This is an optimization exercise on Yosys and OpenROAD, whose aim is small area, not a production implementation. Only simulation tests tie the RTL to the original design; equivalence was not proved. Not every run is shown, and edits may drop behaviour that the tests do not exercise. No driver is modelled on the clock port, so clocking that relies on it looks cheaper here than on a real chip. Power is estimated from default activity; no workload was simulated.

`flow/design.v`:
```
module mig_controller(
    input                   sys_clk,
    input                   rst,
    input                   calib_done,
    output reg              ib_re,
    input       [256 - 1:0] ib_data,
    input       [7 - 1:0]   ib_count,
    input                   ib_valid,
    input                   ib_empty,
    output reg              ob_we,
    output reg  [128 - 1:0] ob_data,
    input       [7 - 1:0]   ob_count,
    input                   ob_full,
    input                   app_rdy,
    output reg              app_en,
    output reg  [3 - 1:0]   app_cmd,
    output reg  [30 - 1:0]  app_addr,
    input       [256 - 1:0] app_rd_data,
    input                   app_rd_data_end,
    input                   app_rd_data_valid,
    input                   app_wdf_rdy,
    output reg              app_wdf_wren,
    output reg  [256 - 1:0] app_wdf_data,
    output reg              app_wdf_end,
    output reg  [32 - 1:0]  app_wdf_mask
);
localparam  OUT_FIFO_SIZE   = 128;
localparam  DRAM_READ       = 3'b001,
            DRAM_WRITE      = 3'b000;
localparam  s_idle          = 2'b00,
            s_read          = 2'b01,
            s_decode        = 2'b11,
            s_cmd           = 2'b10;
reg     [2 - 1:0]   state;
reg     [256 - 1:0] ib_data_buf;
wire                is_dram;
wire                is_read;
wire    [26 - 1:0]  dram_addr;
wire    [128 - 1:0] dram_wr_data;
reg                 prev_valid; 
reg     [26 - 1:0]  prev_dram_rd_addr;
reg     [256 - 1:0] prev_dram_rd_data;
wire                skip_read;
assign skip_read = (state == s_decode) && (is_dram == 1'b1) && (is_read == 1'b1) && (prev_valid == 1'b1) && (dram_addr[26 - 1:1] == prev_dram_rd_addr[26 - 1:1]);
always @(posedge sys_clk) begin
    if(rst) begin
        ib_data_buf <= 256'b0;
    end
    else if(ib_valid) begin
        ib_data_buf <= ib_data;
    end
end
assign {is_dram, is_read, dram_addr, dram_wr_data} = ib_data_buf[156 - 1:0];
always @(posedge sys_clk) begin
    if(rst) begin
        state <= s_idle;
        ib_re <= 1'b0;
        app_en <= 1'b0;
        app_cmd <= 3'b0;
        app_addr <= 30'b0;
        app_wdf_wren <= 1'b0;
        app_wdf_data <= 256'b0;
        app_wdf_end <= 1'b0;
        app_wdf_mask <= 32'b0;
    end
    else begin
        case(state)
            s_idle: begin
                if((calib_done == 1'b1) && (!ib_empty)) begin
                    state <= s_read;
                    ib_re <= 1'b1;
                end
                else begin
                    ib_re <= 1'b0;
                end
                app_en <= 1'b0;
                app_cmd <= 3'b0;
                app_addr <= 30'b0;
                app_wdf_wren <= 1'b0;
                app_wdf_data <= 256'b0;
                app_wdf_end <= 1'b0;
                app_wdf_mask <= 32'b0;
            end
            s_read: begin
                ib_re <= 1'b0;
                if(ib_valid == 1'b1) begin
                    state <= s_decode;
                end
                app_en <= 1'b0;
                app_cmd <= 3'b0;
                app_addr <= 30'b0;
                app_wdf_wren <= 1'b0;
                app_wdf_data <= 256'b0;
                app_wdf_end <= 1'b0;
                app_wdf_mask <= 32'b0;
            end
            s_decode: begin
                ib_re <= 1'b0;
                if(is_dram == 1'b1) begin
                    if(is_read == 1'b1) begin
                        app_cmd <= DRAM_READ;
                        app_addr <= {1'b0, dram_addr[26 - 1:1], 3'b0};   
                        app_wdf_wren <= 1'b0;
                        app_wdf_data <= 256'b0;
                        app_wdf_end <= 1'b0;
                        app_wdf_mask <= 32'b0;
                        if(ob_count < (OUT_FIFO_SIZE - 2)) begin
                            if((prev_valid == 1'b1) && (dram_addr[26 - 1:1] == prev_dram_rd_addr[26 - 1:1])) begin
                                state <= s_idle;
                                app_en <= 1'b0;
                            end
                            else begin
                                state <= s_cmd;
                                app_en <= 1'b1;
                            end
                        end
                        else begin
                            app_en <= 1'b0;
                        end
                    end
                    else begin
                        app_cmd <= DRAM_WRITE;
                        app_addr <= {1'b0, dram_addr[26 - 1:1], 3'b0};   
                        app_wdf_wren <= 1'b1;
                        app_wdf_data <= (dram_addr[0] == 1'b1) ? {dram_wr_data, 128'b0} : {128'b0, dram_wr_data};
                        app_wdf_end <= 1'b1;
                        app_wdf_mask <= (dram_addr[0] == 1'b1) ? {{16{1'b0}}, {16{1'b1}}} : {{16{1'b1}}, {16{1'b0}}};
                        if(app_wdf_rdy == 1'b1) begin
                            state <= s_cmd;
                            app_en <= 1'b1;
                        end
                        else begin
                            app_en <= 1'b0;
                        end
                    end
                end
                else begin
                    state <= s_idle;
                    ib_re <= 1'b0;
                    app_en <= 1'b0;
                    app_cmd <= 3'b0;
                    app_addr <= 30'b0;
                    app_wdf_wren <= 1'b0;
                    app_wdf_data <= 256'b0;
                    app_wdf_end <= 1'b0;
                    app_wdf_mask <= 32'b0;
                end
            end
            s_cmd: begin
                ib_re <= 1'b0;
                if(is_read == 1'b1) begin
                    app_wdf_wren <= 1'b0;
                    app_wdf_data <= 256'b0;
                    app_wdf_end <= 1'b0;
                    app_wdf_mask <= 32'b0;
                    if(app_rdy == 1'b1) begin
                        state <= s_idle;
                        app_en <= 1'b0;
                        app_cmd <= 3'b0;
                        app_addr <= 30'b0;
                    end
                    else begin
                        app_en <= 1'b1;
                        app_cmd <= app_cmd;
                        app_addr <= app_addr;
                    end
                end
                else begin
                    app_wdf_wren <= 1'b0;
                    app_wdf_end <= 1'b0;
                    if(app_rdy == 1'b1) begin
                        state <= s_idle;
                        app_en <= 1'b0;
                        app_cmd <= 3'b0;
                        app_addr <= 30'b0;
                        app_wdf_data <= 256'b0;
                        app_wdf_mask <= 32'b0;
                    end
                    else begin
                        app_en <= 1'b1;
                        app_cmd <= app_cmd;
                        app_addr <= app_addr;
                        app_wdf_data <= app_wdf_data;
                        app_wdf_mask <= app_wdf_mask;
                    end
                end
            end
        endcase
    end
end
always @(posedge sys_clk) begin
    if(rst) begin
        prev_valid <= 1'b0;
        prev_dram_rd_addr <= 26'b0;
        prev_dram_rd_data <= 256'b0;
    end
    else if(app_rd_data_valid) begin
        prev_valid <= 1'b1;
        prev_dram_rd_addr <= dram_addr;
        prev_dram_rd_data <= app_rd_data;
    end
end
always @(posedge sys_clk) begin
    if(rst) begin
        ob_we <= 1'b0;
        ob_data <= 128'b0;
    end
    else begin
        if(app_rd_data_valid == 1'b1) begin
            ob_we <= 1'b1;
            ob_data <= (dram_addr[0] == 1'b1) ? app_rd_data[256 - 1 -: 128] : app_rd_data[128 - 1:0];
        end
        else if(skip_read) begin
            ob_we <= 1'b1;
            ob_data <= (dram_addr[0] == 1'b1) ? prev_dram_rd_data[256 - 1 -: 128] : prev_dram_rd_data[128 - 1:0];
        end
        else if(ob_we == 1'b1) begin
            ob_we <= 1'b0;
            ob_data <= 128'b0;
        end
        else begin
            ob_we <= 1'b0;
            ob_data <= 128'b0;
        end
    end
end
endmodule
```
`flow/run.sh`:
```
#!/bin/bash
# synth_recipe.tcl (not shown) runs the flow's synth.tcl, then flattens the netlist and writes it again
# the make line also repeats each setting of config.mk as NAME=value (left out here)
make -C /OpenROAD-flow-scripts/flow DESIGN_CONFIG=/design/flow/config.mk WORK_HOME=/design/flow/orfs CLKGATE_MAP_FILE= SYNTH_SCRIPT=/design/flow/synth_recipe.tcl finish
```
`flow/config.mk`:
```
export PLATFORM = sky130hd
export DESIGN_NAME = mig_controller
export DESIGN_NICKNAME = mig_controller
export VERILOG_FILES = /design/flow/design.v
export SDC_FILE = /design/flow/constraint.sdc
export NUM_CORES = 4
export LEC_CHECK = 0
export CAP_MARGIN = 20
export CORE_AREA = 5 5 345 345
export DIE_AREA = 0 0 350 350
export SLEW_MARGIN = 20
```
`flow/constraint.sdc`:
```
create_clock -name core_clock -period 5.0 [get_ports {sys_clk}]
set_input_delay 1.0000 -clock core_clock [delete_from_list [all_inputs] [get_ports {sys_clk}]]
set_output_delay 1.0000 -clock core_clock [all_outputs]
set_load 0.01 [all_outputs]
```
Figure 1. Floorplan with the power grid (run 1).
Pins as bars on the die edge. Tap cells in gray.
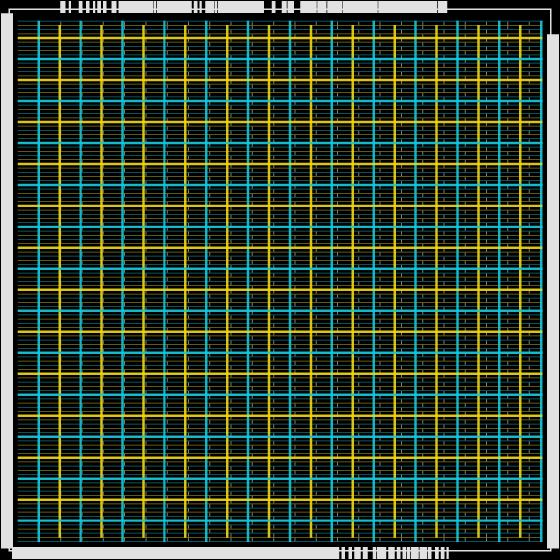
Key: cyan = VSS; yellow = VDD
125 met1 rails follow the rows. 1512 tap cells. 990 signal pins sit on the boundary. The core has 124 rows. 24 straps on met5.
Die Wd: 350 um
y dimension of the die: 350 um
Core ar.: 115000 um^2
largest voltage drop on the vdd net: 258 uV

Figure 2. Cell sizes after repair (run 1).
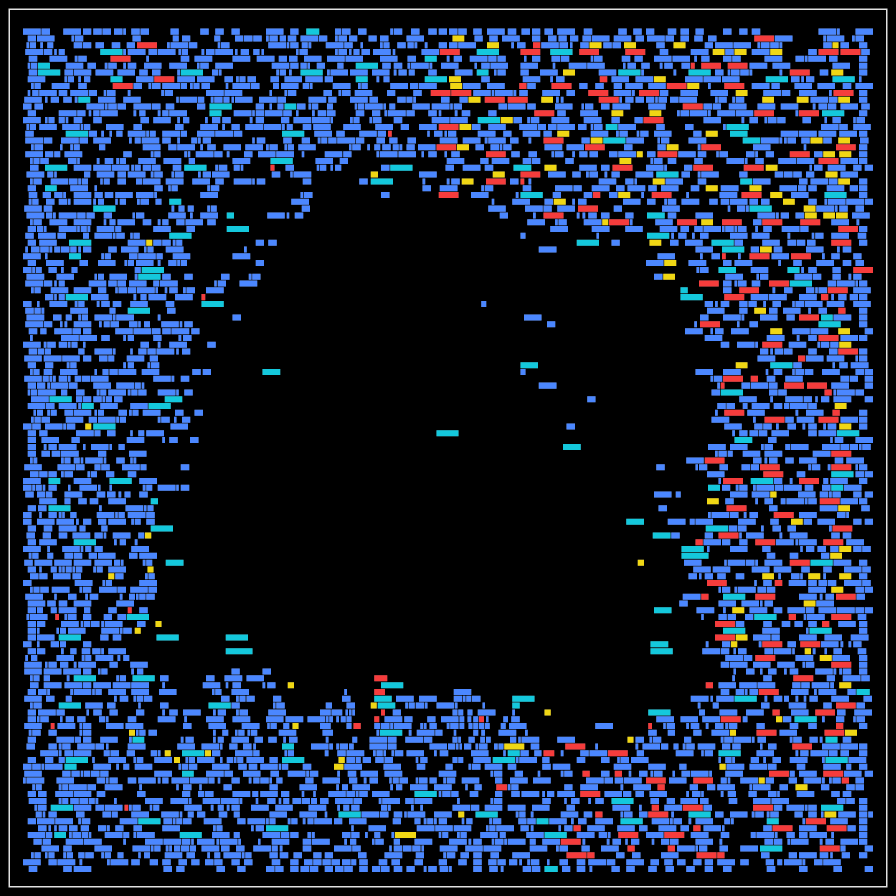
Key: cyan = x6 and larger [cells 152]; yellow = x3 and x4 [cells 113]; blue = x1 and smaller [cells 3299]; red = x2 [cells 178]
summed area of non-filler cells in the final layout: 45700 um^2
area added between synthesis and finish: 39.5%
crit path setup slack, layout: 2040 ps

==> run notes, run 1 <==
----------------------------------------------------
[Status]
  Outcome ... timing/DRC/antenna clean

[Finish]
  Regs by FF count ... app_wdf_data x256, prev_dram_rd_data x256, ib_data_buf x156
  Net count, final ... 4205
  Fraction of final layout cells sized beyond drive strength 1 ... 11.8%

[Clock network]
  Clock buffer depth ... 3
  Clock Sink Count ... 856
  Skew-Pair Late Insertion Delay ... between 600 and 700 ps
  Gates resized, CTS repair ... 0
  Count of H-tree levels built during CTS ... 3
  Clock-pin slew of the registers on the worst-case setup and hold paths ... 60 ps
  Hold buffers post-CTS ... 0
  Master cell of the clock root buffer ... sky130_fd_sc_hd__clkbuf_16
  Clock tree from TritonCTS ... yes
  TritonCTS buffer count ... 96
  Post-CTS Setup Bufs ... 0

[Die]
  Top-level I/O count ... 990
  Overall die area ... 123000 um^2
  Initial core utilization ... 28.6%

[Logic synthesis]
  Synth warnings ... 1
  Seq cells post-synth ... 856
  Instance count of the mapped netlist ... 2919
  Top area cells in the synthesized netlist ... sky130_fd_sc_hd__dfxtp_1 (52%), sky130_fd_sc_hd__mux2i_1 (13%), sky130_fd_sc_hd__mux4_2 (8.8%)
  Synth top area share ... 52.3%
  Dominant cell type by area after synthesis ... sky130_fd_sc_hd__dfxtp_1
  Fraction of synthesis flops using an asynchronous set or reset pin ... 0%
  Distinct cell type count after synthesis ... 35
  Post-synth EDFFs ... 0
  Average cell area after synthesis ... 11.2 um^2
  Register area share after synthesis ... between 50% and 60%
  Synthesized area ... around 33000 um^2
  Most used DFF post-synth ... sky130_fd_sc_hd__dfxtp_1

[Setup path]
  Sort of element at the start of the critical path ... flop
  Critical-path cell list ... clkdlybuf4s50_1
  Category of the worst setup path capture point ... output pin
  Critical path buffer and inverter count ... 1
  Slowest cell on the critical path ... sky130_fd_sc_hd__dfxtp_1
  Number of stages on the worst setup path ... 1
  Kind of critical path ... flop to output pin
  FF-to-FF Start ... ib_data_buf[132]
  Critical path peak fanout ... 17
  Kind of cell adding the most delay to the critical path ... flip-flops
  Crit-path max cell delay ... 650 ps
  Worst endpoint data arrival time ... 1960 ps
  Reg-to-reg endpoint ... ob_data[87]
  Depth of the most critical reg-to-reg path ... 6
  Worst path required time ... ~4000 ps
  Flop2flop setup slack ... 2290 ps

[Min path]
  Startpoint of the most critical hold path ... prev_dram_rd_data[233]
  Number of stages on the worst hold path ... 2
  Hold Path Sink ... prev_dram_rd_data[233]
  Path type of the worst min-delay path ... flop to flop

[Place]
  Total half-perimeter wirelength after legalization and detailed placement ... 75600 um
  IO buf count ... 872
  Routability congestion estimate ... a little under 0.8
  Area post-placement ... 42500 um^2

[Timing]
  Time the worst path needs with I/O delays and setup ... between 2000 and 3000 ps
  Fin Hold WS ... 485 ps
  Setup repair after global routing missed its margin ... no
  Transition time at the pin with the least slew margin ... 1090 ps
  Setup skew after layout ... 18.9 ps
  Maximum achievable frequency ... 337 MHz
  Final setup vio count ... 0
  Slew margin rel. ... 27.2%
  Final critical-path share of the clock period ... between 50% and 60%
  Setup TNS ... 0 ps
  Hold Violations, Final ... 0
  Max-slew violation count ... 0

[Global routing]
  Antenna violations before repair ... 41
  Maximum number of pins on one net before global-route repair ... 186
  Total routing usage reported by global routing ... 16.5%
  First-pass GRT wire length ... 156000 um
  Vias in the first global route ... around 24000
  Total congestion overflow ... 0

[Routing]
  Vias per inst ... 4.60
  Routed met1 length ... 43100 um
  Drt first-iter violations ... roughly 1400
  First-pass detailed-route iteration total ... 5
  DR top layer ... met5
  Post-detailed-route count of antenna-violating nets ... 0
  Amount of wire on met2 after detailed routing ... 50600 um
  DRC violation count after routing ... 0
  Average wire length per cell after detail routing ... 20.4 um
  Met3 wire length ... 11300 um

[Power and ir drop]
  Leakage ... 17.7 nW
  Total Power Consumption ... 15.9 mW
  Pwr/cell area ... 348 nW/um^2

[Job]
  Max Cap Violations ... 0

----------------------------------------------------
Figure 3. Final layout (run 1).
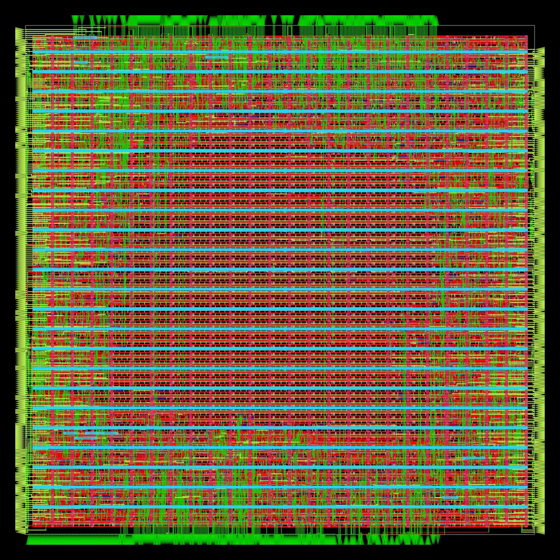
Cell Rows: 124
Detailed Route WL: 107000 um
fraction of the core area covered by cells at the end of the flow: 39.9%

Figure 4. Met1 routing (run 1).
Supply wires on this layer in gray. Cells faint in the background.
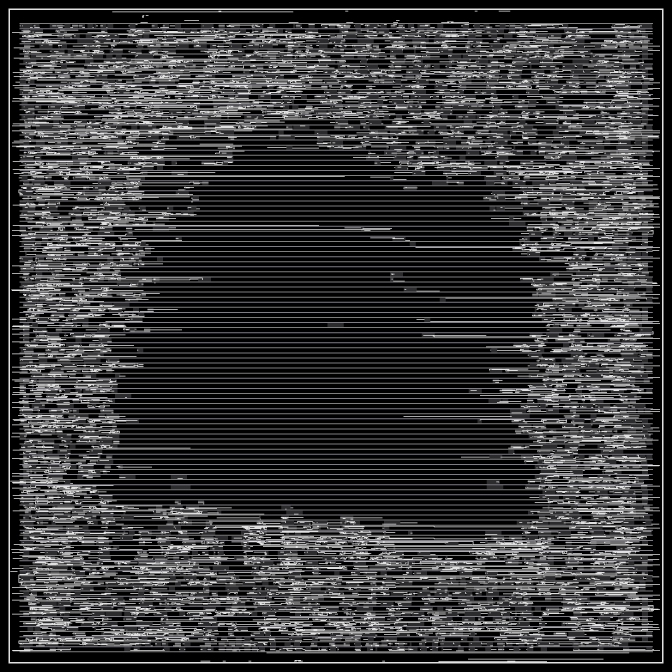
The longest straight run is 195 um. The wires run mostly horizontal.
detailed-route via count: 24249
met1 layer usage reported by global route: 19.6%

[run 1: worst max-delay path by stage]
stage,from,end,slack [ps]
5_1_grt,app_wdf_mask[15],app_wdf_mask[5],1860
4_1_cts,app_wdf_mask[15],app_wdf_mask[15],1960
6_report,app_wdf_mask[15],app_wdf_mask[15],2040
2_1_floorplan,app_rd_data_valid,ob_data[108],2520
3_3_place_gp,app_rdy,app_wdf_data[247],1850
3_5_place_dp,app_rdy,app_wdf_data[245],1790
[run 1: synthesized netlist by cell type, types with 2 or more instances]
cell type                    n
sky130_fd_sc_hd__xor2_1     20
sky130_fd_sc_hd__mux4_2    128
sky130_fd_sc_hd__mux2i_1   438
sky130_fd_sc_hd__nor2b_4    80
sky130_fd_sc_hd__nor3_1      4
sky130_fd_sc_hd__buf_2      70
sky130_fd_sc_hd__nand2_1     4
sky130_fd_sc_hd__buf_6       4
sky130_fd_sc_hd__buf_4      39
sky130_fd_sc_hd__clkbuf_1  138
sky130_fd_sc_hd__a22oi_1   282
sky130_fd_sc_hd__nor2_1    731
sky130_fd_sc_hd__nand2b_1    2
sky130_fd_sc_hd__nor2b_2    30
sky130_fd_sc_hd__buf_12      9
sky130_fd_sc_hd__nor4_2      2
sky130_fd_sc_hd__inv_1       5
sky130_fd_sc_hd__nor4_1     12
sky130_fd_sc_hd__dfxtp_1   856
sky130_fd_sc_hd__o22ai_1     2
sky130_fd_sc_hd__buf_1      13
sky130_fd_sc_hd__a21oi_1     2
sky130_fd_sc_hd__nor2b_1    29
sky130_fd_sc_hd__nand4_1     3
sky130_fd_sc_hd__nand3_1     3
sky130_fd_sc_hd__ha_1        4
[run 1: worst reg2reg max path, stage by stage (launching register included)]
cell	delay (ps)
sky130_fd_sc_hd__dfxtp_1	540
sky130_fd_sc_hd__xor2_1	120
sky130_fd_sc_hd__nor4_1	740
sky130_fd_sc_hd__nand4_1	190
sky130_fd_sc_hd__o32a_4	490
sky130_fd_sc_hd__buf_12	290
sky130_fd_sc_hd__nor2b_4	280
[run 1: metal layers]
metal,vias up,GRT usage [%]
li1,11607,-
met1,11609,19.6
met2,832,27.5
met3,185,7.24
met4,16,4.44
met5,-,0
[run 1: area by class of cell]
| cell class | count | area [um^2] |
|---|---|---|
| Tap cell | 1512 | 1890 |
| Multi-Input combinational cell | 1791 | 14200 |
| Clock inverter | 23 | 216 |
| Sequential cell | 856 | 17100 |
| Inverter | 5 | 18.8 |
| Fill cell | 11251 | 68900 |
| Antenna cell | 13 | 32.5 |
| Timing Repair Buffer | 915 | 9250 |
| Clock buffer | 152 | 2940 |
[run 1: power by group]
group | switching, mW | internal, mW | leakage, nW
registers | 0.173 | 7.08 | 7.00
logic | 0.742 | 0.915 | 9.16
clock network | 2.92 | 4.09 | 1.56
[run 1: kinds of logic after synthesis]
family / count (synthesis) / share of synthesized area (%)
xor gates and xnor gates: 20 / 0.534
DFF: 856 / 52.3
and+or+nand+nor: 902 / 13.7
AOI/OAI and AO/OA: 292 / 6.72
buffers and inverters: 278 / 4.44
muxes: 566 / 22.2
other: 1 / 0.0114
adders and majority gates: 4 / 0.153
[run 1: cells in the final DEF, fill, tap and decap left out, types with 5 or more instances in the layout]
cell type / count
sky130_fd_sc_hd__clkdlybuf4s50_1: 869
sky130_fd_sc_hd__dfxtp_1: 855
sky130_fd_sc_hd__nor2_1: 729
sky130_fd_sc_hd__mux2i_1: 438
sky130_fd_sc_hd__a22oi_1: 282
sky130_fd_sc_hd__mux4_2: 128
sky130_fd_sc_hd__clkbuf_16: 98
sky130_fd_sc_hd__nor2b_4: 80
sky130_fd_sc_hd__nor2b_2: 31
sky130_fd_sc_hd__nor2b_1: 28
sky130_fd_sc_hd__clkbuf_8: 28
sky130_fd_sc_hd__buf_4: 28
sky130_fd_sc_hd__clkbuf_1: 26
sky130_fd_sc_hd__xor2_1: 20
sky130_fd_sc_hd__buf_12: 15
sky130_fd_sc_hd__diode_2: 13
sky130_fd_sc_hd__clkinv_2: 13
sky130_fd_sc_hd__nor4_1: 11
sky130_fd_sc_hd__conb_1: 7
sky130_fd_sc_hd__inv_1: 5
[run 1: per-stage QoR]
step | instances | setup WS (ps)
2_1_floorplan | 2925 | 2520
3_3_place_gp | 5079 | 1850
3_5_place_dp | 5079 | 1790
4_1_cts | 5254 | 1960
5_1_grt | 5260 | 1860
6_report | 5267 | 2040
==> inputs of run 2 (changes only) <==
==> flow/design.v (replaced) <==
module mig_controller(
    input                   sys_clk,
    input                   rst,
    input                   calib_done,
    output reg              ib_re,
    input       [256 - 1:0] ib_data,
    input       [7 - 1:0]   ib_count,
    input                   ib_valid,
    input                   ib_empty,
    output reg              ob_we,
    output      [128 - 1:0] ob_data,
    input       [7 - 1:0]   ob_count,
    input                   ob_full,
    input                   app_rdy,
    output                  app_en,
    output      [3 - 1:0]   app_cmd,
    output      [30 - 1:0]  app_addr,
    input       [256 - 1:0] app_rd_data,
    input                   app_rd_data_end,
    input                   app_rd_data_valid,
    input                   app_wdf_rdy,
    output reg              app_wdf_wren,
    output      [256 - 1:0] app_wdf_data,
    output                  app_wdf_end,
    output      [32 - 1:0]  app_wdf_mask
);
reg                 st_read;
reg                 st_dec;
reg                 st_cmd;
reg     [156 - 1:0] ib_data_buf;
wire                is_dram   = ib_data_buf[155];
wire                is_read   = ib_data_buf[154];
wire    [26 - 1:0]  dram_addr = ib_data_buf[153:128];
wire    [128 - 1:0] dram_wr_data = ib_data_buf[127:0];
reg                 addr_on;
reg                 prev_valid;
reg     [25 - 1:0]  prev_dram_rd_addr;
reg     [256 - 1:0] prev_dram_rd_data;
reg                 ob_sel;
wire dec_dram  = st_dec & is_dram;
wire dec_rd    = dec_dram & is_read;
wire dec_wr    = dec_dram & ~is_read;
wire addr_hit  = prev_valid & (dram_addr[25:1] == prev_dram_rd_addr);
wire ob_ok     = (ob_count < 7'd126);
wire skip_read = dec_rd & addr_hit;
always @(posedge sys_clk) begin
    if (ib_valid)
        ib_data_buf <= ib_data[155:0];
end
always @(posedge sys_clk) begin
    if (rst) begin
        st_read      <= 1'b0;
        st_dec       <= 1'b0;
        st_cmd       <= 1'b0;
        ib_re        <= 1'b0;
        addr_on      <= 1'b0;
        app_wdf_wren <= 1'b0;
    end
    else begin
        ib_re        <= ~st_read & ~st_dec & ~st_cmd & calib_done & ~ib_empty;
        st_read      <= (~st_read & ~st_dec & ~st_cmd & calib_done & ~ib_empty) | (st_read & ~ib_valid);
        st_dec       <= (st_read & ib_valid) | (dec_rd & ~ob_ok) | (dec_wr & ~app_wdf_rdy);
        st_cmd       <= (dec_rd & ob_ok & ~addr_hit) | (dec_wr & app_wdf_rdy) | (st_cmd & ~app_rdy);
        addr_on      <= dec_dram | (st_cmd & ~app_rdy);
        app_wdf_wren <= dec_wr;
    end
end
always @(posedge sys_clk) begin
    if (rst)
        prev_valid <= 1'b0;
    else if (app_rd_data_valid)
        prev_valid <= 1'b1;
end
always @(posedge sys_clk) begin
    if (app_rd_data_valid) begin
        prev_dram_rd_addr <= dram_addr[25:1];
        prev_dram_rd_data <= app_rd_data;
    end
end
always @(posedge sys_clk) begin
    if (rst)
        ob_we <= 1'b0;
    else
        ob_we <= app_rd_data_valid | skip_read;
    ob_sel <= dram_addr[0];
end
assign ob_data = ob_we ? (ob_sel ? prev_dram_rd_data[255:128] : prev_dram_rd_data[127:0]) : 128'b0;
assign app_en  = st_cmd;
assign app_cmd = {2'b00, addr_on & is_read};
assign app_addr = {2'b00, dram_addr[25:1] & {25{addr_on}}, 3'b000};
wire wd_on = app_wdf_wren | (st_cmd & ~is_read);
wire wd_hi = wd_on & dram_addr[0];
wire wd_lo = wd_on & ~dram_addr[0];
assign app_wdf_end  = app_wdf_wren;
assign app_wdf_data = {dram_wr_data & {128{wd_hi}}, dram_wr_data & {128{wd_lo}}};
assign app_wdf_mask = {{16{wd_lo}}, {16{wd_hi}}};
endmodule
Figure 5. Cell sizes after repair (run 2).
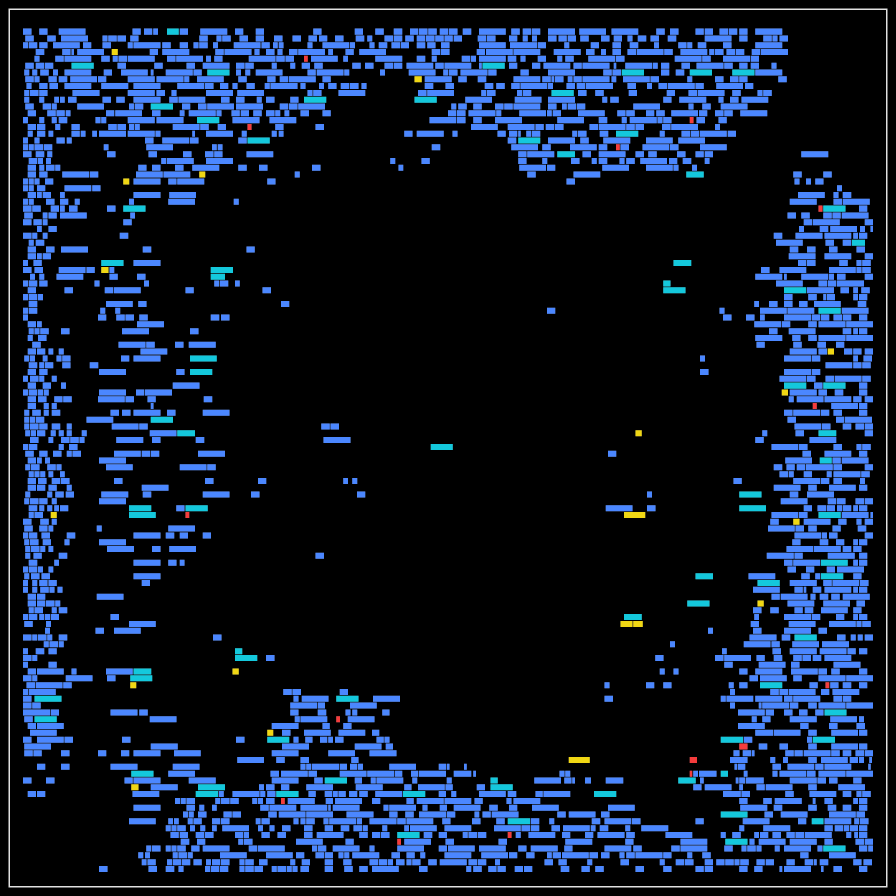
Key: red = x2 [cells 15]; blue = x1 and smaller [cells 1929]; yellow = x3 and x4 [cells 19]; cyan = x6 and larger [cells 79]
number of non-clock buffers: 888
area added between synthesis and finish: 67.0%

==> run 2 against run 1 <==
  * Still clean on timing, DRC and antenna
  * Maximum frequency decreased by 29%
  * First-iteration DRC count down 39%
  * Sequential power is 36% lower
  * Synthesized cell count decreased by 61%
==> run notes, run 2 <==
----------------------------------------------------
[Status]
  Outcome ... timing/DRC/antenna clean

[Timing]
  Setup repair after global routing missed its margin ... no
  Final setup vio count ... 0 (unchanged)
  Setup TNS ... 0 ps (unchanged)
  Maximum achievable frequency ... 239 MHz (-29%)
  Slew margin rel. ... 33.9% (+6.6 points)
  Final critical-path share of the clock period ... 83.7% (+24 points)
  Time the worst path needs with I/O delays and setup ... 4180 ps (+1220 ps)
  Hold Violations, Final ... 0 (unchanged)
  Max-slew violation count ... 0 (unchanged)
  Transition time at the pin with the least slew margin ... 965 ps (-127 ps)

[Setup path]
  Crit path capture ... app_wdf_data[113]
  Category of the worst setup path capture point ... output pin
  Critical path peak fanout ... 78 (+61)
  Sort of element at the start of the critical path ... flop
  Flop2flop setup slack ... 3120 ps (+830 ps)
  Reg-to-reg endpoint ... st_cmd
  Start point of the critical path ... ib_data_buf[154]
  Kind of critical path ... flop to output pin
  FF-to-FF Start ... ib_data_buf[130]
  Worst path required time ... 4000 ps (about the same)
  Depth of the most critical reg-to-reg path ... 4 (-2)
  Worst endpoint data arrival time ... 3180 ps (+1220 ps)

[Logic synthesis]
  Synth warnings ... 1 (unchanged)
  Top area cells in the synthesized netlist ... sky130_fd_sc_hd__edfxtp_1 (72%), sky130_fd_sc_hd__and2_1 (9.7%), sky130_fd_sc_hd__mux2i_1 (7.1%)
  Instance count of the mapped netlist ... 1145 (-61%)
  Synthesized-area fraction occupied by ao, oa, aoi and oai cells ... 0.358% (-6.4 points)
  Seq cells post-synth ... 446 (-48%)
  Synthesized area ... 18200 um^2 (-45%)
  Most used DFF post-synth ... sky130_fd_sc_hd__edfxtp_1
  Post-synth EDFFs ... 437 (+437)
  Adder and majority gate portion of the synthesized area ... 0% (-0.15 points)
  Most common library cells after synthesis ... sky130_fd_sc_hd__edfxtp_1 (437), sky130_fd_sc_hd__and2_1 (282), sky130_fd_sc_hd__nor2b_1 (129)
  Distinct cell type count after synthesis ... 33 (-5.7%)
  Most numerous cell in the Yosys netlist ... sky130_fd_sc_hd__edfxtp_1
  Simple-gate portion of the synthesized area ... 14.9% (+1.2 points)
  Xor/xnor share of the synthesized area ... 1.20% (+0.67 points)
  Average cell area after synthesis ... 15.9 um^2 (+41%)
  Fraction of synthesis flops using an asynchronous set or reset pin ... 0% (unchanged)
  Register area share after synthesis ... 73.2% (+21 points)
  Dominant cell type by area after synthesis ... sky130_fd_sc_hd__edfxtp_1
  Post-synthesis mux area share ... 7.05% (-15 points)
  Main combinational cell family by area after synthesis ... simple AND/OR/NAND/NOR gates
  Synth top area share ... 72.2% (+20 points)

[Place]
  Total half-perimeter wirelength after legalization and detailed placement ... 69000 um (-8.8%)
  IO buf count ... 872 (unchanged)
  Routability congestion estimate ... 0.859 (+8.6%)
  Area post-placement ... 28500 um^2 (-33%)

[Clock network]
  TritonCTS buffer count ... 54 (-44%)
  Clock Sink Count ... 446 (-48%)
  Hold buffers post-CTS ... 0 (unchanged)
  Post-CTS Setup Bufs ... 0 (unchanged)
  Count of H-tree levels built during CTS ... 2 (-1)
  Clock-pin slew of the registers on the worst-case setup and hold paths ... 60 ps (about the same)
  Clock tree from TritonCTS ... yes
  Skew-Pair Late Insertion Delay ... 630 ps (-30 ps)
  Gates resized, CTS repair ... 0 (unchanged)
  Clock buffer depth ... 3 (unchanged)

[Power and ir drop]
  Total Power Consumption ... 9.56 mW (-40%)
  Leakage ... 10.6 nW (-40%)
  Pwr/cell area ... 315 nW/um^2 (-9.5%)

[Die]
  Core ar. ... 115000 um^2 (unchanged)
  Top-level I/O count ... 990 (unchanged)
  Overall die area ... 123000 um^2 (unchanged)
  Initial core utilization ... 15.8% (-13 points)
  Die Wd ... 350 um (unchanged)
  Cell Rows ... 124 (unchanged)

[Finish]
  Highest-count cells in the layout ignoring fill and taps ... sky130_fd_sc_hd__clkdlybuf4s50_1 (870), sky130_fd_sc_hd__edfxtp_1 (437), sky130_fd_sc_hd__and2_1 (282), sky130_fd_sc_hd__mux2i_1 (128), sky130_fd_sc_hd__nor2b_1 (128)
  Summed area of non-filler cells in the final layout ... 30300 um^2 (-34%)
  Layout filler cell count ... 11777 (+4.7%)
  Most common cell after layout, fill and taps aside ... sky130_fd_sc_hd__clkdlybuf4s50_1
  Regs by FF count ... prev_dram_rd_data x256, ib_data_buf x156, prev_dram_rd_addr x25
  Fraction of final layout cells sized beyond drive strength 1 ... 5.53% (-6.3 points)
  Max FFs per register ... 256
  Net count, final ... 2532 (-40%)

[Routing]
  Post-detailed-route count of antenna-violating nets ... 0 (unchanged)
  Detailed Route WL ... 87000 um (-19%)
  Average wire length per cell after detail routing ... 24.4 um (+19%)
  Vias per inst ... 3.60 (-22%)
  Detailed-route via count ... 12847 (-47%)
  Drt first-iter violations ... 882 (-39%)
  First-pass detailed-route iteration total ... 5 (unchanged)
  DRC violation count after routing ... 0 (unchanged)

[Global routing]
  Total congestion overflow ... 0 (unchanged)
  Maximum number of pins on one net before global-route repair ... 145 (-22%)
  Vias in the first global route ... 13050 (-45%)
  First-pass GRT wire length ... 112000 um (-28%)
  Antenna violations before repair ... 56 (+37%)
  Total routing usage reported by global routing ... 13.4% (-3.2 points)

[Job]
  Max Cap Violations ... 0 (unchanged)

[Min path]
  Path type of the worst min-delay path ... flop to flop

----------------------------------------------------
Figure 6. Floorplan with the power grid (run 2).
Pins as bars on the die edge. Tap cells in gray.
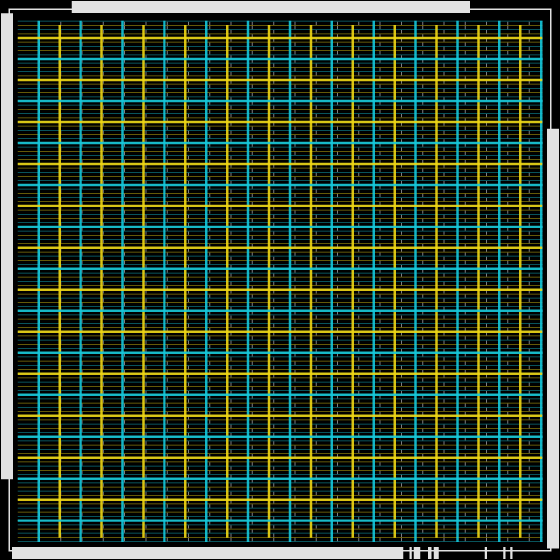
Key: yellow = VDD; cyan = VSS
1512 tap cells. 125 met1 rails follow the rows. The core has 124 rows. 24 straps on met5. 990 signal pins sit on the boundary.
largest voltage drop on the vdd net: 249 uV

## run 2: cell types whose count changed in the layout (fill, tap and decap cells not counted), sizes merged, moves of 282 or more
cell / change
a22oi: -282
and2: +282
dfxtp: -847
edfxtp: +437
mux2i: -310
nor2: -726
## run 2: metrics by stage
stage,setup slack [ps],utilization [%],hold WS [ps],instances
CTS,565,26.4,469,3554
floorplan,2530,-,363,1151
finish,815,26.5,472,3569
global route,580,26.5,492,3564
detailed placement,1290,24.9,467,3452
global placement,1280,24.9,457,3452
## run 2: area by class of cell
class | count | area, um^2 | share of cell area [%]
Multi-Input combinational cell | 604 | 4320 | 14.2
Tap cell | 1512 | 1890 | 6.23
Sequential cell | 446 | 13300 | 43.9
Antenna cell | 15 | 37.5 | 0.124
Timing Repair Buffer | 888 | 8970 | 29.6
Clock inverter | 37 | 404 | 1.33
Clock buffer | 65 | 1410 | 4.65
Inverter | 2 | 7.51 | 0.0247
## run 2: report_power, final
part	internal, mW	switching (mW)	total, mW
registers	4.44	0.185	4.62
clock network	2.39	1.64	4.03
logic	0.540	0.371	0.911
## run 2: worst min-delay path by stage
stage | start | to | slack [ps] | cells past startpoint
4_1_cts | st_read | ib_re | 470 | 1
5_1_grt | st_read | ib_re | 490 | 1
3_5_place_dp | prev_valid | prev_valid | 470 | 2
6_report | st_read | ib_re | 470 | 1
3_3_place_gp | st_dec | ib_re | 460 | 1
2_1_floorplan | ib_data_buf[128] | ob_sel | 360 | 0
## run 2: cell families after synthesis
group           Yosys count
other cells               1
simple gates            435
xor+xnor                 25
compound gates            9
flops                   446
mux                     128
buf+inv                 101
## run 2: layer usage
| layer | part of all wire (%) | wire (um) | GRT usage, % |
|---|---|---|---|
| met2 | 46 | 40300 | 21.2 |
| met5 | 0.083 | 72 | 0 |
| met1 | 38 | 33300 | 15.8 |
| met4 | 3.6 | 3140 | 5.78 |
| met3 | 12 | 10100 | 5.92 |
## run 2: worst max-delay path, cell delays in order, from the launching register on
cell	delay, ps
sky130_fd_sc_hd__edfxtp_1	540
sky130_fd_sc_hd__inv_2	110
sky130_fd_sc_hd__a21oi_2	110
sky130_fd_sc_hd__nor2_4	590
sky130_fd_sc_hd__buf_12	320
sky130_fd_sc_hd__and2_1	230
sky130_fd_sc_hd__clkdlybuf4s50_1	560
==> inputs of run 3 (changes only) <==
--- a/flow/design.v
+++ b/flow/design.v
@@ -37,5 +37,6 @@
 reg     [25 - 1:0]  prev_dram_rd_addr;
 reg     [256 - 1:0] prev_dram_rd_data;
-reg                 ob_sel;
+reg                 ob_hi;
+reg                 ob_lo;
 wire dec_dram  = st_dec & is_dram;
 wire dec_rd    = dec_dram & is_read;
@@ -78,12 +79,18 @@
     end
 end
+wire ob_set = app_rd_data_valid | skip_read;
 always @(posedge sys_clk) begin
-    if (rst)
+    if (rst) begin
         ob_we <= 1'b0;
-    else
-        ob_we <= app_rd_data_valid | skip_read;
-    ob_sel <= dram_addr[0];
+        ob_hi <= 1'b0;
+        ob_lo <= 1'b0;
+    end
+    else begin
+        ob_we <= ob_set;
+        ob_hi <= ob_set & dram_addr[0];
+        ob_lo <= ob_set & ~dram_addr[0];
+    end
 end
-assign ob_data = ob_we ? (ob_sel ? prev_dram_rd_data[255:128] : prev_dram_rd_data[127:0]) : 128'b0;
+assign ob_data = (prev_dram_rd_data[255:128] & {128{ob_hi}}) | (prev_dram_rd_data[127:0] & {128{ob_lo}});
 assign app_en  = st_cmd;
 assign app_cmd = {2'b00, addr_on & is_read};
==> flow/flow/run.sh (new file) <==
#!/bin/bash
# Standard ORFS layout with three changes:
#  - port buffers are sky130_fd_sc_hd__buf_1 (every port still gets one),
#  - clock tree built from clkbuf_8 with larger sink clusters, no dummy loads.
set -euo pipefail
export BUFFER_PORTS_ARGS="-buffer_cell sky130_fd_sc_hd__buf_1"
export CTS_ARGS="-sink_clustering_enable -repair_clock_nets -buf_list sky130_fd_sc_hd__clkbuf_8 -dont_use_dummy_load -sink_clustering_size 16 -sink_clustering_max_diameter 80"
bash standard.sh > standard.log 2>&1
==> flow/standard.sh (new file) <==
#!/bin/bash
# synth_recipe.tcl (not shown) runs the flow's synth.tcl, then flattens the netlist and writes it again
# the make line also repeats each setting of config.mk as NAME=value (left out here)
make -C /OpenROAD-flow-scripts/flow DESIGN_CONFIG=/design/flow/config.mk WORK_HOME=/design/flow/orfs CLKGATE_MAP_FILE= SYNTH_SCRIPT=/design/flow/synth_recipe.tcl "${@:-finish}"
removed: flow/run.sh
Figure 7. Placement density heat map (run 3).
The bar under the picture is 100 um long. The die is cut into 35 by 35 equal tiles; black is low, pale yellow is high, 0 to 100% covered.
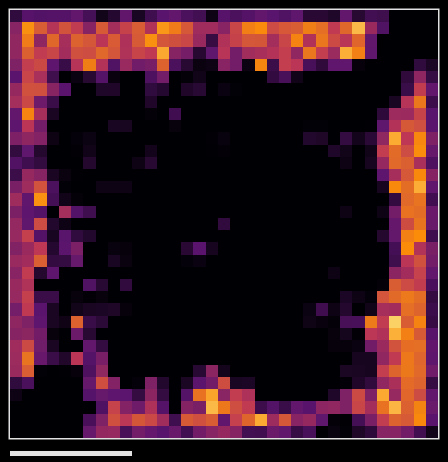
51% of the tiles are nearly empty. The emptiest ninth of the die: center. The mean over all tiles is 17%.
fraction of the core area covered by cells at the end of the flow: 19.8%
initial core utilization: 15.0%

==> run 3 against run 2 <==
  * Still clean on timing, DRC and antenna
  * Final area fell by 25%
  * Power is 26% lower
  * Sequential share of layout area up 15 points
  * Critical path depth unchanged
  * Sequential power about the same
  * Maximum frequency up 8.3%
  * Sequential cell count increased by 1
  * Synthesized area fell by 5.3%
  * Die area unchanged
  * Global-route usage is 0.46 points lower
==> run notes, run 3 <==
----------------------------------------------------
[Logic synthesis]
  Synth warnings ... 1 (unchanged)
  Instance count of the mapped netlist ... 1026 (-10%)
  Top area cells in the synthesized netlist ... sky130_fd_sc_hd__edfxtp_1 (76%), sky130_fd_sc_hd__and2_1 (10%), sky130_fd_sc_hd__a22o_1 (6.5%)
  Most used DFF post-synth ... sky130_fd_sc_hd__edfxtp_1
  Synth top area share ... 76.2% (+4.0 points)
  Average cell area after synthesis ... 16.8 um^2 (+5.7%)
  Most numerous cell in the Yosys netlist ... sky130_fd_sc_hd__edfxtp_1
  Fraction of synthesis flops using an asynchronous set or reset pin ... 0% (unchanged)
  Register area share after synthesis ... 77.4% (+4.2 points)
  Most common library cells after synthesis ... sky130_fd_sc_hd__edfxtp_1 (437), sky130_fd_sc_hd__and2_1 (281), sky130_fd_sc_hd__a22o_1 (128)
  Post-synth EDFFs ... 437 (unchanged)
  Dominant cell type by area after synthesis ... sky130_fd_sc_hd__edfxtp_1
  Seq cells post-synth ... 447 (+0.22%)
  Synthesized area ... 17200 um^2 (-5.3%)
  Distinct cell type count after synthesis ... 30 (-9.1%)

[Finish]
  Area added between synthesis and finish ... 31.8%
  Layout filler cell count ... 12507 (+6.2%)
  Reg with most FFs ... prev_dram_rd_data
  Regs by FF count ... prev_dram_rd_data x256, ib_data_buf x156, prev_dram_rd_addr x25
  Sequential cell area in the final layout ... 13300 um^2 (+0.15%)
  Net count, final ... 2395 (-5.4%)
  Highest-count cells in the layout ignoring fill and taps ... sky130_fd_sc_hd__buf_1 (870), sky130_fd_sc_hd__edfxtp_1 (437), sky130_fd_sc_hd__and2_1 (281), sky130_fd_sc_hd__a22o_1 (128), sky130_fd_sc_hd__clkbuf_8 (38)
  Area taken by multi-input logic gates ... 3400 um^2 (-21%)
  Max FFs per register ... 256 (unchanged)
  Fin cells ... 3386 (-5.1%)
  Fraction of final layout cells sized beyond drive strength 1 ... 3.39% (-2.1 points)
  Most common cell after layout, fill and taps aside ... sky130_fd_sc_hd__buf_1
  Summed area of non-filler cells in the final layout ... 22700 um^2 (-25%)

[Place]
  IO buf count ... 872 (unchanged)
  Area post-placement ... 22100 um^2 (-22%)
  Total half-perimeter wirelength after legalization and detailed placement ... 69200 um (+0.36%)
  Post-Place Setup Slack ... 1910 ps (+622 ps)
  Routability congestion estimate ... 0.834 (-3.0%)
  Cell count after placement ... 3331 (-3.5%)

[Setup path]
  Kind of critical path ... flop to output pin
  FF-to-FF Start ... ib_data_buf[149]
  Critical-path cell list ... inv_1 > a21oi_1 > nor2_4 > buf_12 > and2_1 > buf_1
  Flop2flop setup slack ... 2920 ps (-200 ps)
  Worst path required time ... 4000 ps (about the same)
  Depth of the most critical reg-to-reg path ... 4 (unchanged)
  Category of the worst setup path capture point ... output pin
  Slowest cell on the critical path ... sky130_fd_sc_hd__a21oi_1
  Sort of element at the start of the critical path ... flop
  Reg-to-reg endpoint ... ob_hi
  Critical path peak fanout ... 144 (+85%)
  Worst endpoint data arrival time ... 2860 ps (-320 ps)
  Crit-path max cell delay ... 550 ps (-40 ps)

[Timing]
  Setup repair after global routing missed its margin ... no
  Final setup vio count ... 0 (unchanged)
  Fin Hold WS ... 479 ps (+6.69 ps)
  Maximum achievable frequency ... 259 MHz (+8.3%)
  Max-slew violation count ... 0 (unchanged)
  Setup skew after layout ... 53.2 ps
  Hold Violations, Final ... 0 (unchanged)
  Final critical-path share of the clock period ... 77.3% (-6.4 points)
  Time the worst path needs with I/O delays and setup ... 3860 ps (-320 ps)
  Setup TNS ... 0 ps (unchanged)
  Crit path setup slack, layout ... 1140 ps (+320 ps)
  Slew margin rel. ... 32.2% (-1.6 points)
  Transition time at the pin with the least slew margin ... 1010 ps (+43.6 ps)

[Global routing]
  Vias in the first global route ... 12581 (-3.6%)
  Maximum number of pins on one net before global-route repair ... 145 (unchanged)
  Total routing usage reported by global routing ... 12.9% (-0.46 points)
  First-pass GRT wire length ... 108000 um (-3.5%)
  Antenna violations before repair ... 48 (-14%)
  Total congestion overflow ... 0 (unchanged)

[Routing]
  Detailed Route WL ... 84600 um (-2.7%)
  First-pass detailed-route iteration total ... 7 (+2)
  DRC violation count after routing ... 0 (unchanged)
  Average wire length per cell after detail routing ... 25.0 um (+2.5%)
  Post-detailed-route count of antenna-violating nets ... 0 (unchanged)
  Drt first-iter violations ... 942 (+6.8%)
  Vias per inst ... 3.64 (+1.1%)
  Detailed-route via count ... 12323 (-4.1%)

[Min path]
  Path type of the worst min-delay path ... flop to flop
  Number of stages on the worst hold path ... 1 (unchanged)
  Startpoint of the most critical hold path ... st_read
  Hold Path Sink ... ib_re

[Die]
  Die Wd ... 350 um (unchanged)
  Cell Rows ... 124 (unchanged)
  Overall die area ... 123000 um^2 (unchanged)
  Y dimension of the die ... between 300 and 400 um
  Top-level I/O count ... 990 (unchanged)
  Core ar. ... 115000 um^2 (unchanged)

[Job]
  Max Cap Violations ... 0 (unchanged)

[Clock network]
  Post-CTS Setup Bufs ... 0 (unchanged)
  Gates resized, CTS repair ... 0 (unchanged)
  TritonCTS buffer count ... 38 (-30%)
  Master cell of the clock root buffer ... sky130_fd_sc_hd__clkbuf_8
  Skew-Pair Late Insertion Delay ... 650 ps (+20 ps)
  Clock-pin slew of the registers on the worst-case setup and hold paths ... 100 ps (+40 ps)
  Clock tree from TritonCTS ... yes
  Clock Sink Count ... 447 (+0.22%)
  Hold buffers post-CTS ... 0 (unchanged)
  Count of H-tree levels built during CTS ... 2 (unchanged)
  Clock buffer depth ... 3 (unchanged)

[Status]
  Outcome ... timing/DRC/antenna clean

[Power and ir drop]
  Total Power Consumption ... 7.07 mW (-26%)
  Leakage ... 7.24 nW (-32%)
  Pwr/cell area ... 312 nW/um^2 (-1.1%)

----------------------------------------------------
Figure 8. Floorplan with the power grid (run 3).
Pins as bars on the die edge. Tap cells in gray.
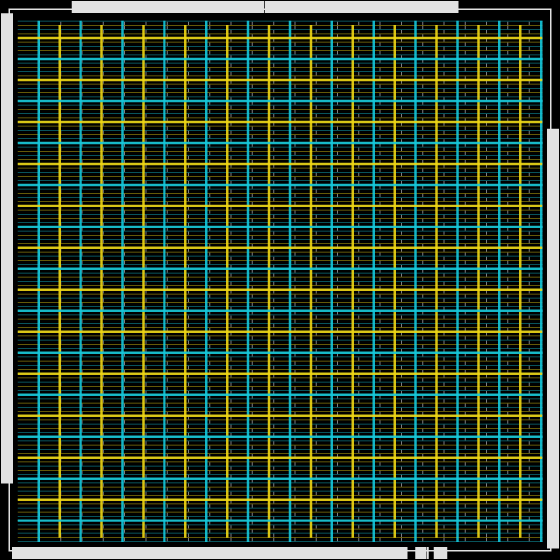
Key: yellow = VDD; cyan = VSS
The core has 124 rows. 25 straps on met4. 125 met1 rails follow the rows. 24 straps on met5. 1512 tap cells.
largest voltage drop on the vdd net: 215 uV

-- run 3: cell count changes after synthesis, moves of 5 or more --
cell	change
sky130_fd_sc_hd__xor2_1	+12
sky130_fd_sc_hd__nor2b_1	-129
sky130_fd_sc_hd__a22o_1	+127
sky130_fd_sc_hd__xnor2_1	-12
sky130_fd_sc_hd__nand2_1	+5
sky130_fd_sc_hd__mux2i_1	-128
sky130_fd_sc_hd__clkbuf_1	+35
sky130_fd_sc_hd__clkbuf_2	-11
sky130_fd_sc_hd__buf_2	-24
-- run 3: report_power, final --
part / switching (mW) / internal (mW) / total [mW]
Combinational: 0.347 / 0.188 / 0.534
Sequential: 0.196 / 4.44 / 4.64
Clock: 1.22 / 0.681 / 1.90
-- run 3: worst max-delay path, delay by kind of cell (launching register included) --
kind	cells	cell delay [ps]
DFF	1	400
AOI/OAI and AO/OA	1	550
and+or+nand+nor	2	440
buffers and inverters	3	540
-- run 3: cell type report --
| class | count | area share (%) |
|---|---|---|
| diodes | 17 | 0.188 |
| flip-flops and latches | 447 | 58.8 |
| repair buffers | 886 | 15.4 |
| multi-input cells | 484 | 15.0 |
| inverters | 2 | 0.0331 |
| clock buffers | 38 | 2.31 |
| well taps | 1512 | 8.34 |
-- run 3: cells by family (layout without fill, tap and decap cells) --
logic type	after synthesis	count (layout)	synth area share, %
other cells	1	24	0.0218
compound gates	139	139	6.97
flops	447	447	77.4
simple gates	313	313	11.2
buf+inv	101	926	3.10
xor+xnor	25	25	1.27
-- run 3: per-layer routing --
metal	up-vias	wire length (um)	global-route usage [%]
met5	-	13	0
met1	6032	33200	15.6
met3	123	8630	4.76
met4	2	2450	4.56
li1	5402	-	-
met2	764	40300	21.2
-- run 3: worst max path at each step --
stage / to / startpoint / slack (ps)
2_1_floorplan: app_wdf_data[118] / ib_data_buf[154] / 2510
4_1_cts: app_wdf_data[218] / ib_data_buf[154] / 1140
3_3_place_gp: app_wdf_data[218] / ib_data_buf[154] / 1940
3_5_place_dp: app_wdf_data[218] / ib_data_buf[154] / 1910
5_1_grt: app_wdf_data[218] / ib_data_buf[154] / 960
6_report: app_wdf_data[220] / ib_data_buf[154] / 1140
==> inputs of run 4 (changes only) <==
--- a/flow/design.v
+++ b/flow/design.v
@@ -28,9 +28,9 @@
 reg                 st_dec;
 reg                 st_cmd;
-reg     [156 - 1:0] ib_data_buf;
-wire                is_dram   = ib_data_buf[155];
-wire                is_read   = ib_data_buf[154];
-wire    [26 - 1:0]  dram_addr = ib_data_buf[153:128];
-wire    [128 - 1:0] dram_wr_data = ib_data_buf[127:0];
+reg     [28 - 1:0]  ib_data_buf;
+reg     [128 - 1:0] wr_data_n;
+wire                is_dram   = ib_data_buf[27];
+wire                is_read   = ib_data_buf[26];
+wire    [26 - 1:0]  dram_addr = ib_data_buf[25:0];
 reg                 addr_on;
 reg                 prev_valid;
@@ -46,6 +46,8 @@
 wire skip_read = dec_rd & addr_hit;
 always @(posedge sys_clk) begin
-    if (ib_valid)
-        ib_data_buf <= ib_data[155:0];
+    if (ib_valid) begin
+        ib_data_buf <= ib_data[155:128];
+        wr_data_n   <= ~ib_data[127:0];
+    end
 end
 always @(posedge sys_clk) begin
@@ -97,8 +99,8 @@
 assign app_addr = {2'b00, dram_addr[25:1] & {25{addr_on}}, 3'b000};
 wire wd_on = app_wdf_wren | (st_cmd & ~is_read);
-wire wd_hi = wd_on & dram_addr[0];
-wire wd_lo = wd_on & ~dram_addr[0];
+wire wd_hi_n = ~(wd_on & dram_addr[0]);
+wire wd_lo_n = ~(wd_on & ~dram_addr[0]);
 assign app_wdf_end  = app_wdf_wren;
-assign app_wdf_data = {dram_wr_data & {128{wd_hi}}, dram_wr_data & {128{wd_lo}}};
-assign app_wdf_mask = {{16{wd_lo}}, {16{wd_hi}}};
+assign app_wdf_data = {~(wr_data_n | {128{wd_hi_n}}), ~(wr_data_n | {128{wd_lo_n}})};
+assign app_wdf_mask = {{16{~wd_lo_n}}, {16{~wd_hi_n}}};
 endmodule
Figure 9. Final layout (run 4).
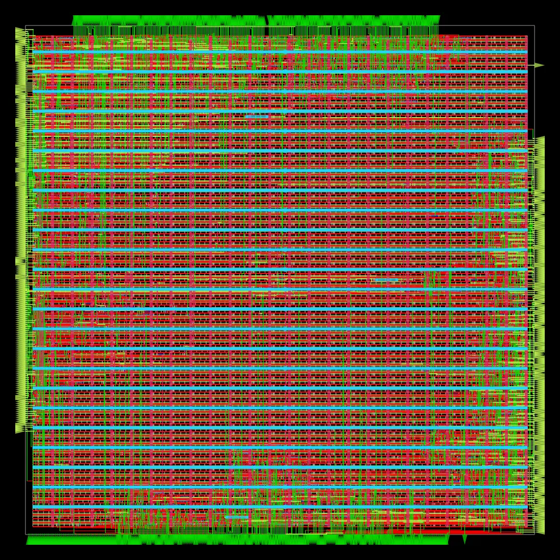
Detailed Route WL: 82700 um
top-level I/O count: 990

==> run 4 against run 3 <==
  * Synthesized area down 0.70%
  * Largest power group unchanged
  * Via count up 3.9%
  * Non-clock buffer count rose by 12
  * Combinational power about the same
  * Sequential cell count is the same
  * Critical endpoint is now app_wdf_mask[20]
  * Synthesized cell count grew 13%
  * Still clean
  * Largest cell class unchanged
  * Wire length decreased by 2.2%
  * Die area unchanged
  * Critical path depth shrank 1
==> run notes, run 4 <==
----------------------------------------------------
[Die]
  Initial core utilization ... 14.9% (-0.10 points)
  Die Wd ... 350 um (unchanged)
  Y dimension of the die ... 350 um (unchanged)
  Core ar. ... 115000 um^2 (unchanged)
  Cell Rows ... 124 (unchanged)
  Overall die area ... 123000 um^2 (unchanged)

[Logic synthesis]
  Main combinational cell family by area after synthesis ... simple AND/OR/NAND/NOR gates
  Most used DFF post-synth ... sky130_fd_sc_hd__edfxtp_1
  Synth top area share ... 76.8% (+0.54 points)
  Xor/xnor share of the synthesized area ... 1.17% (-0.10 points)
  Distinct cell type count after synthesis ... 37 (+23%)
  Synth warnings ... 1 (unchanged)
  Post-synthesis mux area share ... 0% (unchanged)
  Fraction of synthesis flops using an asynchronous set or reset pin ... 0% (unchanged)
  Adder and majority gate portion of the synthesized area ... 0% (unchanged)
  Dominant cell type by area after synthesis ... sky130_fd_sc_hd__edfxtp_1
  Most common library cells after synthesis ... sky130_fd_sc_hd__edfxtp_1 (437), sky130_fd_sc_hd__nor2_1 (261), sky130_fd_sc_hd__inv_1 (133)
  Synthesized area ... 17100 um^2 (-0.70%)
  Top area cells in the synthesized netlist ... sky130_fd_sc_hd__edfxtp_1 (77%), sky130_fd_sc_hd__a22o_1 (6.6%), sky130_fd_sc_hd__nor2_1 (5.7%)
  Register area share after synthesis ... 78.0% (+0.54 points)
  Simple-gate portion of the synthesized area ... 7.72% (-3.5 points)
  Instance count of the mapped netlist ... 1155 (+13%)
  Most numerous cell in the Yosys netlist ... sky130_fd_sc_hd__edfxtp_1
  Seq cells post-synth ... 447 (unchanged)

[Timing]
  Max-slew violation count ... 0 (unchanged)
  Maximum achievable frequency ... 247 MHz (-4.4%)
  Final setup vio count ... 0 (unchanged)
  Hold Violations, Final ... 0 (unchanged)
  Final critical-path share of the clock period ... 80.9% (+3.6 points)
  Time the worst path needs with I/O delays and setup ... 4040 ps (+180 ps)
  Setup skew after layout ... 60.1 ps (+6.85 ps)
  Slew margin rel. ... 37.8% (+5.6 points)
  Transition time at the pin with the least slew margin ... 932 ps (-75.8 ps)

[Clock network]
  Gates resized, CTS repair ... 0 (unchanged)
  Count of H-tree levels built during CTS ... 2 (unchanged)
  Skew-Pair Late Insertion Delay ... 650 ps (about the same)
  Clock tree from TritonCTS ... yes
  Hold buffers post-CTS ... 0 (unchanged)
  Clock Sink Count ... 447 (unchanged)
  Post-CTS Setup Bufs ... 0 (unchanged)
  Master cell of the clock root buffer ... sky130_fd_sc_hd__clkbuf_8

[Status]
  Outcome ... timing/DRC/antenna clean

[Place]
  Area post-placement ... 22000 um^2 (-0.42%)
  Total half-perimeter wirelength after legalization and detailed placement ... 67300 um (-2.7%)
  IO buf count ... 872 (unchanged)

[Setup path]
  Kind of critical path ... flop to output pin
  Critical path peak fanout ... 49 (-66%)
  Worst path required time ... 4000 ps (about the same)
  Worst endpoint data arrival time ... 3040 ps (+180 ps)

[Min path]
  Path type of the worst min-delay path ... flop to flop

[Finish]
  Reg with most FFs ... prev_dram_rd_data
  Area added between synthesis and finish ... 32.2%
  Most common cell after layout, fill and taps aside ... sky130_fd_sc_hd__buf_1
  Regs by FF count ... prev_dram_rd_data x256, wr_data_n x128, ib_data_buf x28
  Net count, final ... 2539 (+6.0%)
  Fraction of final layout cells sized beyond drive strength 1 ... 3.80% (+0.41 points)
  Highest-count cells in the layout ignoring fill and taps ... sky130_fd_sc_hd__buf_1 (870), sky130_fd_sc_hd__edfxtp_1 (437), sky130_fd_sc_hd__nor2_1 (261), sky130_fd_sc_hd__inv_1 (133), sky130_fd_sc_hd__a22o_1 (128)
  Area taken by multi-input logic gates ... 2750 um^2 (-19%)
  Sequential cell area in the final layout ... 13300 um^2 (unchanged)

[Global routing]
  Met3 track demand over resource ... 5.52% (+0.76 points)
  Vias in the first global route ... 12948 (+2.9%)
  Antenna violations before repair ... 45 (-6.3%)
  Total routing usage reported by global routing ... 12.6% (-0.30 points)
  Global-route track usage on met2 ... 20.6% (-0.61 points)
  First-pass GRT wire length ... 106000 um (-1.7%)

[Job]
  Max Cap Violations ... 0 (unchanged)

[Routing]
  Detailed-route via count ... 12809 (+3.9%)
  Post-detailed-route count of antenna-violating nets ... 0 (unchanged)

----------------------------------------------------
Figure 10. Floorplan with the power grid (run 4).
Pins as bars on the die edge. Tap cells in gray.
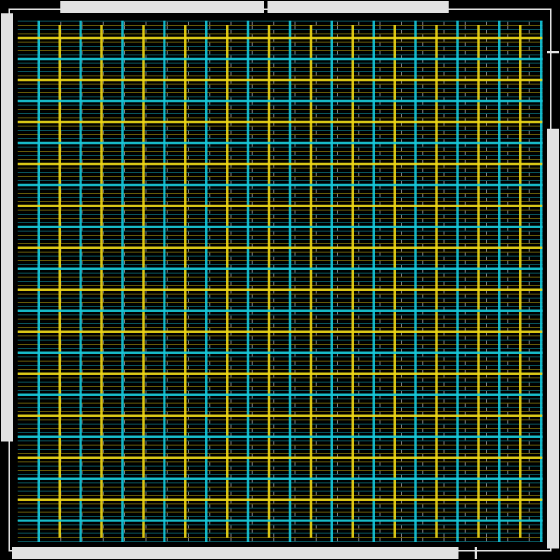
Key: yellow = VDD; cyan = VSS
125 met1 rails follow the rows. The core has 124 rows. 25 straps on met4. 1512 tap cells.
largest voltage drop on the vdd net: 184 uV

-- run 4: changes by cell type after synthesis, moves of 6 or more --
cell,change
sky130_fd_sc_hd__buf_2,+23
sky130_fd_sc_hd__and2_1,-256
sky130_fd_sc_hd__nor2_1,+255
sky130_fd_sc_hd__xnor2_1,+6
sky130_fd_sc_hd__xor2_1,-10
sky130_fd_sc_hd__inv_1,+131
sky130_fd_sc_hd__clkbuf_1,-22
-- run 4: critical path, cell delays in order (launching register included) --
cell and delay (ps):
sky130_fd_sc_hd__edfxtp_1 550, sky130_fd_sc_hd__inv_2 70, sky130_fd_sc_hd__a21oi_1 380, sky130_fd_sc_hd__or2_4 730, sky130_fd_sc_hd__inv_1 420, sky130_fd_sc_hd__buf_1 260
-- run 4: metrics by stage --
step	worst slack [ps]	instances	total power, mW	hold slack (ps)	util [%]
3_5_place_dp	1510	3474	5.26	460	19.2
4_1_cts	754	3513	7.27	356	19.7
3_3_place_gp	1560	3474	5.24	452	19.2
5_1_grt	637	3523	7.43	395	19.7
6_report	956	3526	7.09	478	19.7
2_1_floorplan	2400	1161	4.79	437	-
-- run 4: worst paths after layout --
check	startpoint	cells after the start	end
max	ib_data_buf[26]	5	app_wdf_mask[20]
min	prev_valid	2	prev_valid
max reg2reg	ib_data_buf[7]	5	ob_lo
min reg2reg	prev_valid	2	prev_valid
-- run 4: cells by family after synthesis --
kind of cell | Yosys count
AOI/OAI and AO/OA | 139
other | 1
and+or+nand+nor | 315
xor gates and xnor gates | 22
buffers and inverters | 231
DFF | 447
-- run 4: final cells by class --
cell class / instances / share of cell area, %
repair buffers: 898 / 15.7
multi-input cells: 483 / 12.2
inverters: 134 / 2.23
diodes: 13 / 0.144
well taps: 1512 / 8.37
clock buffers: 39 / 2.38
flip-flops and latches: 447 / 59.0
-- run 4: layer usage --
layer	up-vias	routed length (um)
met2	721	38900
li1	5684	-
met3	149	9790
met5	-	41
met4	6	2990
met1	6249	31000
-- run 4: power breakdown --
part	switching, mW	internal (mW)
combinational	0.339	0.196
clock	1.24	0.698
sequential	0.188	4.44
total	1.76	5.33
==> inputs of run 5 (changes only) <==
==> flow/flow/run.sh (replaced) <==
#!/bin/bash
# Standard ORFS layout with these changes:
#  - port buffers are sky130_fd_sc_hd__buf_1 (every port still gets one),
#  - clock tree built from clkbuf_8 with larger sink clusters, no dummy loads,
#  - after CTS, leaf clock buffers with a slow sink slew become clkbuf_16.
set -euo pipefail
export BUFFER_PORTS_ARGS="-buffer_cell sky130_fd_sc_hd__buf_1"
export CTS_ARGS="-sink_clustering_enable -repair_clock_nets -buf_list sky130_fd_sc_hd__clkbuf_8 -dont_use_dummy_load -sink_clustering_size 16 -sink_clustering_max_diameter 80"
export POST_CTS_TCL="$PWD/flow/post_cts.tcl"
export CLK_LEAF_SLEW_LIMIT=0.112
bash standard.sh > standard.log 2>&1
==> flow/flow/post_cts.tcl (new file) <==
# Upsize clock-tree leaf buffers whose flip-flop clock pins see a slow slew,
# then legalize the placement again.
estimate_parasitics -placement
set upsized 0
foreach inst [get_cells -hierarchical clkbuf_leaf_*] {
  if {[get_property $inst ref_name] ne "sky130_fd_sc_hd__clkbuf_8"} { continue }
  set out [get_pins -of_objects $inst -filter "direction==output"]
  set net [get_nets -of_objects $out]
  set worst 0
  foreach p [get_pins -of_objects $net -filter "direction==input"] {
    set s [get_property $p slew_max]
    if {$s > $worst} { set worst $s }
  }
  if {$worst > $::env(CLK_LEAF_SLEW_LIMIT)} {
    replace_cell $inst sky130_fd_sc_hd__clkbuf_16
    incr upsized
  }
}
puts "post_cts: upsized $upsized leaf clock buffers"
if {$upsized > 0} {
  detailed_placement
  check_placement -verbose
  estimate_parasitics -placement
}
--- a/flow/config.mk
+++ b/flow/config.mk
@@ -7,5 +7,5 @@
 export LEC_CHECK = 0
 export CAP_MARGIN = 20
-export CORE_AREA = 5 5 345 345
-export DIE_AREA = 0 0 350 350
+export CORE_AREA = 5 5 455 125
+export DIE_AREA = 0 0 460 130
 export SLEW_MARGIN = 20
Figure 11. Met1 routing (run 5).
Supply wires on this layer in gray. Cells faint in the background.
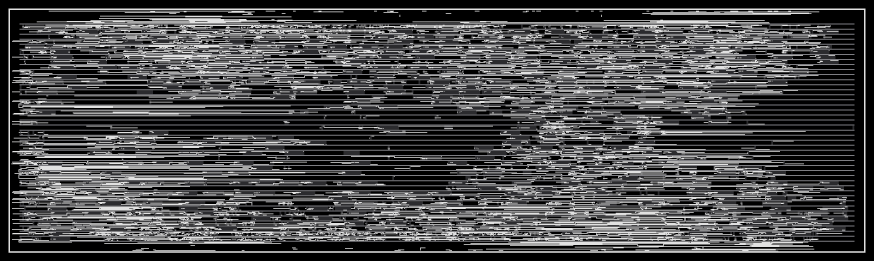
The longest straight run is 150 um. The wires run mostly horizontal. The layer holds 44% of the routed length. 2231 nets have wire on it.
Detailed Route WL: 77400 um
met1 layer usage reported by global route: 35.0%
detailed-route via count: 12681

==> run 5 against run 4 <==
  * Still clean on timing, DRC and antenna
  * Via count down 1.0%
  * Critical path depth up 1
  * Power about the same
  * Cell count down 23%
  * Sequential power about the same
  * Clock skew down 38 ps
  * First-iteration DRC count up 47%
==> run notes, run 5 <==
----------------------------------------------------
[Timing]
  Final setup vio count ... 0 (unchanged)
  Hold Violations, Final ... 0 (unchanged)
  Max-slew violation count ... 0 (unchanged)
  Time the worst path needs with I/O delays and setup ... 3820 ps (-219 ps)
  Final critical-path share of the clock period ... 76.5% (-4.4 points)
  Slew margin rel. ... 34.6% (-3.2 points)
  Setup skew after layout ... 22.5 ps (-37.6 ps)
  Setup repair after global routing missed its margin ... no
  Maximum achievable frequency ... 261 MHz (+5.7%)
  Transition time at the pin with the least slew margin ... 980 ps (+48.0 ps)
  Setup TNS ... 0 ps

[Min path]
  Path type of the worst min-delay path ... primary input to flop
  Startpoint of the most critical hold path ... app_rd_data[203]

[Setup path]
  Worst path required time ... 4000 ps (about the same)
  Critical path peak fanout ... 94 (+92%)
  Category of the worst setup path capture point ... output pin
  FF-to-FF Start ... ib_data_buf[16]
  Sort of element at the start of the critical path ... flop
  Start point of the critical path ... ib_data_buf[26]
  Worst endpoint data arrival time ... 2820 ps (-220 ps)
  Kind of critical path ... flop to output pin

[Finish]
  Sequential cell area in the final layout ... 13300 um^2 (unchanged)
  Reg with most FFs ... prev_dram_rd_data
  Area taken by multi-input logic gates ... 2750 um^2 (unchanged)
  Highest-count cells in the layout ignoring fill and taps ... sky130_fd_sc_hd__buf_1 (870), sky130_fd_sc_hd__edfxtp_1 (437), sky130_fd_sc_hd__nor2_1 (261), sky130_fd_sc_hd__inv_1 (133), sky130_fd_sc_hd__a22o_1 (128)
  Most common cell after layout, fill and taps aside ... sky130_fd_sc_hd__buf_1
  Fraction of final layout cells sized beyond drive strength 1 ... 2.83% (-0.97 points)
  Area added between synthesis and finish ... 25.5%
  Net count, final ... 2519 (-0.79%)
  Max FFs per register ... 256
  Layout filler cell count ... 5182
  Regs by FF count ... prev_dram_rd_data x256, wr_data_n x128, ib_data_buf x28

[Power and ir drop]
  Sequential share of power ... 65.2% (about the same)
  Leakage ... ~7.8 nW
  Clock share of power ... 26.7% (-0.6 points)
  Portion of total power attributed to combinational logic ... 8.1% (+0.6 points)
  Pwr/cell area ... between 300 and 400 nW/um^2
  Sw Ratio ... 25.3% (+0.45 points)
  Largest voltage drop on the vdd net ... 199 uV (+7.9%)
  Cell-internal power ... 5.30 mW (-0.54%)
  Total Power Consumption ... 7.10 mW (about the same)
  Switching power ... 1.80 mW (+1.9%)

[Logic synthesis]
  Register area share after synthesis ... 78.0% (unchanged)
  Synth warnings ... 1 (unchanged)
  Instance count of the mapped netlist ... 1155 (unchanged)
  Most common library cells after synthesis ... sky130_fd_sc_hd__edfxtp_1 (437), sky130_fd_sc_hd__nor2_1 (261), sky130_fd_sc_hd__inv_1 (133)
  Post-synth EDFFs ... 437
  Synth top area share ... 76.8% (unchanged)
  Fraction of synthesis flops using an asynchronous set or reset pin ... 0% (unchanged)
  Dominant cell type by area after synthesis ... sky130_fd_sc_hd__edfxtp_1
  Synthesized area ... 17100 um^2 (unchanged)
  Most used DFF post-synth ... sky130_fd_sc_hd__edfxtp_1
  Most numerous cell in the Yosys netlist ... sky130_fd_sc_hd__edfxtp_1
  Seq cells post-synth ... 447 (unchanged)
  Distinct cell type count after synthesis ... 37 (unchanged)
  Average cell area after synthesis ... 14.8 um^2
  Top area cells in the synthesized netlist ... sky130_fd_sc_hd__edfxtp_1 (77%), sky130_fd_sc_hd__a22o_1 (6.6%), sky130_fd_sc_hd__nor2_1 (5.7%)

[Place]
  Routability congestion estimate ... between 0.9 and 1
  Total half-perimeter wirelength after legalization and detailed placement ... 63200 um (-6.2%)
  IO buf count ... 872 (unchanged)

[Clock network]
  Clock-pin slew of the registers on the worst-case setup and hold paths ... 110 ps
  Clock tree from TritonCTS ... yes
  Skew-Pair Late Insertion Delay ... 700 ps (+50 ps)
  Clock Sink Count ... 447 (unchanged)

[Die]
  Top-level I/O count ... 990 (unchanged)
  Y dimension of the die ... 130 um (-63%)
  Initial core utilization ... 32.5% (+18 points)
  Die Wd ... 460 um (+31%)
  Cell Rows ... 43 (-65%)
  Overall die area ... 59800 um^2 (-51%)

[Global routing]
  Maximum number of pins on one net before global-route repair ... 108
  Vias in the first global route ... 11928 (-7.9%)
  Antenna violations before repair ... 12 (-73%)
  Total routing usage reported by global routing ... 24.2% (+12 points)
  First-pass GRT wire length ... 98300 um (-7.2%)
  Total congestion overflow ... 0

[Routing]
  DRC violation count after routing ... 0
  Vias per inst ... 4.69
  Post-detailed-route count of antenna-violating nets ... 0 (unchanged)
  Average wire length per cell after detail routing ... 28.6 um
  Drt first-iter violations ... approximately 1500
  First-pass detailed-route iteration total ... 5

[Status]
  Outcome ... timing/DRC/antenna clean

[Job]
  Max Cap Violations ... 0 (unchanged)

----------------------------------------------------
Figure 12. Placement density heat map (run 5).
The bar under the picture is 100 um long. The die is cut into 23 by 6 equal tiles; black is low, pale yellow is high, 0 to 100% covered.
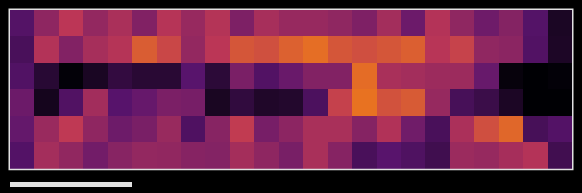
The emptiest ninth of the die: middle left. The fullest tile reaches 67%. The mean over all tiles is 34%. The densest ninth of the die: top center. 4.3% of the tiles are nearly empty.
fraction of the core area covered by cells at the end of the flow: 40.8%
Core ar.: 52600 um^2

## run 5: per-stage QoR
step	instances	hold slack (ps)	setup WS [ps]	area (um^2)	utilization, %
5_1_grt	2701	389	1050	21500	40.8
2_1_floorplan	1161	437	2400	17100	-
3_5_place_dp	2670	457	2000	20900	39.8
3_3_place_gp	2670	458	2010	20900	39.8
6_report	2702	454	1180	21500	40.8
## run 5: routing by layer
metal  track usage [%]  wire (um)  vias up
met2              34.2      33100      564
li1                  -          -     5632
met3              11.2       9040       60
met1              35.0      34400     6421
met4              2.80        874        4
met5                 0         24        -
## run 5: worst paths after layout
kind,end,slack (ps),depth (start not counted)
min,prev_dram_rd_data[203],450,1
max,app_wdf_data[30],1180,6
max reg2reg,ob_lo,3200,5
min reg2reg,ib_re,470,1
## run 5: final cells by class
cell class                 count  area share, %
sequential                   447           62.1
timing repair buffer         886           16.1
clock buffer                  31           2.36
antenna                        1         0.0117
tap                          720           4.20
inverter                     134           2.34
multi-input combinational    483           12.8
## run 5: kinds of logic (layout without fill, tap and decap cells)
logic type                after synthesis  count (layout)  share of synthesized area [%]
other                                   1               8                         0.0219
DFF                                   447             447                           78.0
xor gates and xnor gates               22              22                           1.17
AOI/OAI and AO/OA                     139             139                           6.99
and+or+nand+nor                       315             315                           7.72
buffers and inverters                 231            1051                           6.14
## run 5: power by group through the flow
stage | Sequential (mW) | Combinational (mW) | Clock [mW]
floorplan | 4.60 | 0.192 | 0
global placement | 4.71 | 0.560 | 0
detailed placement | 4.71 | 0.565 | 0
global route | 4.65 | 0.610 | 2.09
finish | 4.63 | 0.575 | 1.89
## run 5: worst max-delay path: stages (launching register included)
cell and delay (ps):
sky130_fd_sc_hd__edfxtp_1 460, sky130_fd_sc_hd__inv_2 50, sky130_fd_sc_hd__a21oi_1 190, sky130_fd_sc_hd__or2_4 540, sky130_fd_sc_hd__buf_12 400, sky130_fd_sc_hd__nor2_1 210
sky130_fd_sc_hd__buf_1 180
==> inputs of run 6 (changes only) <==
--- a/flow/config.mk
+++ b/flow/config.mk
@@ -7,5 +7,5 @@
 export LEC_CHECK = 0
 export CAP_MARGIN = 20
-export CORE_AREA = 5 5 455 125
-export DIE_AREA = 0 0 460 130
+export CORE_AREA = 5 5 395 145
+export DIE_AREA = 0 0 400 150
 export SLEW_MARGIN = 20
Figure 13. Placement density heat map (run 6).
The bar under the picture is 100 um long. The die is cut into 40 by 15 equal tiles; black is low, pale yellow is high, 0 to 100% covered.
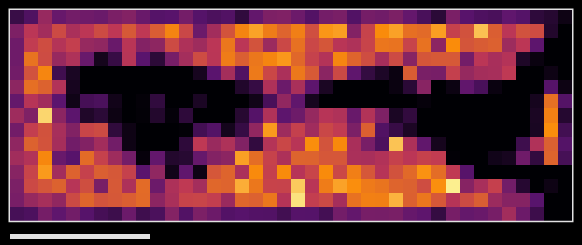
The mean over all tiles is 34%. 18% of the tiles are nearly empty. The fullest tile reaches 97%. 3.8% of the tiles are over 75% full. The emptiest ninth of the die: middle right.
initial core utilization: 31.6%
fraction of the core area covered by cells at the end of the flow: 39.7%
Core ar.: 54000 um^2

==> run 6 against run 5 <==
  * Worst hold slack improved by 4.8 ps
  * Synthesized cell count unchanged
  * Via count decreased by 3.0%
  * Sequential cell count unchanged
  * First-iteration DRC count decreased by 35%
  * Clock skew increased by 32 ps
  * Clock-buffer cell count unchanged
  * Non-clock buffer count unchanged
  * Power decreased by 2.0%
  * Wire length decreased by 17%
  * Highest routed layer is now met4
  * Still clean
  * Largest power group unchanged
  * Sequential power decreased by 0.9%
  * Critical path type unchanged
==> run notes, run 6 <==
----------------------------------------------------
[Clock network]
  Clock Sink Count ... 447 (unchanged)
  Skew-Pair Late Insertion Delay ... 680 ps (-20 ps)
  Clock tree from TritonCTS ... yes
  Clock-pin slew of the registers on the worst-case setup and hold paths ... 100 ps (about the same)

[Die]
  Y dimension of the die ... 150 um (+15%)
  Die Wd ... 400 um (-13%)
  Overall die area ... 60000 um^2 (+0.33%)
  Cell Rows ... 51 (+19%)
  Top-level I/O count ... 990 (unchanged)

[Setup path]
  Start point of the critical path ... ib_data_buf[26]
  Crit-path max cell delay ... 640 ps (+100 ps)
  Reg-to-reg endpoint ... ob_hi
  Sort of element at the start of the critical path ... flop
  Flop2flop setup slack ... 3350 ps (+150 ps)
  Number of stages on the worst setup path ... 6 (unchanged)
  Worst path required time ... 4000 ps (about the same)
  FF-to-FF Start ... ib_data_buf[9]
  Crit path capture ... app_wdf_data[49]
  Kind of cell adding the most delay to the critical path ... simple AND/OR/NAND/NOR gates
  Critical path buffer and inverter count ... 3 (unchanged)
  Critical path peak fanout ... 61 (-35%)
  Category of the worst setup path capture point ... output pin
  Worst endpoint data arrival time ... 2820 ps (about the same)
  Depth of the most critical reg-to-reg path ... 5 (unchanged)
  Kind of critical path ... flop to output pin
  Slowest cell on the critical path ... sky130_fd_sc_hd__or2_4
  Critical-path cell list ... inv_2 > a21oi_1 > or2_4 > buf_4 > nor2_1 > buf_1

[Global routing]
  Total congestion overflow ... 0 (unchanged)
  First-pass GRT wire length ... 83700 um (-15%)
  Antenna violations before repair ... 12 (unchanged)
  Maximum number of pins on one net before global-route repair ... 85 (-21%)
  Total routing usage reported by global routing ... 20.0% (-4.3 points)
  Vias in the first global route ... 11911 (-0.14%)

[Logic synthesis]
  Register area share after synthesis ... 78.0% (unchanged)
  Synth warnings ... 1 (unchanged)
  Average cell area after synthesis ... 14.8 um^2 (unchanged)
  Synthesized area ... 17100 um^2 (unchanged)
  Dominant cell type by area after synthesis ... sky130_fd_sc_hd__edfxtp_1
  Most used DFF post-synth ... sky130_fd_sc_hd__edfxtp_1
  Most common library cells after synthesis ... sky130_fd_sc_hd__edfxtp_1 (437), sky130_fd_sc_hd__nor2_1 (261), sky130_fd_sc_hd__inv_1 (133)
  Top area cells in the synthesized netlist ... sky130_fd_sc_hd__edfxtp_1 (77%), sky130_fd_sc_hd__a22o_1 (6.6%), sky130_fd_sc_hd__nor2_1 (5.7%)
  Instance count of the mapped netlist ... 1155 (unchanged)
  Fraction of synthesis flops using an asynchronous set or reset pin ... 0% (unchanged)
  Post-synth EDFFs ... 437 (unchanged)
  Synth top area share ... 76.8% (unchanged)
  Seq cells post-synth ... 447 (unchanged)
  Most numerous cell in the Yosys netlist ... sky130_fd_sc_hd__edfxtp_1
  Distinct cell type count after synthesis ... 37 (unchanged)

[Finish]
  Highest-count cells in the layout ignoring fill and taps ... sky130_fd_sc_hd__buf_1 (870), sky130_fd_sc_hd__edfxtp_1 (437), sky130_fd_sc_hd__nor2_1 (261), sky130_fd_sc_hd__inv_1 (133), sky130_fd_sc_hd__a22o_1 (128)
  Regs by FF count ... prev_dram_rd_data x256, wr_data_n x128, ib_data_buf x28
  Fraction of final layout cells sized beyond drive strength 1 ... 2.83% (unchanged)
  Fin cells ... 2732 (+1.1%)
  Max FFs per register ... 256 (unchanged)
  Net count, final ... 2519 (unchanged)
  Area taken by multi-input logic gates ... 2750 um^2 (unchanged)
  Reg with most FFs ... prev_dram_rd_data
  Layout filler cell count ... 5293 (+2.1%)
  Sequential cell area in the final layout ... 13300 um^2 (unchanged)
  Most common cell after layout, fill and taps aside ... sky130_fd_sc_hd__buf_1

[Routing]
  First-pass detailed-route iteration total ... 5 (unchanged)
  DRC violation count after routing ... 0 (unchanged)
  Detailed-route via count ... 12303 (-3.0%)
  Post-detailed-route count of antenna-violating nets ... 0 (unchanged)
  Drt first-iter violations ... 982 (-35%)
  Detailed Route WL ... 64400 um (-17%)
  Average wire length per cell after detail routing ... 23.6 um (-18%)
  Vias per inst ... 4.50 (-4.0%)

[Timing]
  Transition time at the pin with the least slew margin ... 1030 ps (+53.5 ps)
  Fin Hold WS ... 458 ps (+4.76 ps)
  Slew margin rel. ... 31.1% (-3.6 points)
  Maximum achievable frequency ... 261 MHz (about the same)
  Setup skew after layout ... 54.9 ps (+32.4 ps)
  Time the worst path needs with I/O delays and setup ... 3820 ps (-0.280 ps)
  Setup repair after global routing missed its margin ... no
  Hold Violations, Final ... 0 (unchanged)
  Setup TNS ... 0 ps (unchanged)
  Final critical-path share of the clock period ... 76.5% (about the same)
  Final setup vio count ... 0 (unchanged)
  Max-slew violation count ... 0 (unchanged)

[Place]
  Cell count after placement ... 2692 (+0.82%)
  IO buf count ... 872 (unchanged)
  Area post-placement ... 21000 um^2 (about the same)
  Post-Place Setup Slack ... 1890 ps (-115 ps)
  Total half-perimeter wirelength after legalization and detailed placement ... 50800 um (-20%)
  Routability congestion estimate ... 0.885 (-8.8%)

[Power and ir drop]
  Largest voltage drop on the vdd net ... 173 uV (-13%)
  Leakage ... 7.74 nW (-0.22%)
  Pwr/cell area ... 324 nW/um^2 (-2.2%)

[Job]
  Max Cap Violations ... 0 (unchanged)

[Min path]
  Path type of the worst min-delay path ... flop to flop
  Number of stages on the worst hold path ... 1 (unchanged)

[Status]
  Outcome ... timing/DRC/antenna clean

----------------------------------------------------
Figure 14. Cell sizes after repair (run 6).
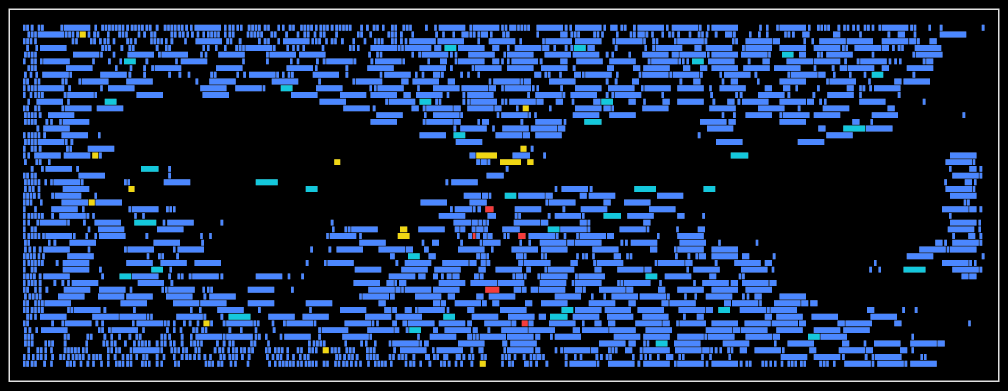
Key: blue = x1 and smaller [cells 1925]; cyan = x6 and larger [cells 36]; yellow = x3 and x4 [cells 15]; red = x2 [cells 5]
number of non-clock buffers: 886
area added between synthesis and finish: 25.7%
summed area of non-filler cells in the final layout: 21500 um^2
crit path setup slack, layout: 1180 ps

run 6: changes by cell type in the layout (fill, tap and decap cells not counted):
cell and delta:
sky130_fd_sc_hd__buf_12 -1, sky130_fd_sc_hd__clkbuf_16 -1, sky130_fd_sc_hd__clkbuf_8 +1, sky130_fd_sc_hd__buf_4 +1
sky130_fd_sc_hd__diode_2 +8
run 6: area by class of cell:
type | count | share of cell area [%]
Clock buffer | 31 | 2.30
Multi-Input combinational cell | 483 | 12.8
Inverter | 134 | 2.34
Sequential cell | 447 | 62.1
Timing Repair Buffer | 886 | 16.1
Tap cell | 742 | 4.32
Antenna cell | 9 | 0.105
run 6: logic make-up (layout without fill, tap and decap cells):
group / Yosys count / count (layout) / synth area share [%]
AO/OA/AOI/OAI: 139 / 139 / 6.99
buffers and inverters: 231 / 1051 / 6.14
XOR/XNOR: 22 / 22 / 1.17
other: 1 / 16 / 0.0219
flip-flops: 447 / 447 / 78.0
AND/OR/NAND/NOR: 315 / 315 / 7.72
run 6: metal layers:
metal	up-vias	GRT usage, %	wire, um
met4	0	8.64	2850
met2	442	36.0	34100
met1	6116	22.7	23100
met3	102	5.06	4440
met5	-	0	0
li1	5643	-	-
run 6: how the worst min path moves through the flow:
stage,start,endpoint,slack (ps)
after global routing,app_rd_data[151],prev_dram_rd_data[151],400
final,st_read,ib_re,460
after global placement,st_dec,ib_re,460
after detailed placement,st_dec,ib_re,460
after floorplan,st_read,ib_re,440
run 6: metrics by stage:
| stage | power, mW | util [%] |
|---|---|---|
| finish | 6.95 | 39.7 |
| detailed placement | 5.21 | 38.8 |
| global route | 7.26 | 39.7 |
| global placement | 5.19 | 38.8 |
| floorplan | 4.79 | - |
run 6: worst reg2reg max path: cells and delay by family (launching register included):
kind	cells	cell delay, ps
DFF	1	460
xor gates and xnor gates	1	200
AOI/OAI and AO/OA	1	190
and+or+nand+nor	3	730
run 6: power breakdown:
group | total (mW) | internal [mW] | switching, mW
registers | 4.59 | 4.44 | 0.152
clock network | 1.84 | 0.656 | 1.18
logic | 0.530 | 0.191 | 0.339
total | 6.95 | 5.28 | 1.67
==> inputs of run 7 (changes only) <==
--- a/flow/design.v
+++ b/flow/design.v
@@ -8,5 +8,5 @@
     input                   ib_valid,
     input                   ib_empty,
-    output reg              ob_we,
+    output                  ob_we,
     output      [128 - 1:0] ob_data,
     input       [7 - 1:0]   ob_count,
@@ -84,14 +84,13 @@
 always @(posedge sys_clk) begin
     if (rst) begin
-        ob_we <= 1'b0;
         ob_hi <= 1'b0;
         ob_lo <= 1'b0;
     end
     else begin
-        ob_we <= ob_set;
         ob_hi <= ob_set & dram_addr[0];
         ob_lo <= ob_set & ~dram_addr[0];
     end
 end
+assign ob_we   = ob_hi | ob_lo;
 assign ob_data = (prev_dram_rd_data[255:128] & {128{ob_hi}}) | (prev_dram_rd_data[127:0] & {128{ob_lo}});
 assign app_en  = st_cmd;
Figure 15. Met1 routing (run 7).
Supply wires on this layer in gray. Cells faint in the background.
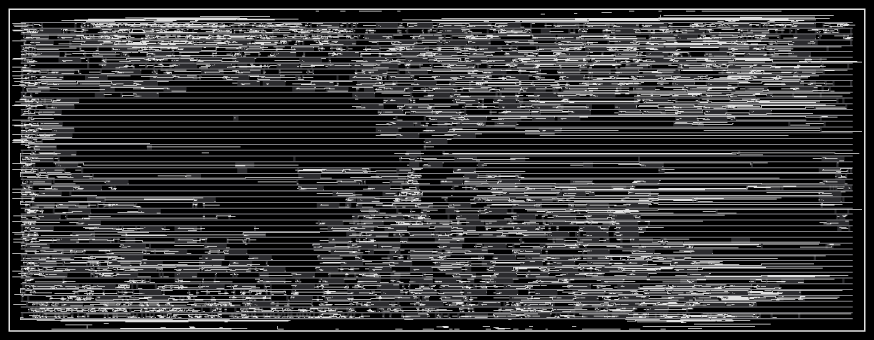
2186 nets have wire on it. The longest straight run is 182 um. The layer holds 39% of the routed length.
met1 layer usage reported by global route: 25.6%
detailed-route via count: 12208

==> run 7 against run 6 <==
  * Utilization decreased by 0.095 points
  * Synthesized cell count decreased by 0.26%
  * Sequential share of layout area increased by 0.055 points
  * Maximum frequency decreased by 0.85%
  * Sequential power about the same
  * Worst hold slack got worse by 70 ps
  * Clock-buffer cell count unchanged
  * Sequential cell count decreased by 1
  * Die area unchanged
==> run notes, run 7 <==
----------------------------------------------------
[Setup path]
  Worst endpoint data arrival time ... 2860 ps (+40 ps)
  Category of the worst setup path capture point ... output pin
  Kind of critical path ... flop to output pin
  Reg-to-reg endpoint ... ob_hi
  Flop2flop setup slack ... 3250 ps (-100 ps)
  Worst path required time ... 4000 ps (about the same)
  FF-to-FF Start ... ib_data_buf[12]
  Sort of element at the start of the critical path ... flop
  Depth of the most critical reg-to-reg path ... 4 (-1)
  Critical path peak fanout ... 72 (+18%)

[Place]
  Routability congestion estimate ... 0.891 (+0.70%)
  Total half-perimeter wirelength after legalization and detailed placement ... 51700 um (+1.9%)
  IO buf count ... 872 (unchanged)
  Cell count after placement ... 2685 (-0.26%)
  Post-Place Setup Slack ... 1810 ps (-77.0 ps)

[Min path]
  Number of stages on the worst hold path ... 1 (unchanged)
  Startpoint of the most critical hold path ... st_read
  Hold Path Sink ... ib_re
  Path type of the worst min-delay path ... flop to flop

[Global routing]
  Total congestion overflow ... 0 (unchanged)
  First-pass GRT wire length ... 85200 um (+1.7%)
  Vias in the first global route ... 11816 (-0.80%)
  Maximum number of pins on one net before global-route repair ... 95 (+12%)
  Total routing usage reported by global routing ... 20.3% (+0.37 points)
  Antenna violations before repair ... 19 (+7)

[Logic synthesis]
  Synthesized area ... 17100 um^2 (-0.21%)
  Seq cells post-synth ... 446 (-0.22%)
  Most numerous cell in the Yosys netlist ... sky130_fd_sc_hd__edfxtp_1
  Post-synth EDFFs ... 437 (unchanged)
  Synth warnings ... 1 (unchanged)
  Register area share after synthesis ... 78.0% (about the same)
  Dominant cell type by area after synthesis ... sky130_fd_sc_hd__edfxtp_1
  Fraction of synthesis flops using an asynchronous set or reset pin ... 0% (unchanged)
  Distinct cell type count after synthesis ... 32 (-14%)
  Instance count of the mapped netlist ... 1152 (-0.26%)
  Most common library cells after synthesis ... sky130_fd_sc_hd__edfxtp_1 (437), sky130_fd_sc_hd__nor2_1 (260), sky130_fd_sc_hd__inv_1 (132)
  Average cell area after synthesis ... 14.8 um^2 (about the same)
  Top area cells in the synthesized netlist ... sky130_fd_sc_hd__edfxtp_1 (77%), sky130_fd_sc_hd__a22o_1 (6.6%), sky130_fd_sc_hd__nor2_1 (5.7%)
  Synth top area share ... 76.9% (+0.16 points)
  Most used DFF post-synth ... sky130_fd_sc_hd__edfxtp_1

[Timing]
  Final critical-path share of the clock period ... 77.2% (+0.66 points)
  Hold Violations, Final ... 0 (unchanged)
  Setup TNS ... 0 ps (unchanged)
  Transition time at the pin with the least slew margin ... 888 ps (-146 ps)
  Setup skew after layout ... 83.6 ps (+28.7 ps)
  Max-slew violation count ... 0 (unchanged)
  Final setup vio count ... 0 (unchanged)
  Fin Hold WS ... 389 ps (-69.6 ps)
  Maximum achievable frequency ... 259 MHz (-0.85%)
  Time the worst path needs with I/O delays and setup ... 3860 ps (+33.0 ps)
  Setup repair after global routing missed its margin ... no
  Slew margin rel. ... 40.8% (+9.7 points)

[Routing]
  Drt first-iter violations ... 1194 (+22%)
  DRC violation count after routing ... 0 (unchanged)
  Average wire length per cell after detail routing ... 24.1 um (+2.1%)
  Detailed Route WL ... 65600 um (+1.9%)
  First-pass detailed-route iteration total ... 8 (+3)
  Vias per inst ... 4.48 (-0.63%)
  Post-detailed-route count of antenna-violating nets ... 0 (unchanged)

[Clock network]
  Clock Sink Count ... 446 (-0.22%)
  Clock tree from TritonCTS ... yes
  Clock-pin slew of the registers on the worst-case setup and hold paths ... 100 ps (about the same)
  Skew-Pair Late Insertion Delay ... 700 ps (+20 ps)

[Finish]
  Max FFs per register ... 256 (unchanged)
  Regs by FF count ... prev_dram_rd_data x256, wr_data_n x128, ib_data_buf x28
  Layout filler cell count ... 5321 (+0.53%)
  Highest-count cells in the layout ignoring fill and taps ... sky130_fd_sc_hd__buf_1 (870), sky130_fd_sc_hd__edfxtp_1 (437), sky130_fd_sc_hd__nor2_1 (260), sky130_fd_sc_hd__inv_1 (132), sky130_fd_sc_hd__a22o_1 (128)
  Fin cells ... 2728 (-0.15%)
  Most common cell after layout, fill and taps aside ... sky130_fd_sc_hd__buf_1
  Net count, final ... 2512 (-0.28%)
  Reg with most FFs ... prev_dram_rd_data
  Fraction of final layout cells sized beyond drive strength 1 ... 2.58% (-0.24 points)

[Power and ir drop]
  Total Power Consumption ... 6.91 mW (-0.61%)
  Pwr/cell area ... 323 nW/um^2 (-0.37%)
  Leakage ... 7.71 nW (-0.39%)
  Largest voltage drop on the vdd net ... 159 uV (-8.3%)

[Status]
  Outcome ... timing/DRC/antenna clean

[Die]
  Overall die area ... 60000 um^2 (unchanged)
  Initial core utilization ... 31.6% (-0.067 points)
  Core ar. ... 54000 um^2 (unchanged)
  Die Wd ... 400 um (unchanged)
  Top-level I/O count ... 990 (unchanged)
  Cell Rows ... 51 (unchanged)
  Y dimension of the die ... 150 um (unchanged)

[Job]
  Max Cap Violations ... 0 (unchanged)

----------------------------------------------------
Figure 16. Cell sizes after repair (run 7).
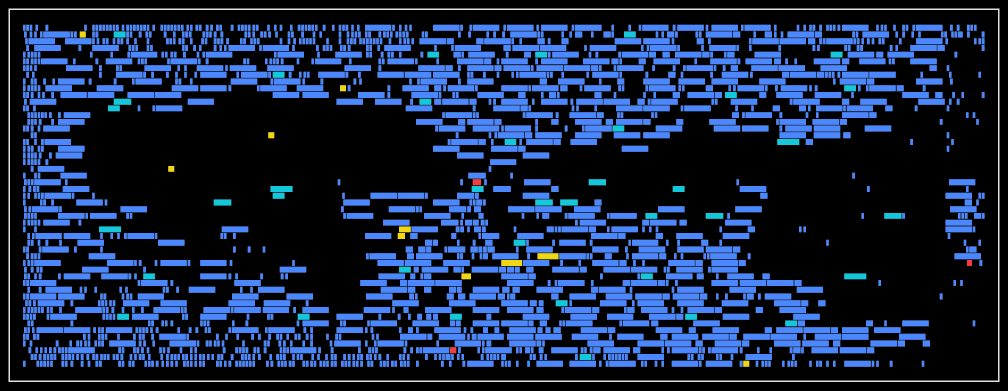
Key: yellow = x3 and x4 [cells 10]; cyan = x6 and larger [cells 38]; blue = x1 and smaller [cells 1923]; red = x2 [cells 3]
summed area of non-filler cells in the final layout: 21400 um^2
number of non-clock buffers: 882
crit path setup slack, layout: 1140 ps
area added between synthesis and finish: 25.6%

-- run 7: metrics by stage --
step	area, um^2	utilization [%]
floorplan	17100	-
global placement	20900	38.7
detailed placement	20900	38.7
global route	21400	39.6
finish	21400	39.6
-- run 7: logic make-up (layout without fill, tap and decap cells) --
group,Yosys count,after routing,synth area share [%]
XOR/XNOR,25,25,1.28
AO/OA/AOI/OAI,138,138,7.01
other,1,19,0.0220
buffers and inverters,229,1045,6.08
flip-flops,446,446,78.0
AND/OR/NAND/NOR,313,313,7.60
-- run 7: how the worst max path moves through the flow --
| stage | from | end | slack, ps | cells after the start |
|---|---|---|---|---|
| after floorplan | ib_data_buf[26] | app_wdf_mask[17] | 2320 | 7 |
| after global placement | ib_data_buf[26] | app_wdf_mask[13] | 1840 | 5 |
| after detailed placement | ib_data_buf[26] | app_wdf_mask[2] | 1810 | 5 |
| after global routing | ib_data_buf[26] | app_wdf_mask[2] | 830 | 5 |
| final | ib_data_buf[26] | app_wdf_mask[2] | 1140 | 5 |
-- run 7: where the power goes --
group / internal, mW / switching [mW] / leakage (nW)
registers: 4.43 / 0.158 / 4.35
logic: 0.189 / 0.338 / 3.11
clock network: 0.622 / 1.18 / 0.243
-- run 7: layout make-up --
| class | instances | area [um^2] | area share [%] |
|---|---|---|---|
| timing repair buffer | 882 | 3440 | 16.1 |
| clock buffer | 31 | 472 | 2.20 |
| sequential | 446 | 13300 | 62.1 |
| multi-input combinational | 483 | 2750 | 12.8 |
| antenna | 12 | 30.0 | 0.140 |
| inverter | 132 | 495 | 2.31 |
| tap | 742 | 928 | 4.33 |
-- run 7: per-layer routing --
metal | global-route usage (%) | vias up | part of all wire [%]
met5 | 0 | - | 0.11
met4 | 6.45 | 10 | 2.8
met3 | 5.38 | 103 | 6.8
met2 | 34.6 | 484 | 51
met1 | 25.6 | 5985 | 39
li1 | - | 5626 | -
-- run 7: worst max-delay path, stage by stage, from the launching register on --
cell and delay (ps):
sky130_fd_sc_hd__edfxtp_1 390, sky130_fd_sc_hd__inv_1 110, sky130_fd_sc_hd__a21oi_1 230, sky130_fd_sc_hd__nand2b_4 680, sky130_fd_sc_hd__inv_1 520, sky130_fd_sc_hd__buf_1 250

## Gallery

Met1 routing.
Supply wires on this layer in gray. Cells faint in the background.
panel A
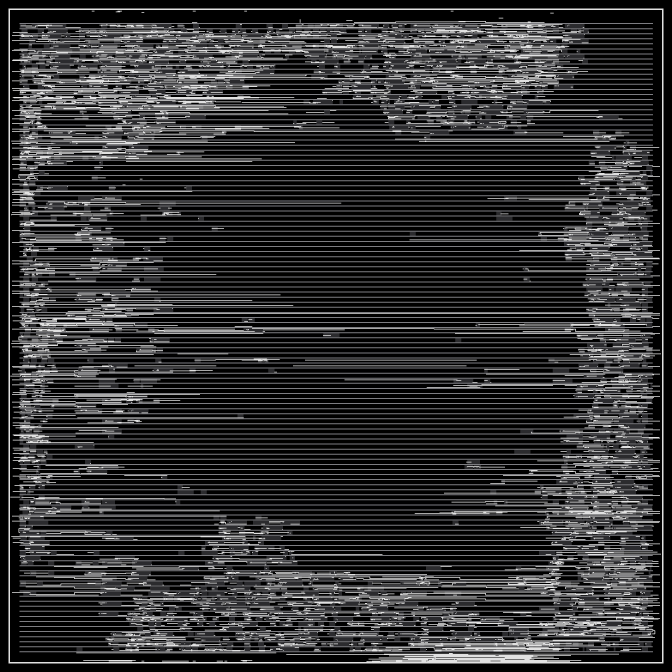
panel B
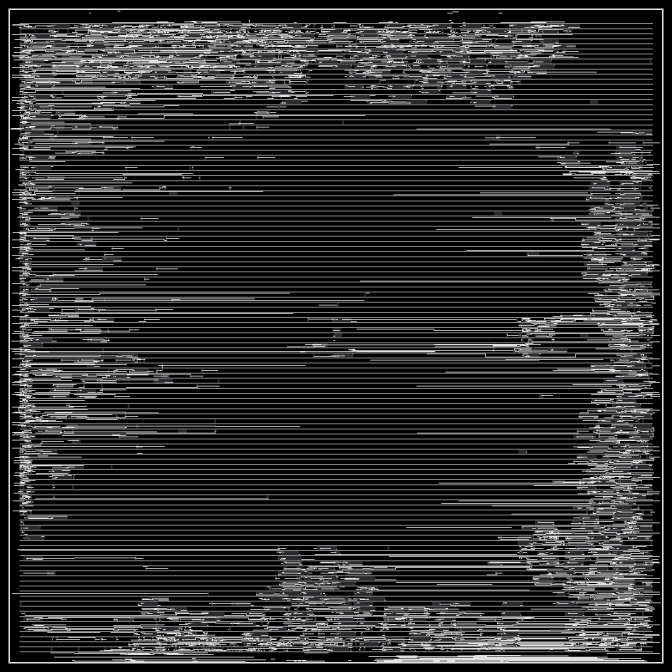
panel C
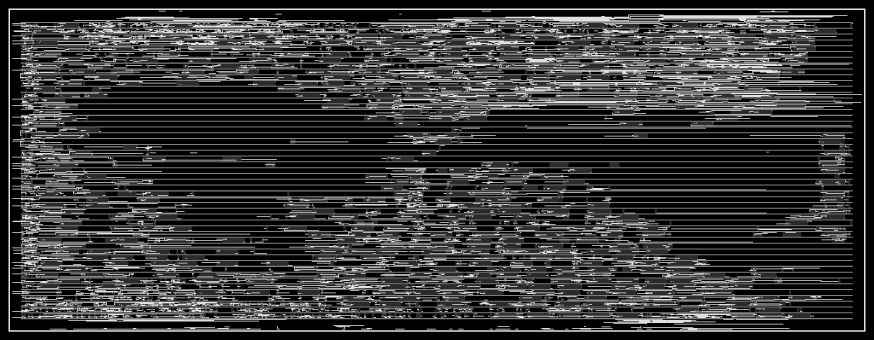
panel D
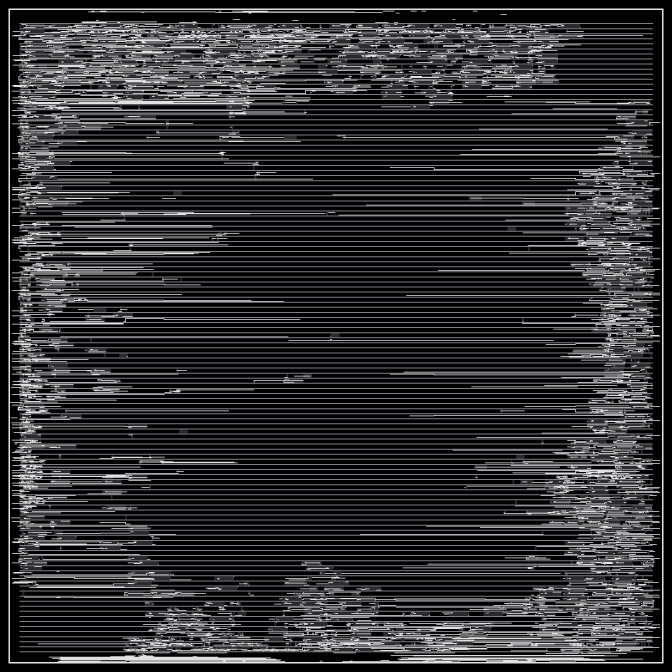
panel C -> run 6
panel A -> run 2
panel B -> run 4
panel D -> run 3

Key to panel D:
The longest straight run is 146 um. The wires run mostly horizontal.


==> notes/layouts.md <==
Pictures saved along the way, in no particular order.

Placement density heat map.
(a)
The bar under the picture is 100 um long. The die is cut into 40 by 15 equal tiles; black is low, pale yellow is high, 0 to 100% covered.
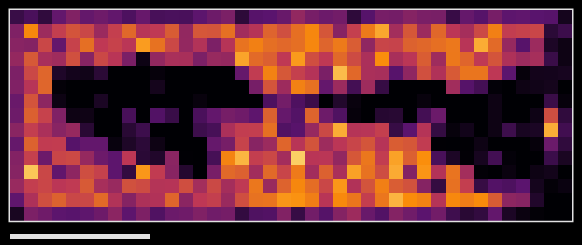
(b)
The bar under the picture is 100 um long. The die is cut into 35 by 35 equal tiles; black is low, pale yellow is high, 0 to 100% covered.
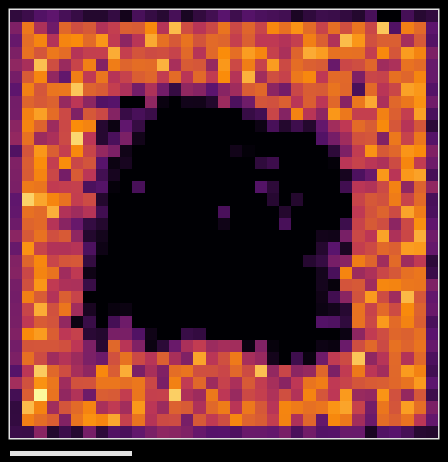
(c)
The bar under the picture is 100 um long. The die is cut into 35 by 35 equal tiles; black is low, pale yellow is high, 0 to 100% covered.
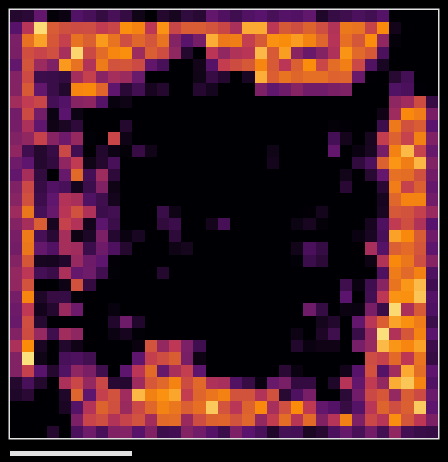
(b) is run 1.
(a) is run 7.
(c) is run 2.
Of these, smallest die: (a)

-- static timing again, ports no longer ideal --
How much do the figures lean on ideal ports? The routed layouts below were timed once more, with nothing changed but the port constraints.
Step 1 sets driving cells, clkbuf_16 on the clock port and buf_2 on the other inputs (assumed; they add their load-dependent delay and slew).
Step 2 times the ports against the registers' clock, not the clock port: input delays grow and output delays shrink by t, the midpoint of the rising clock arrivals with the driver on.
a / b / c = no drivers / after step 1 / after step 2; a / b = the first two.
| run | t (ns) | setup slack, ns | hold WS [ns] | clock arrival spread, ns |
|---|---|---|---|---|
| run 1 | 0.719 | 2.037 / 1.969 / 1.779 | 0.485 / 0.485 / 0.485 | 0.021 / 0.020 |
| run 2 | 0.673 | 0.815 / 0.755 / 1.428 | 0.472 / 0.472 / 0.472 | 0.025 / 0.025 |
| run 3 | 0.678 | 1.136 / 1.082 / 1.760 | 0.479 / 0.469 / 0.479 | 0.082 / 0.082 |
| run 4 | 0.660 | 0.956 / 0.907 / 1.567 | 0.478 / 0.478 / 0.478 | 0.092 / 0.092 |
| run 5 | 0.718 | 1.175 / 1.123 / 1.841 | 0.454 / 0.435 / 0.474 | 0.074 / 0.074 |
| run 6 | 0.708 | 1.175 / 1.121 / 1.829 | 0.458 / 0.443 / 0.458 | 0.066 / 0.066 |
| run 7 | 0.706 | 1.142 / 1.089 / 1.794 | 0.389 / 0.389 / 0.389 | 0.092 / 0.091 |
After both steps setup and hold are still met in every run listed. For run 1, which loses most, drivers alone change the setup slack by -0.068 ns; drivers and shift together by -0.258 ns.
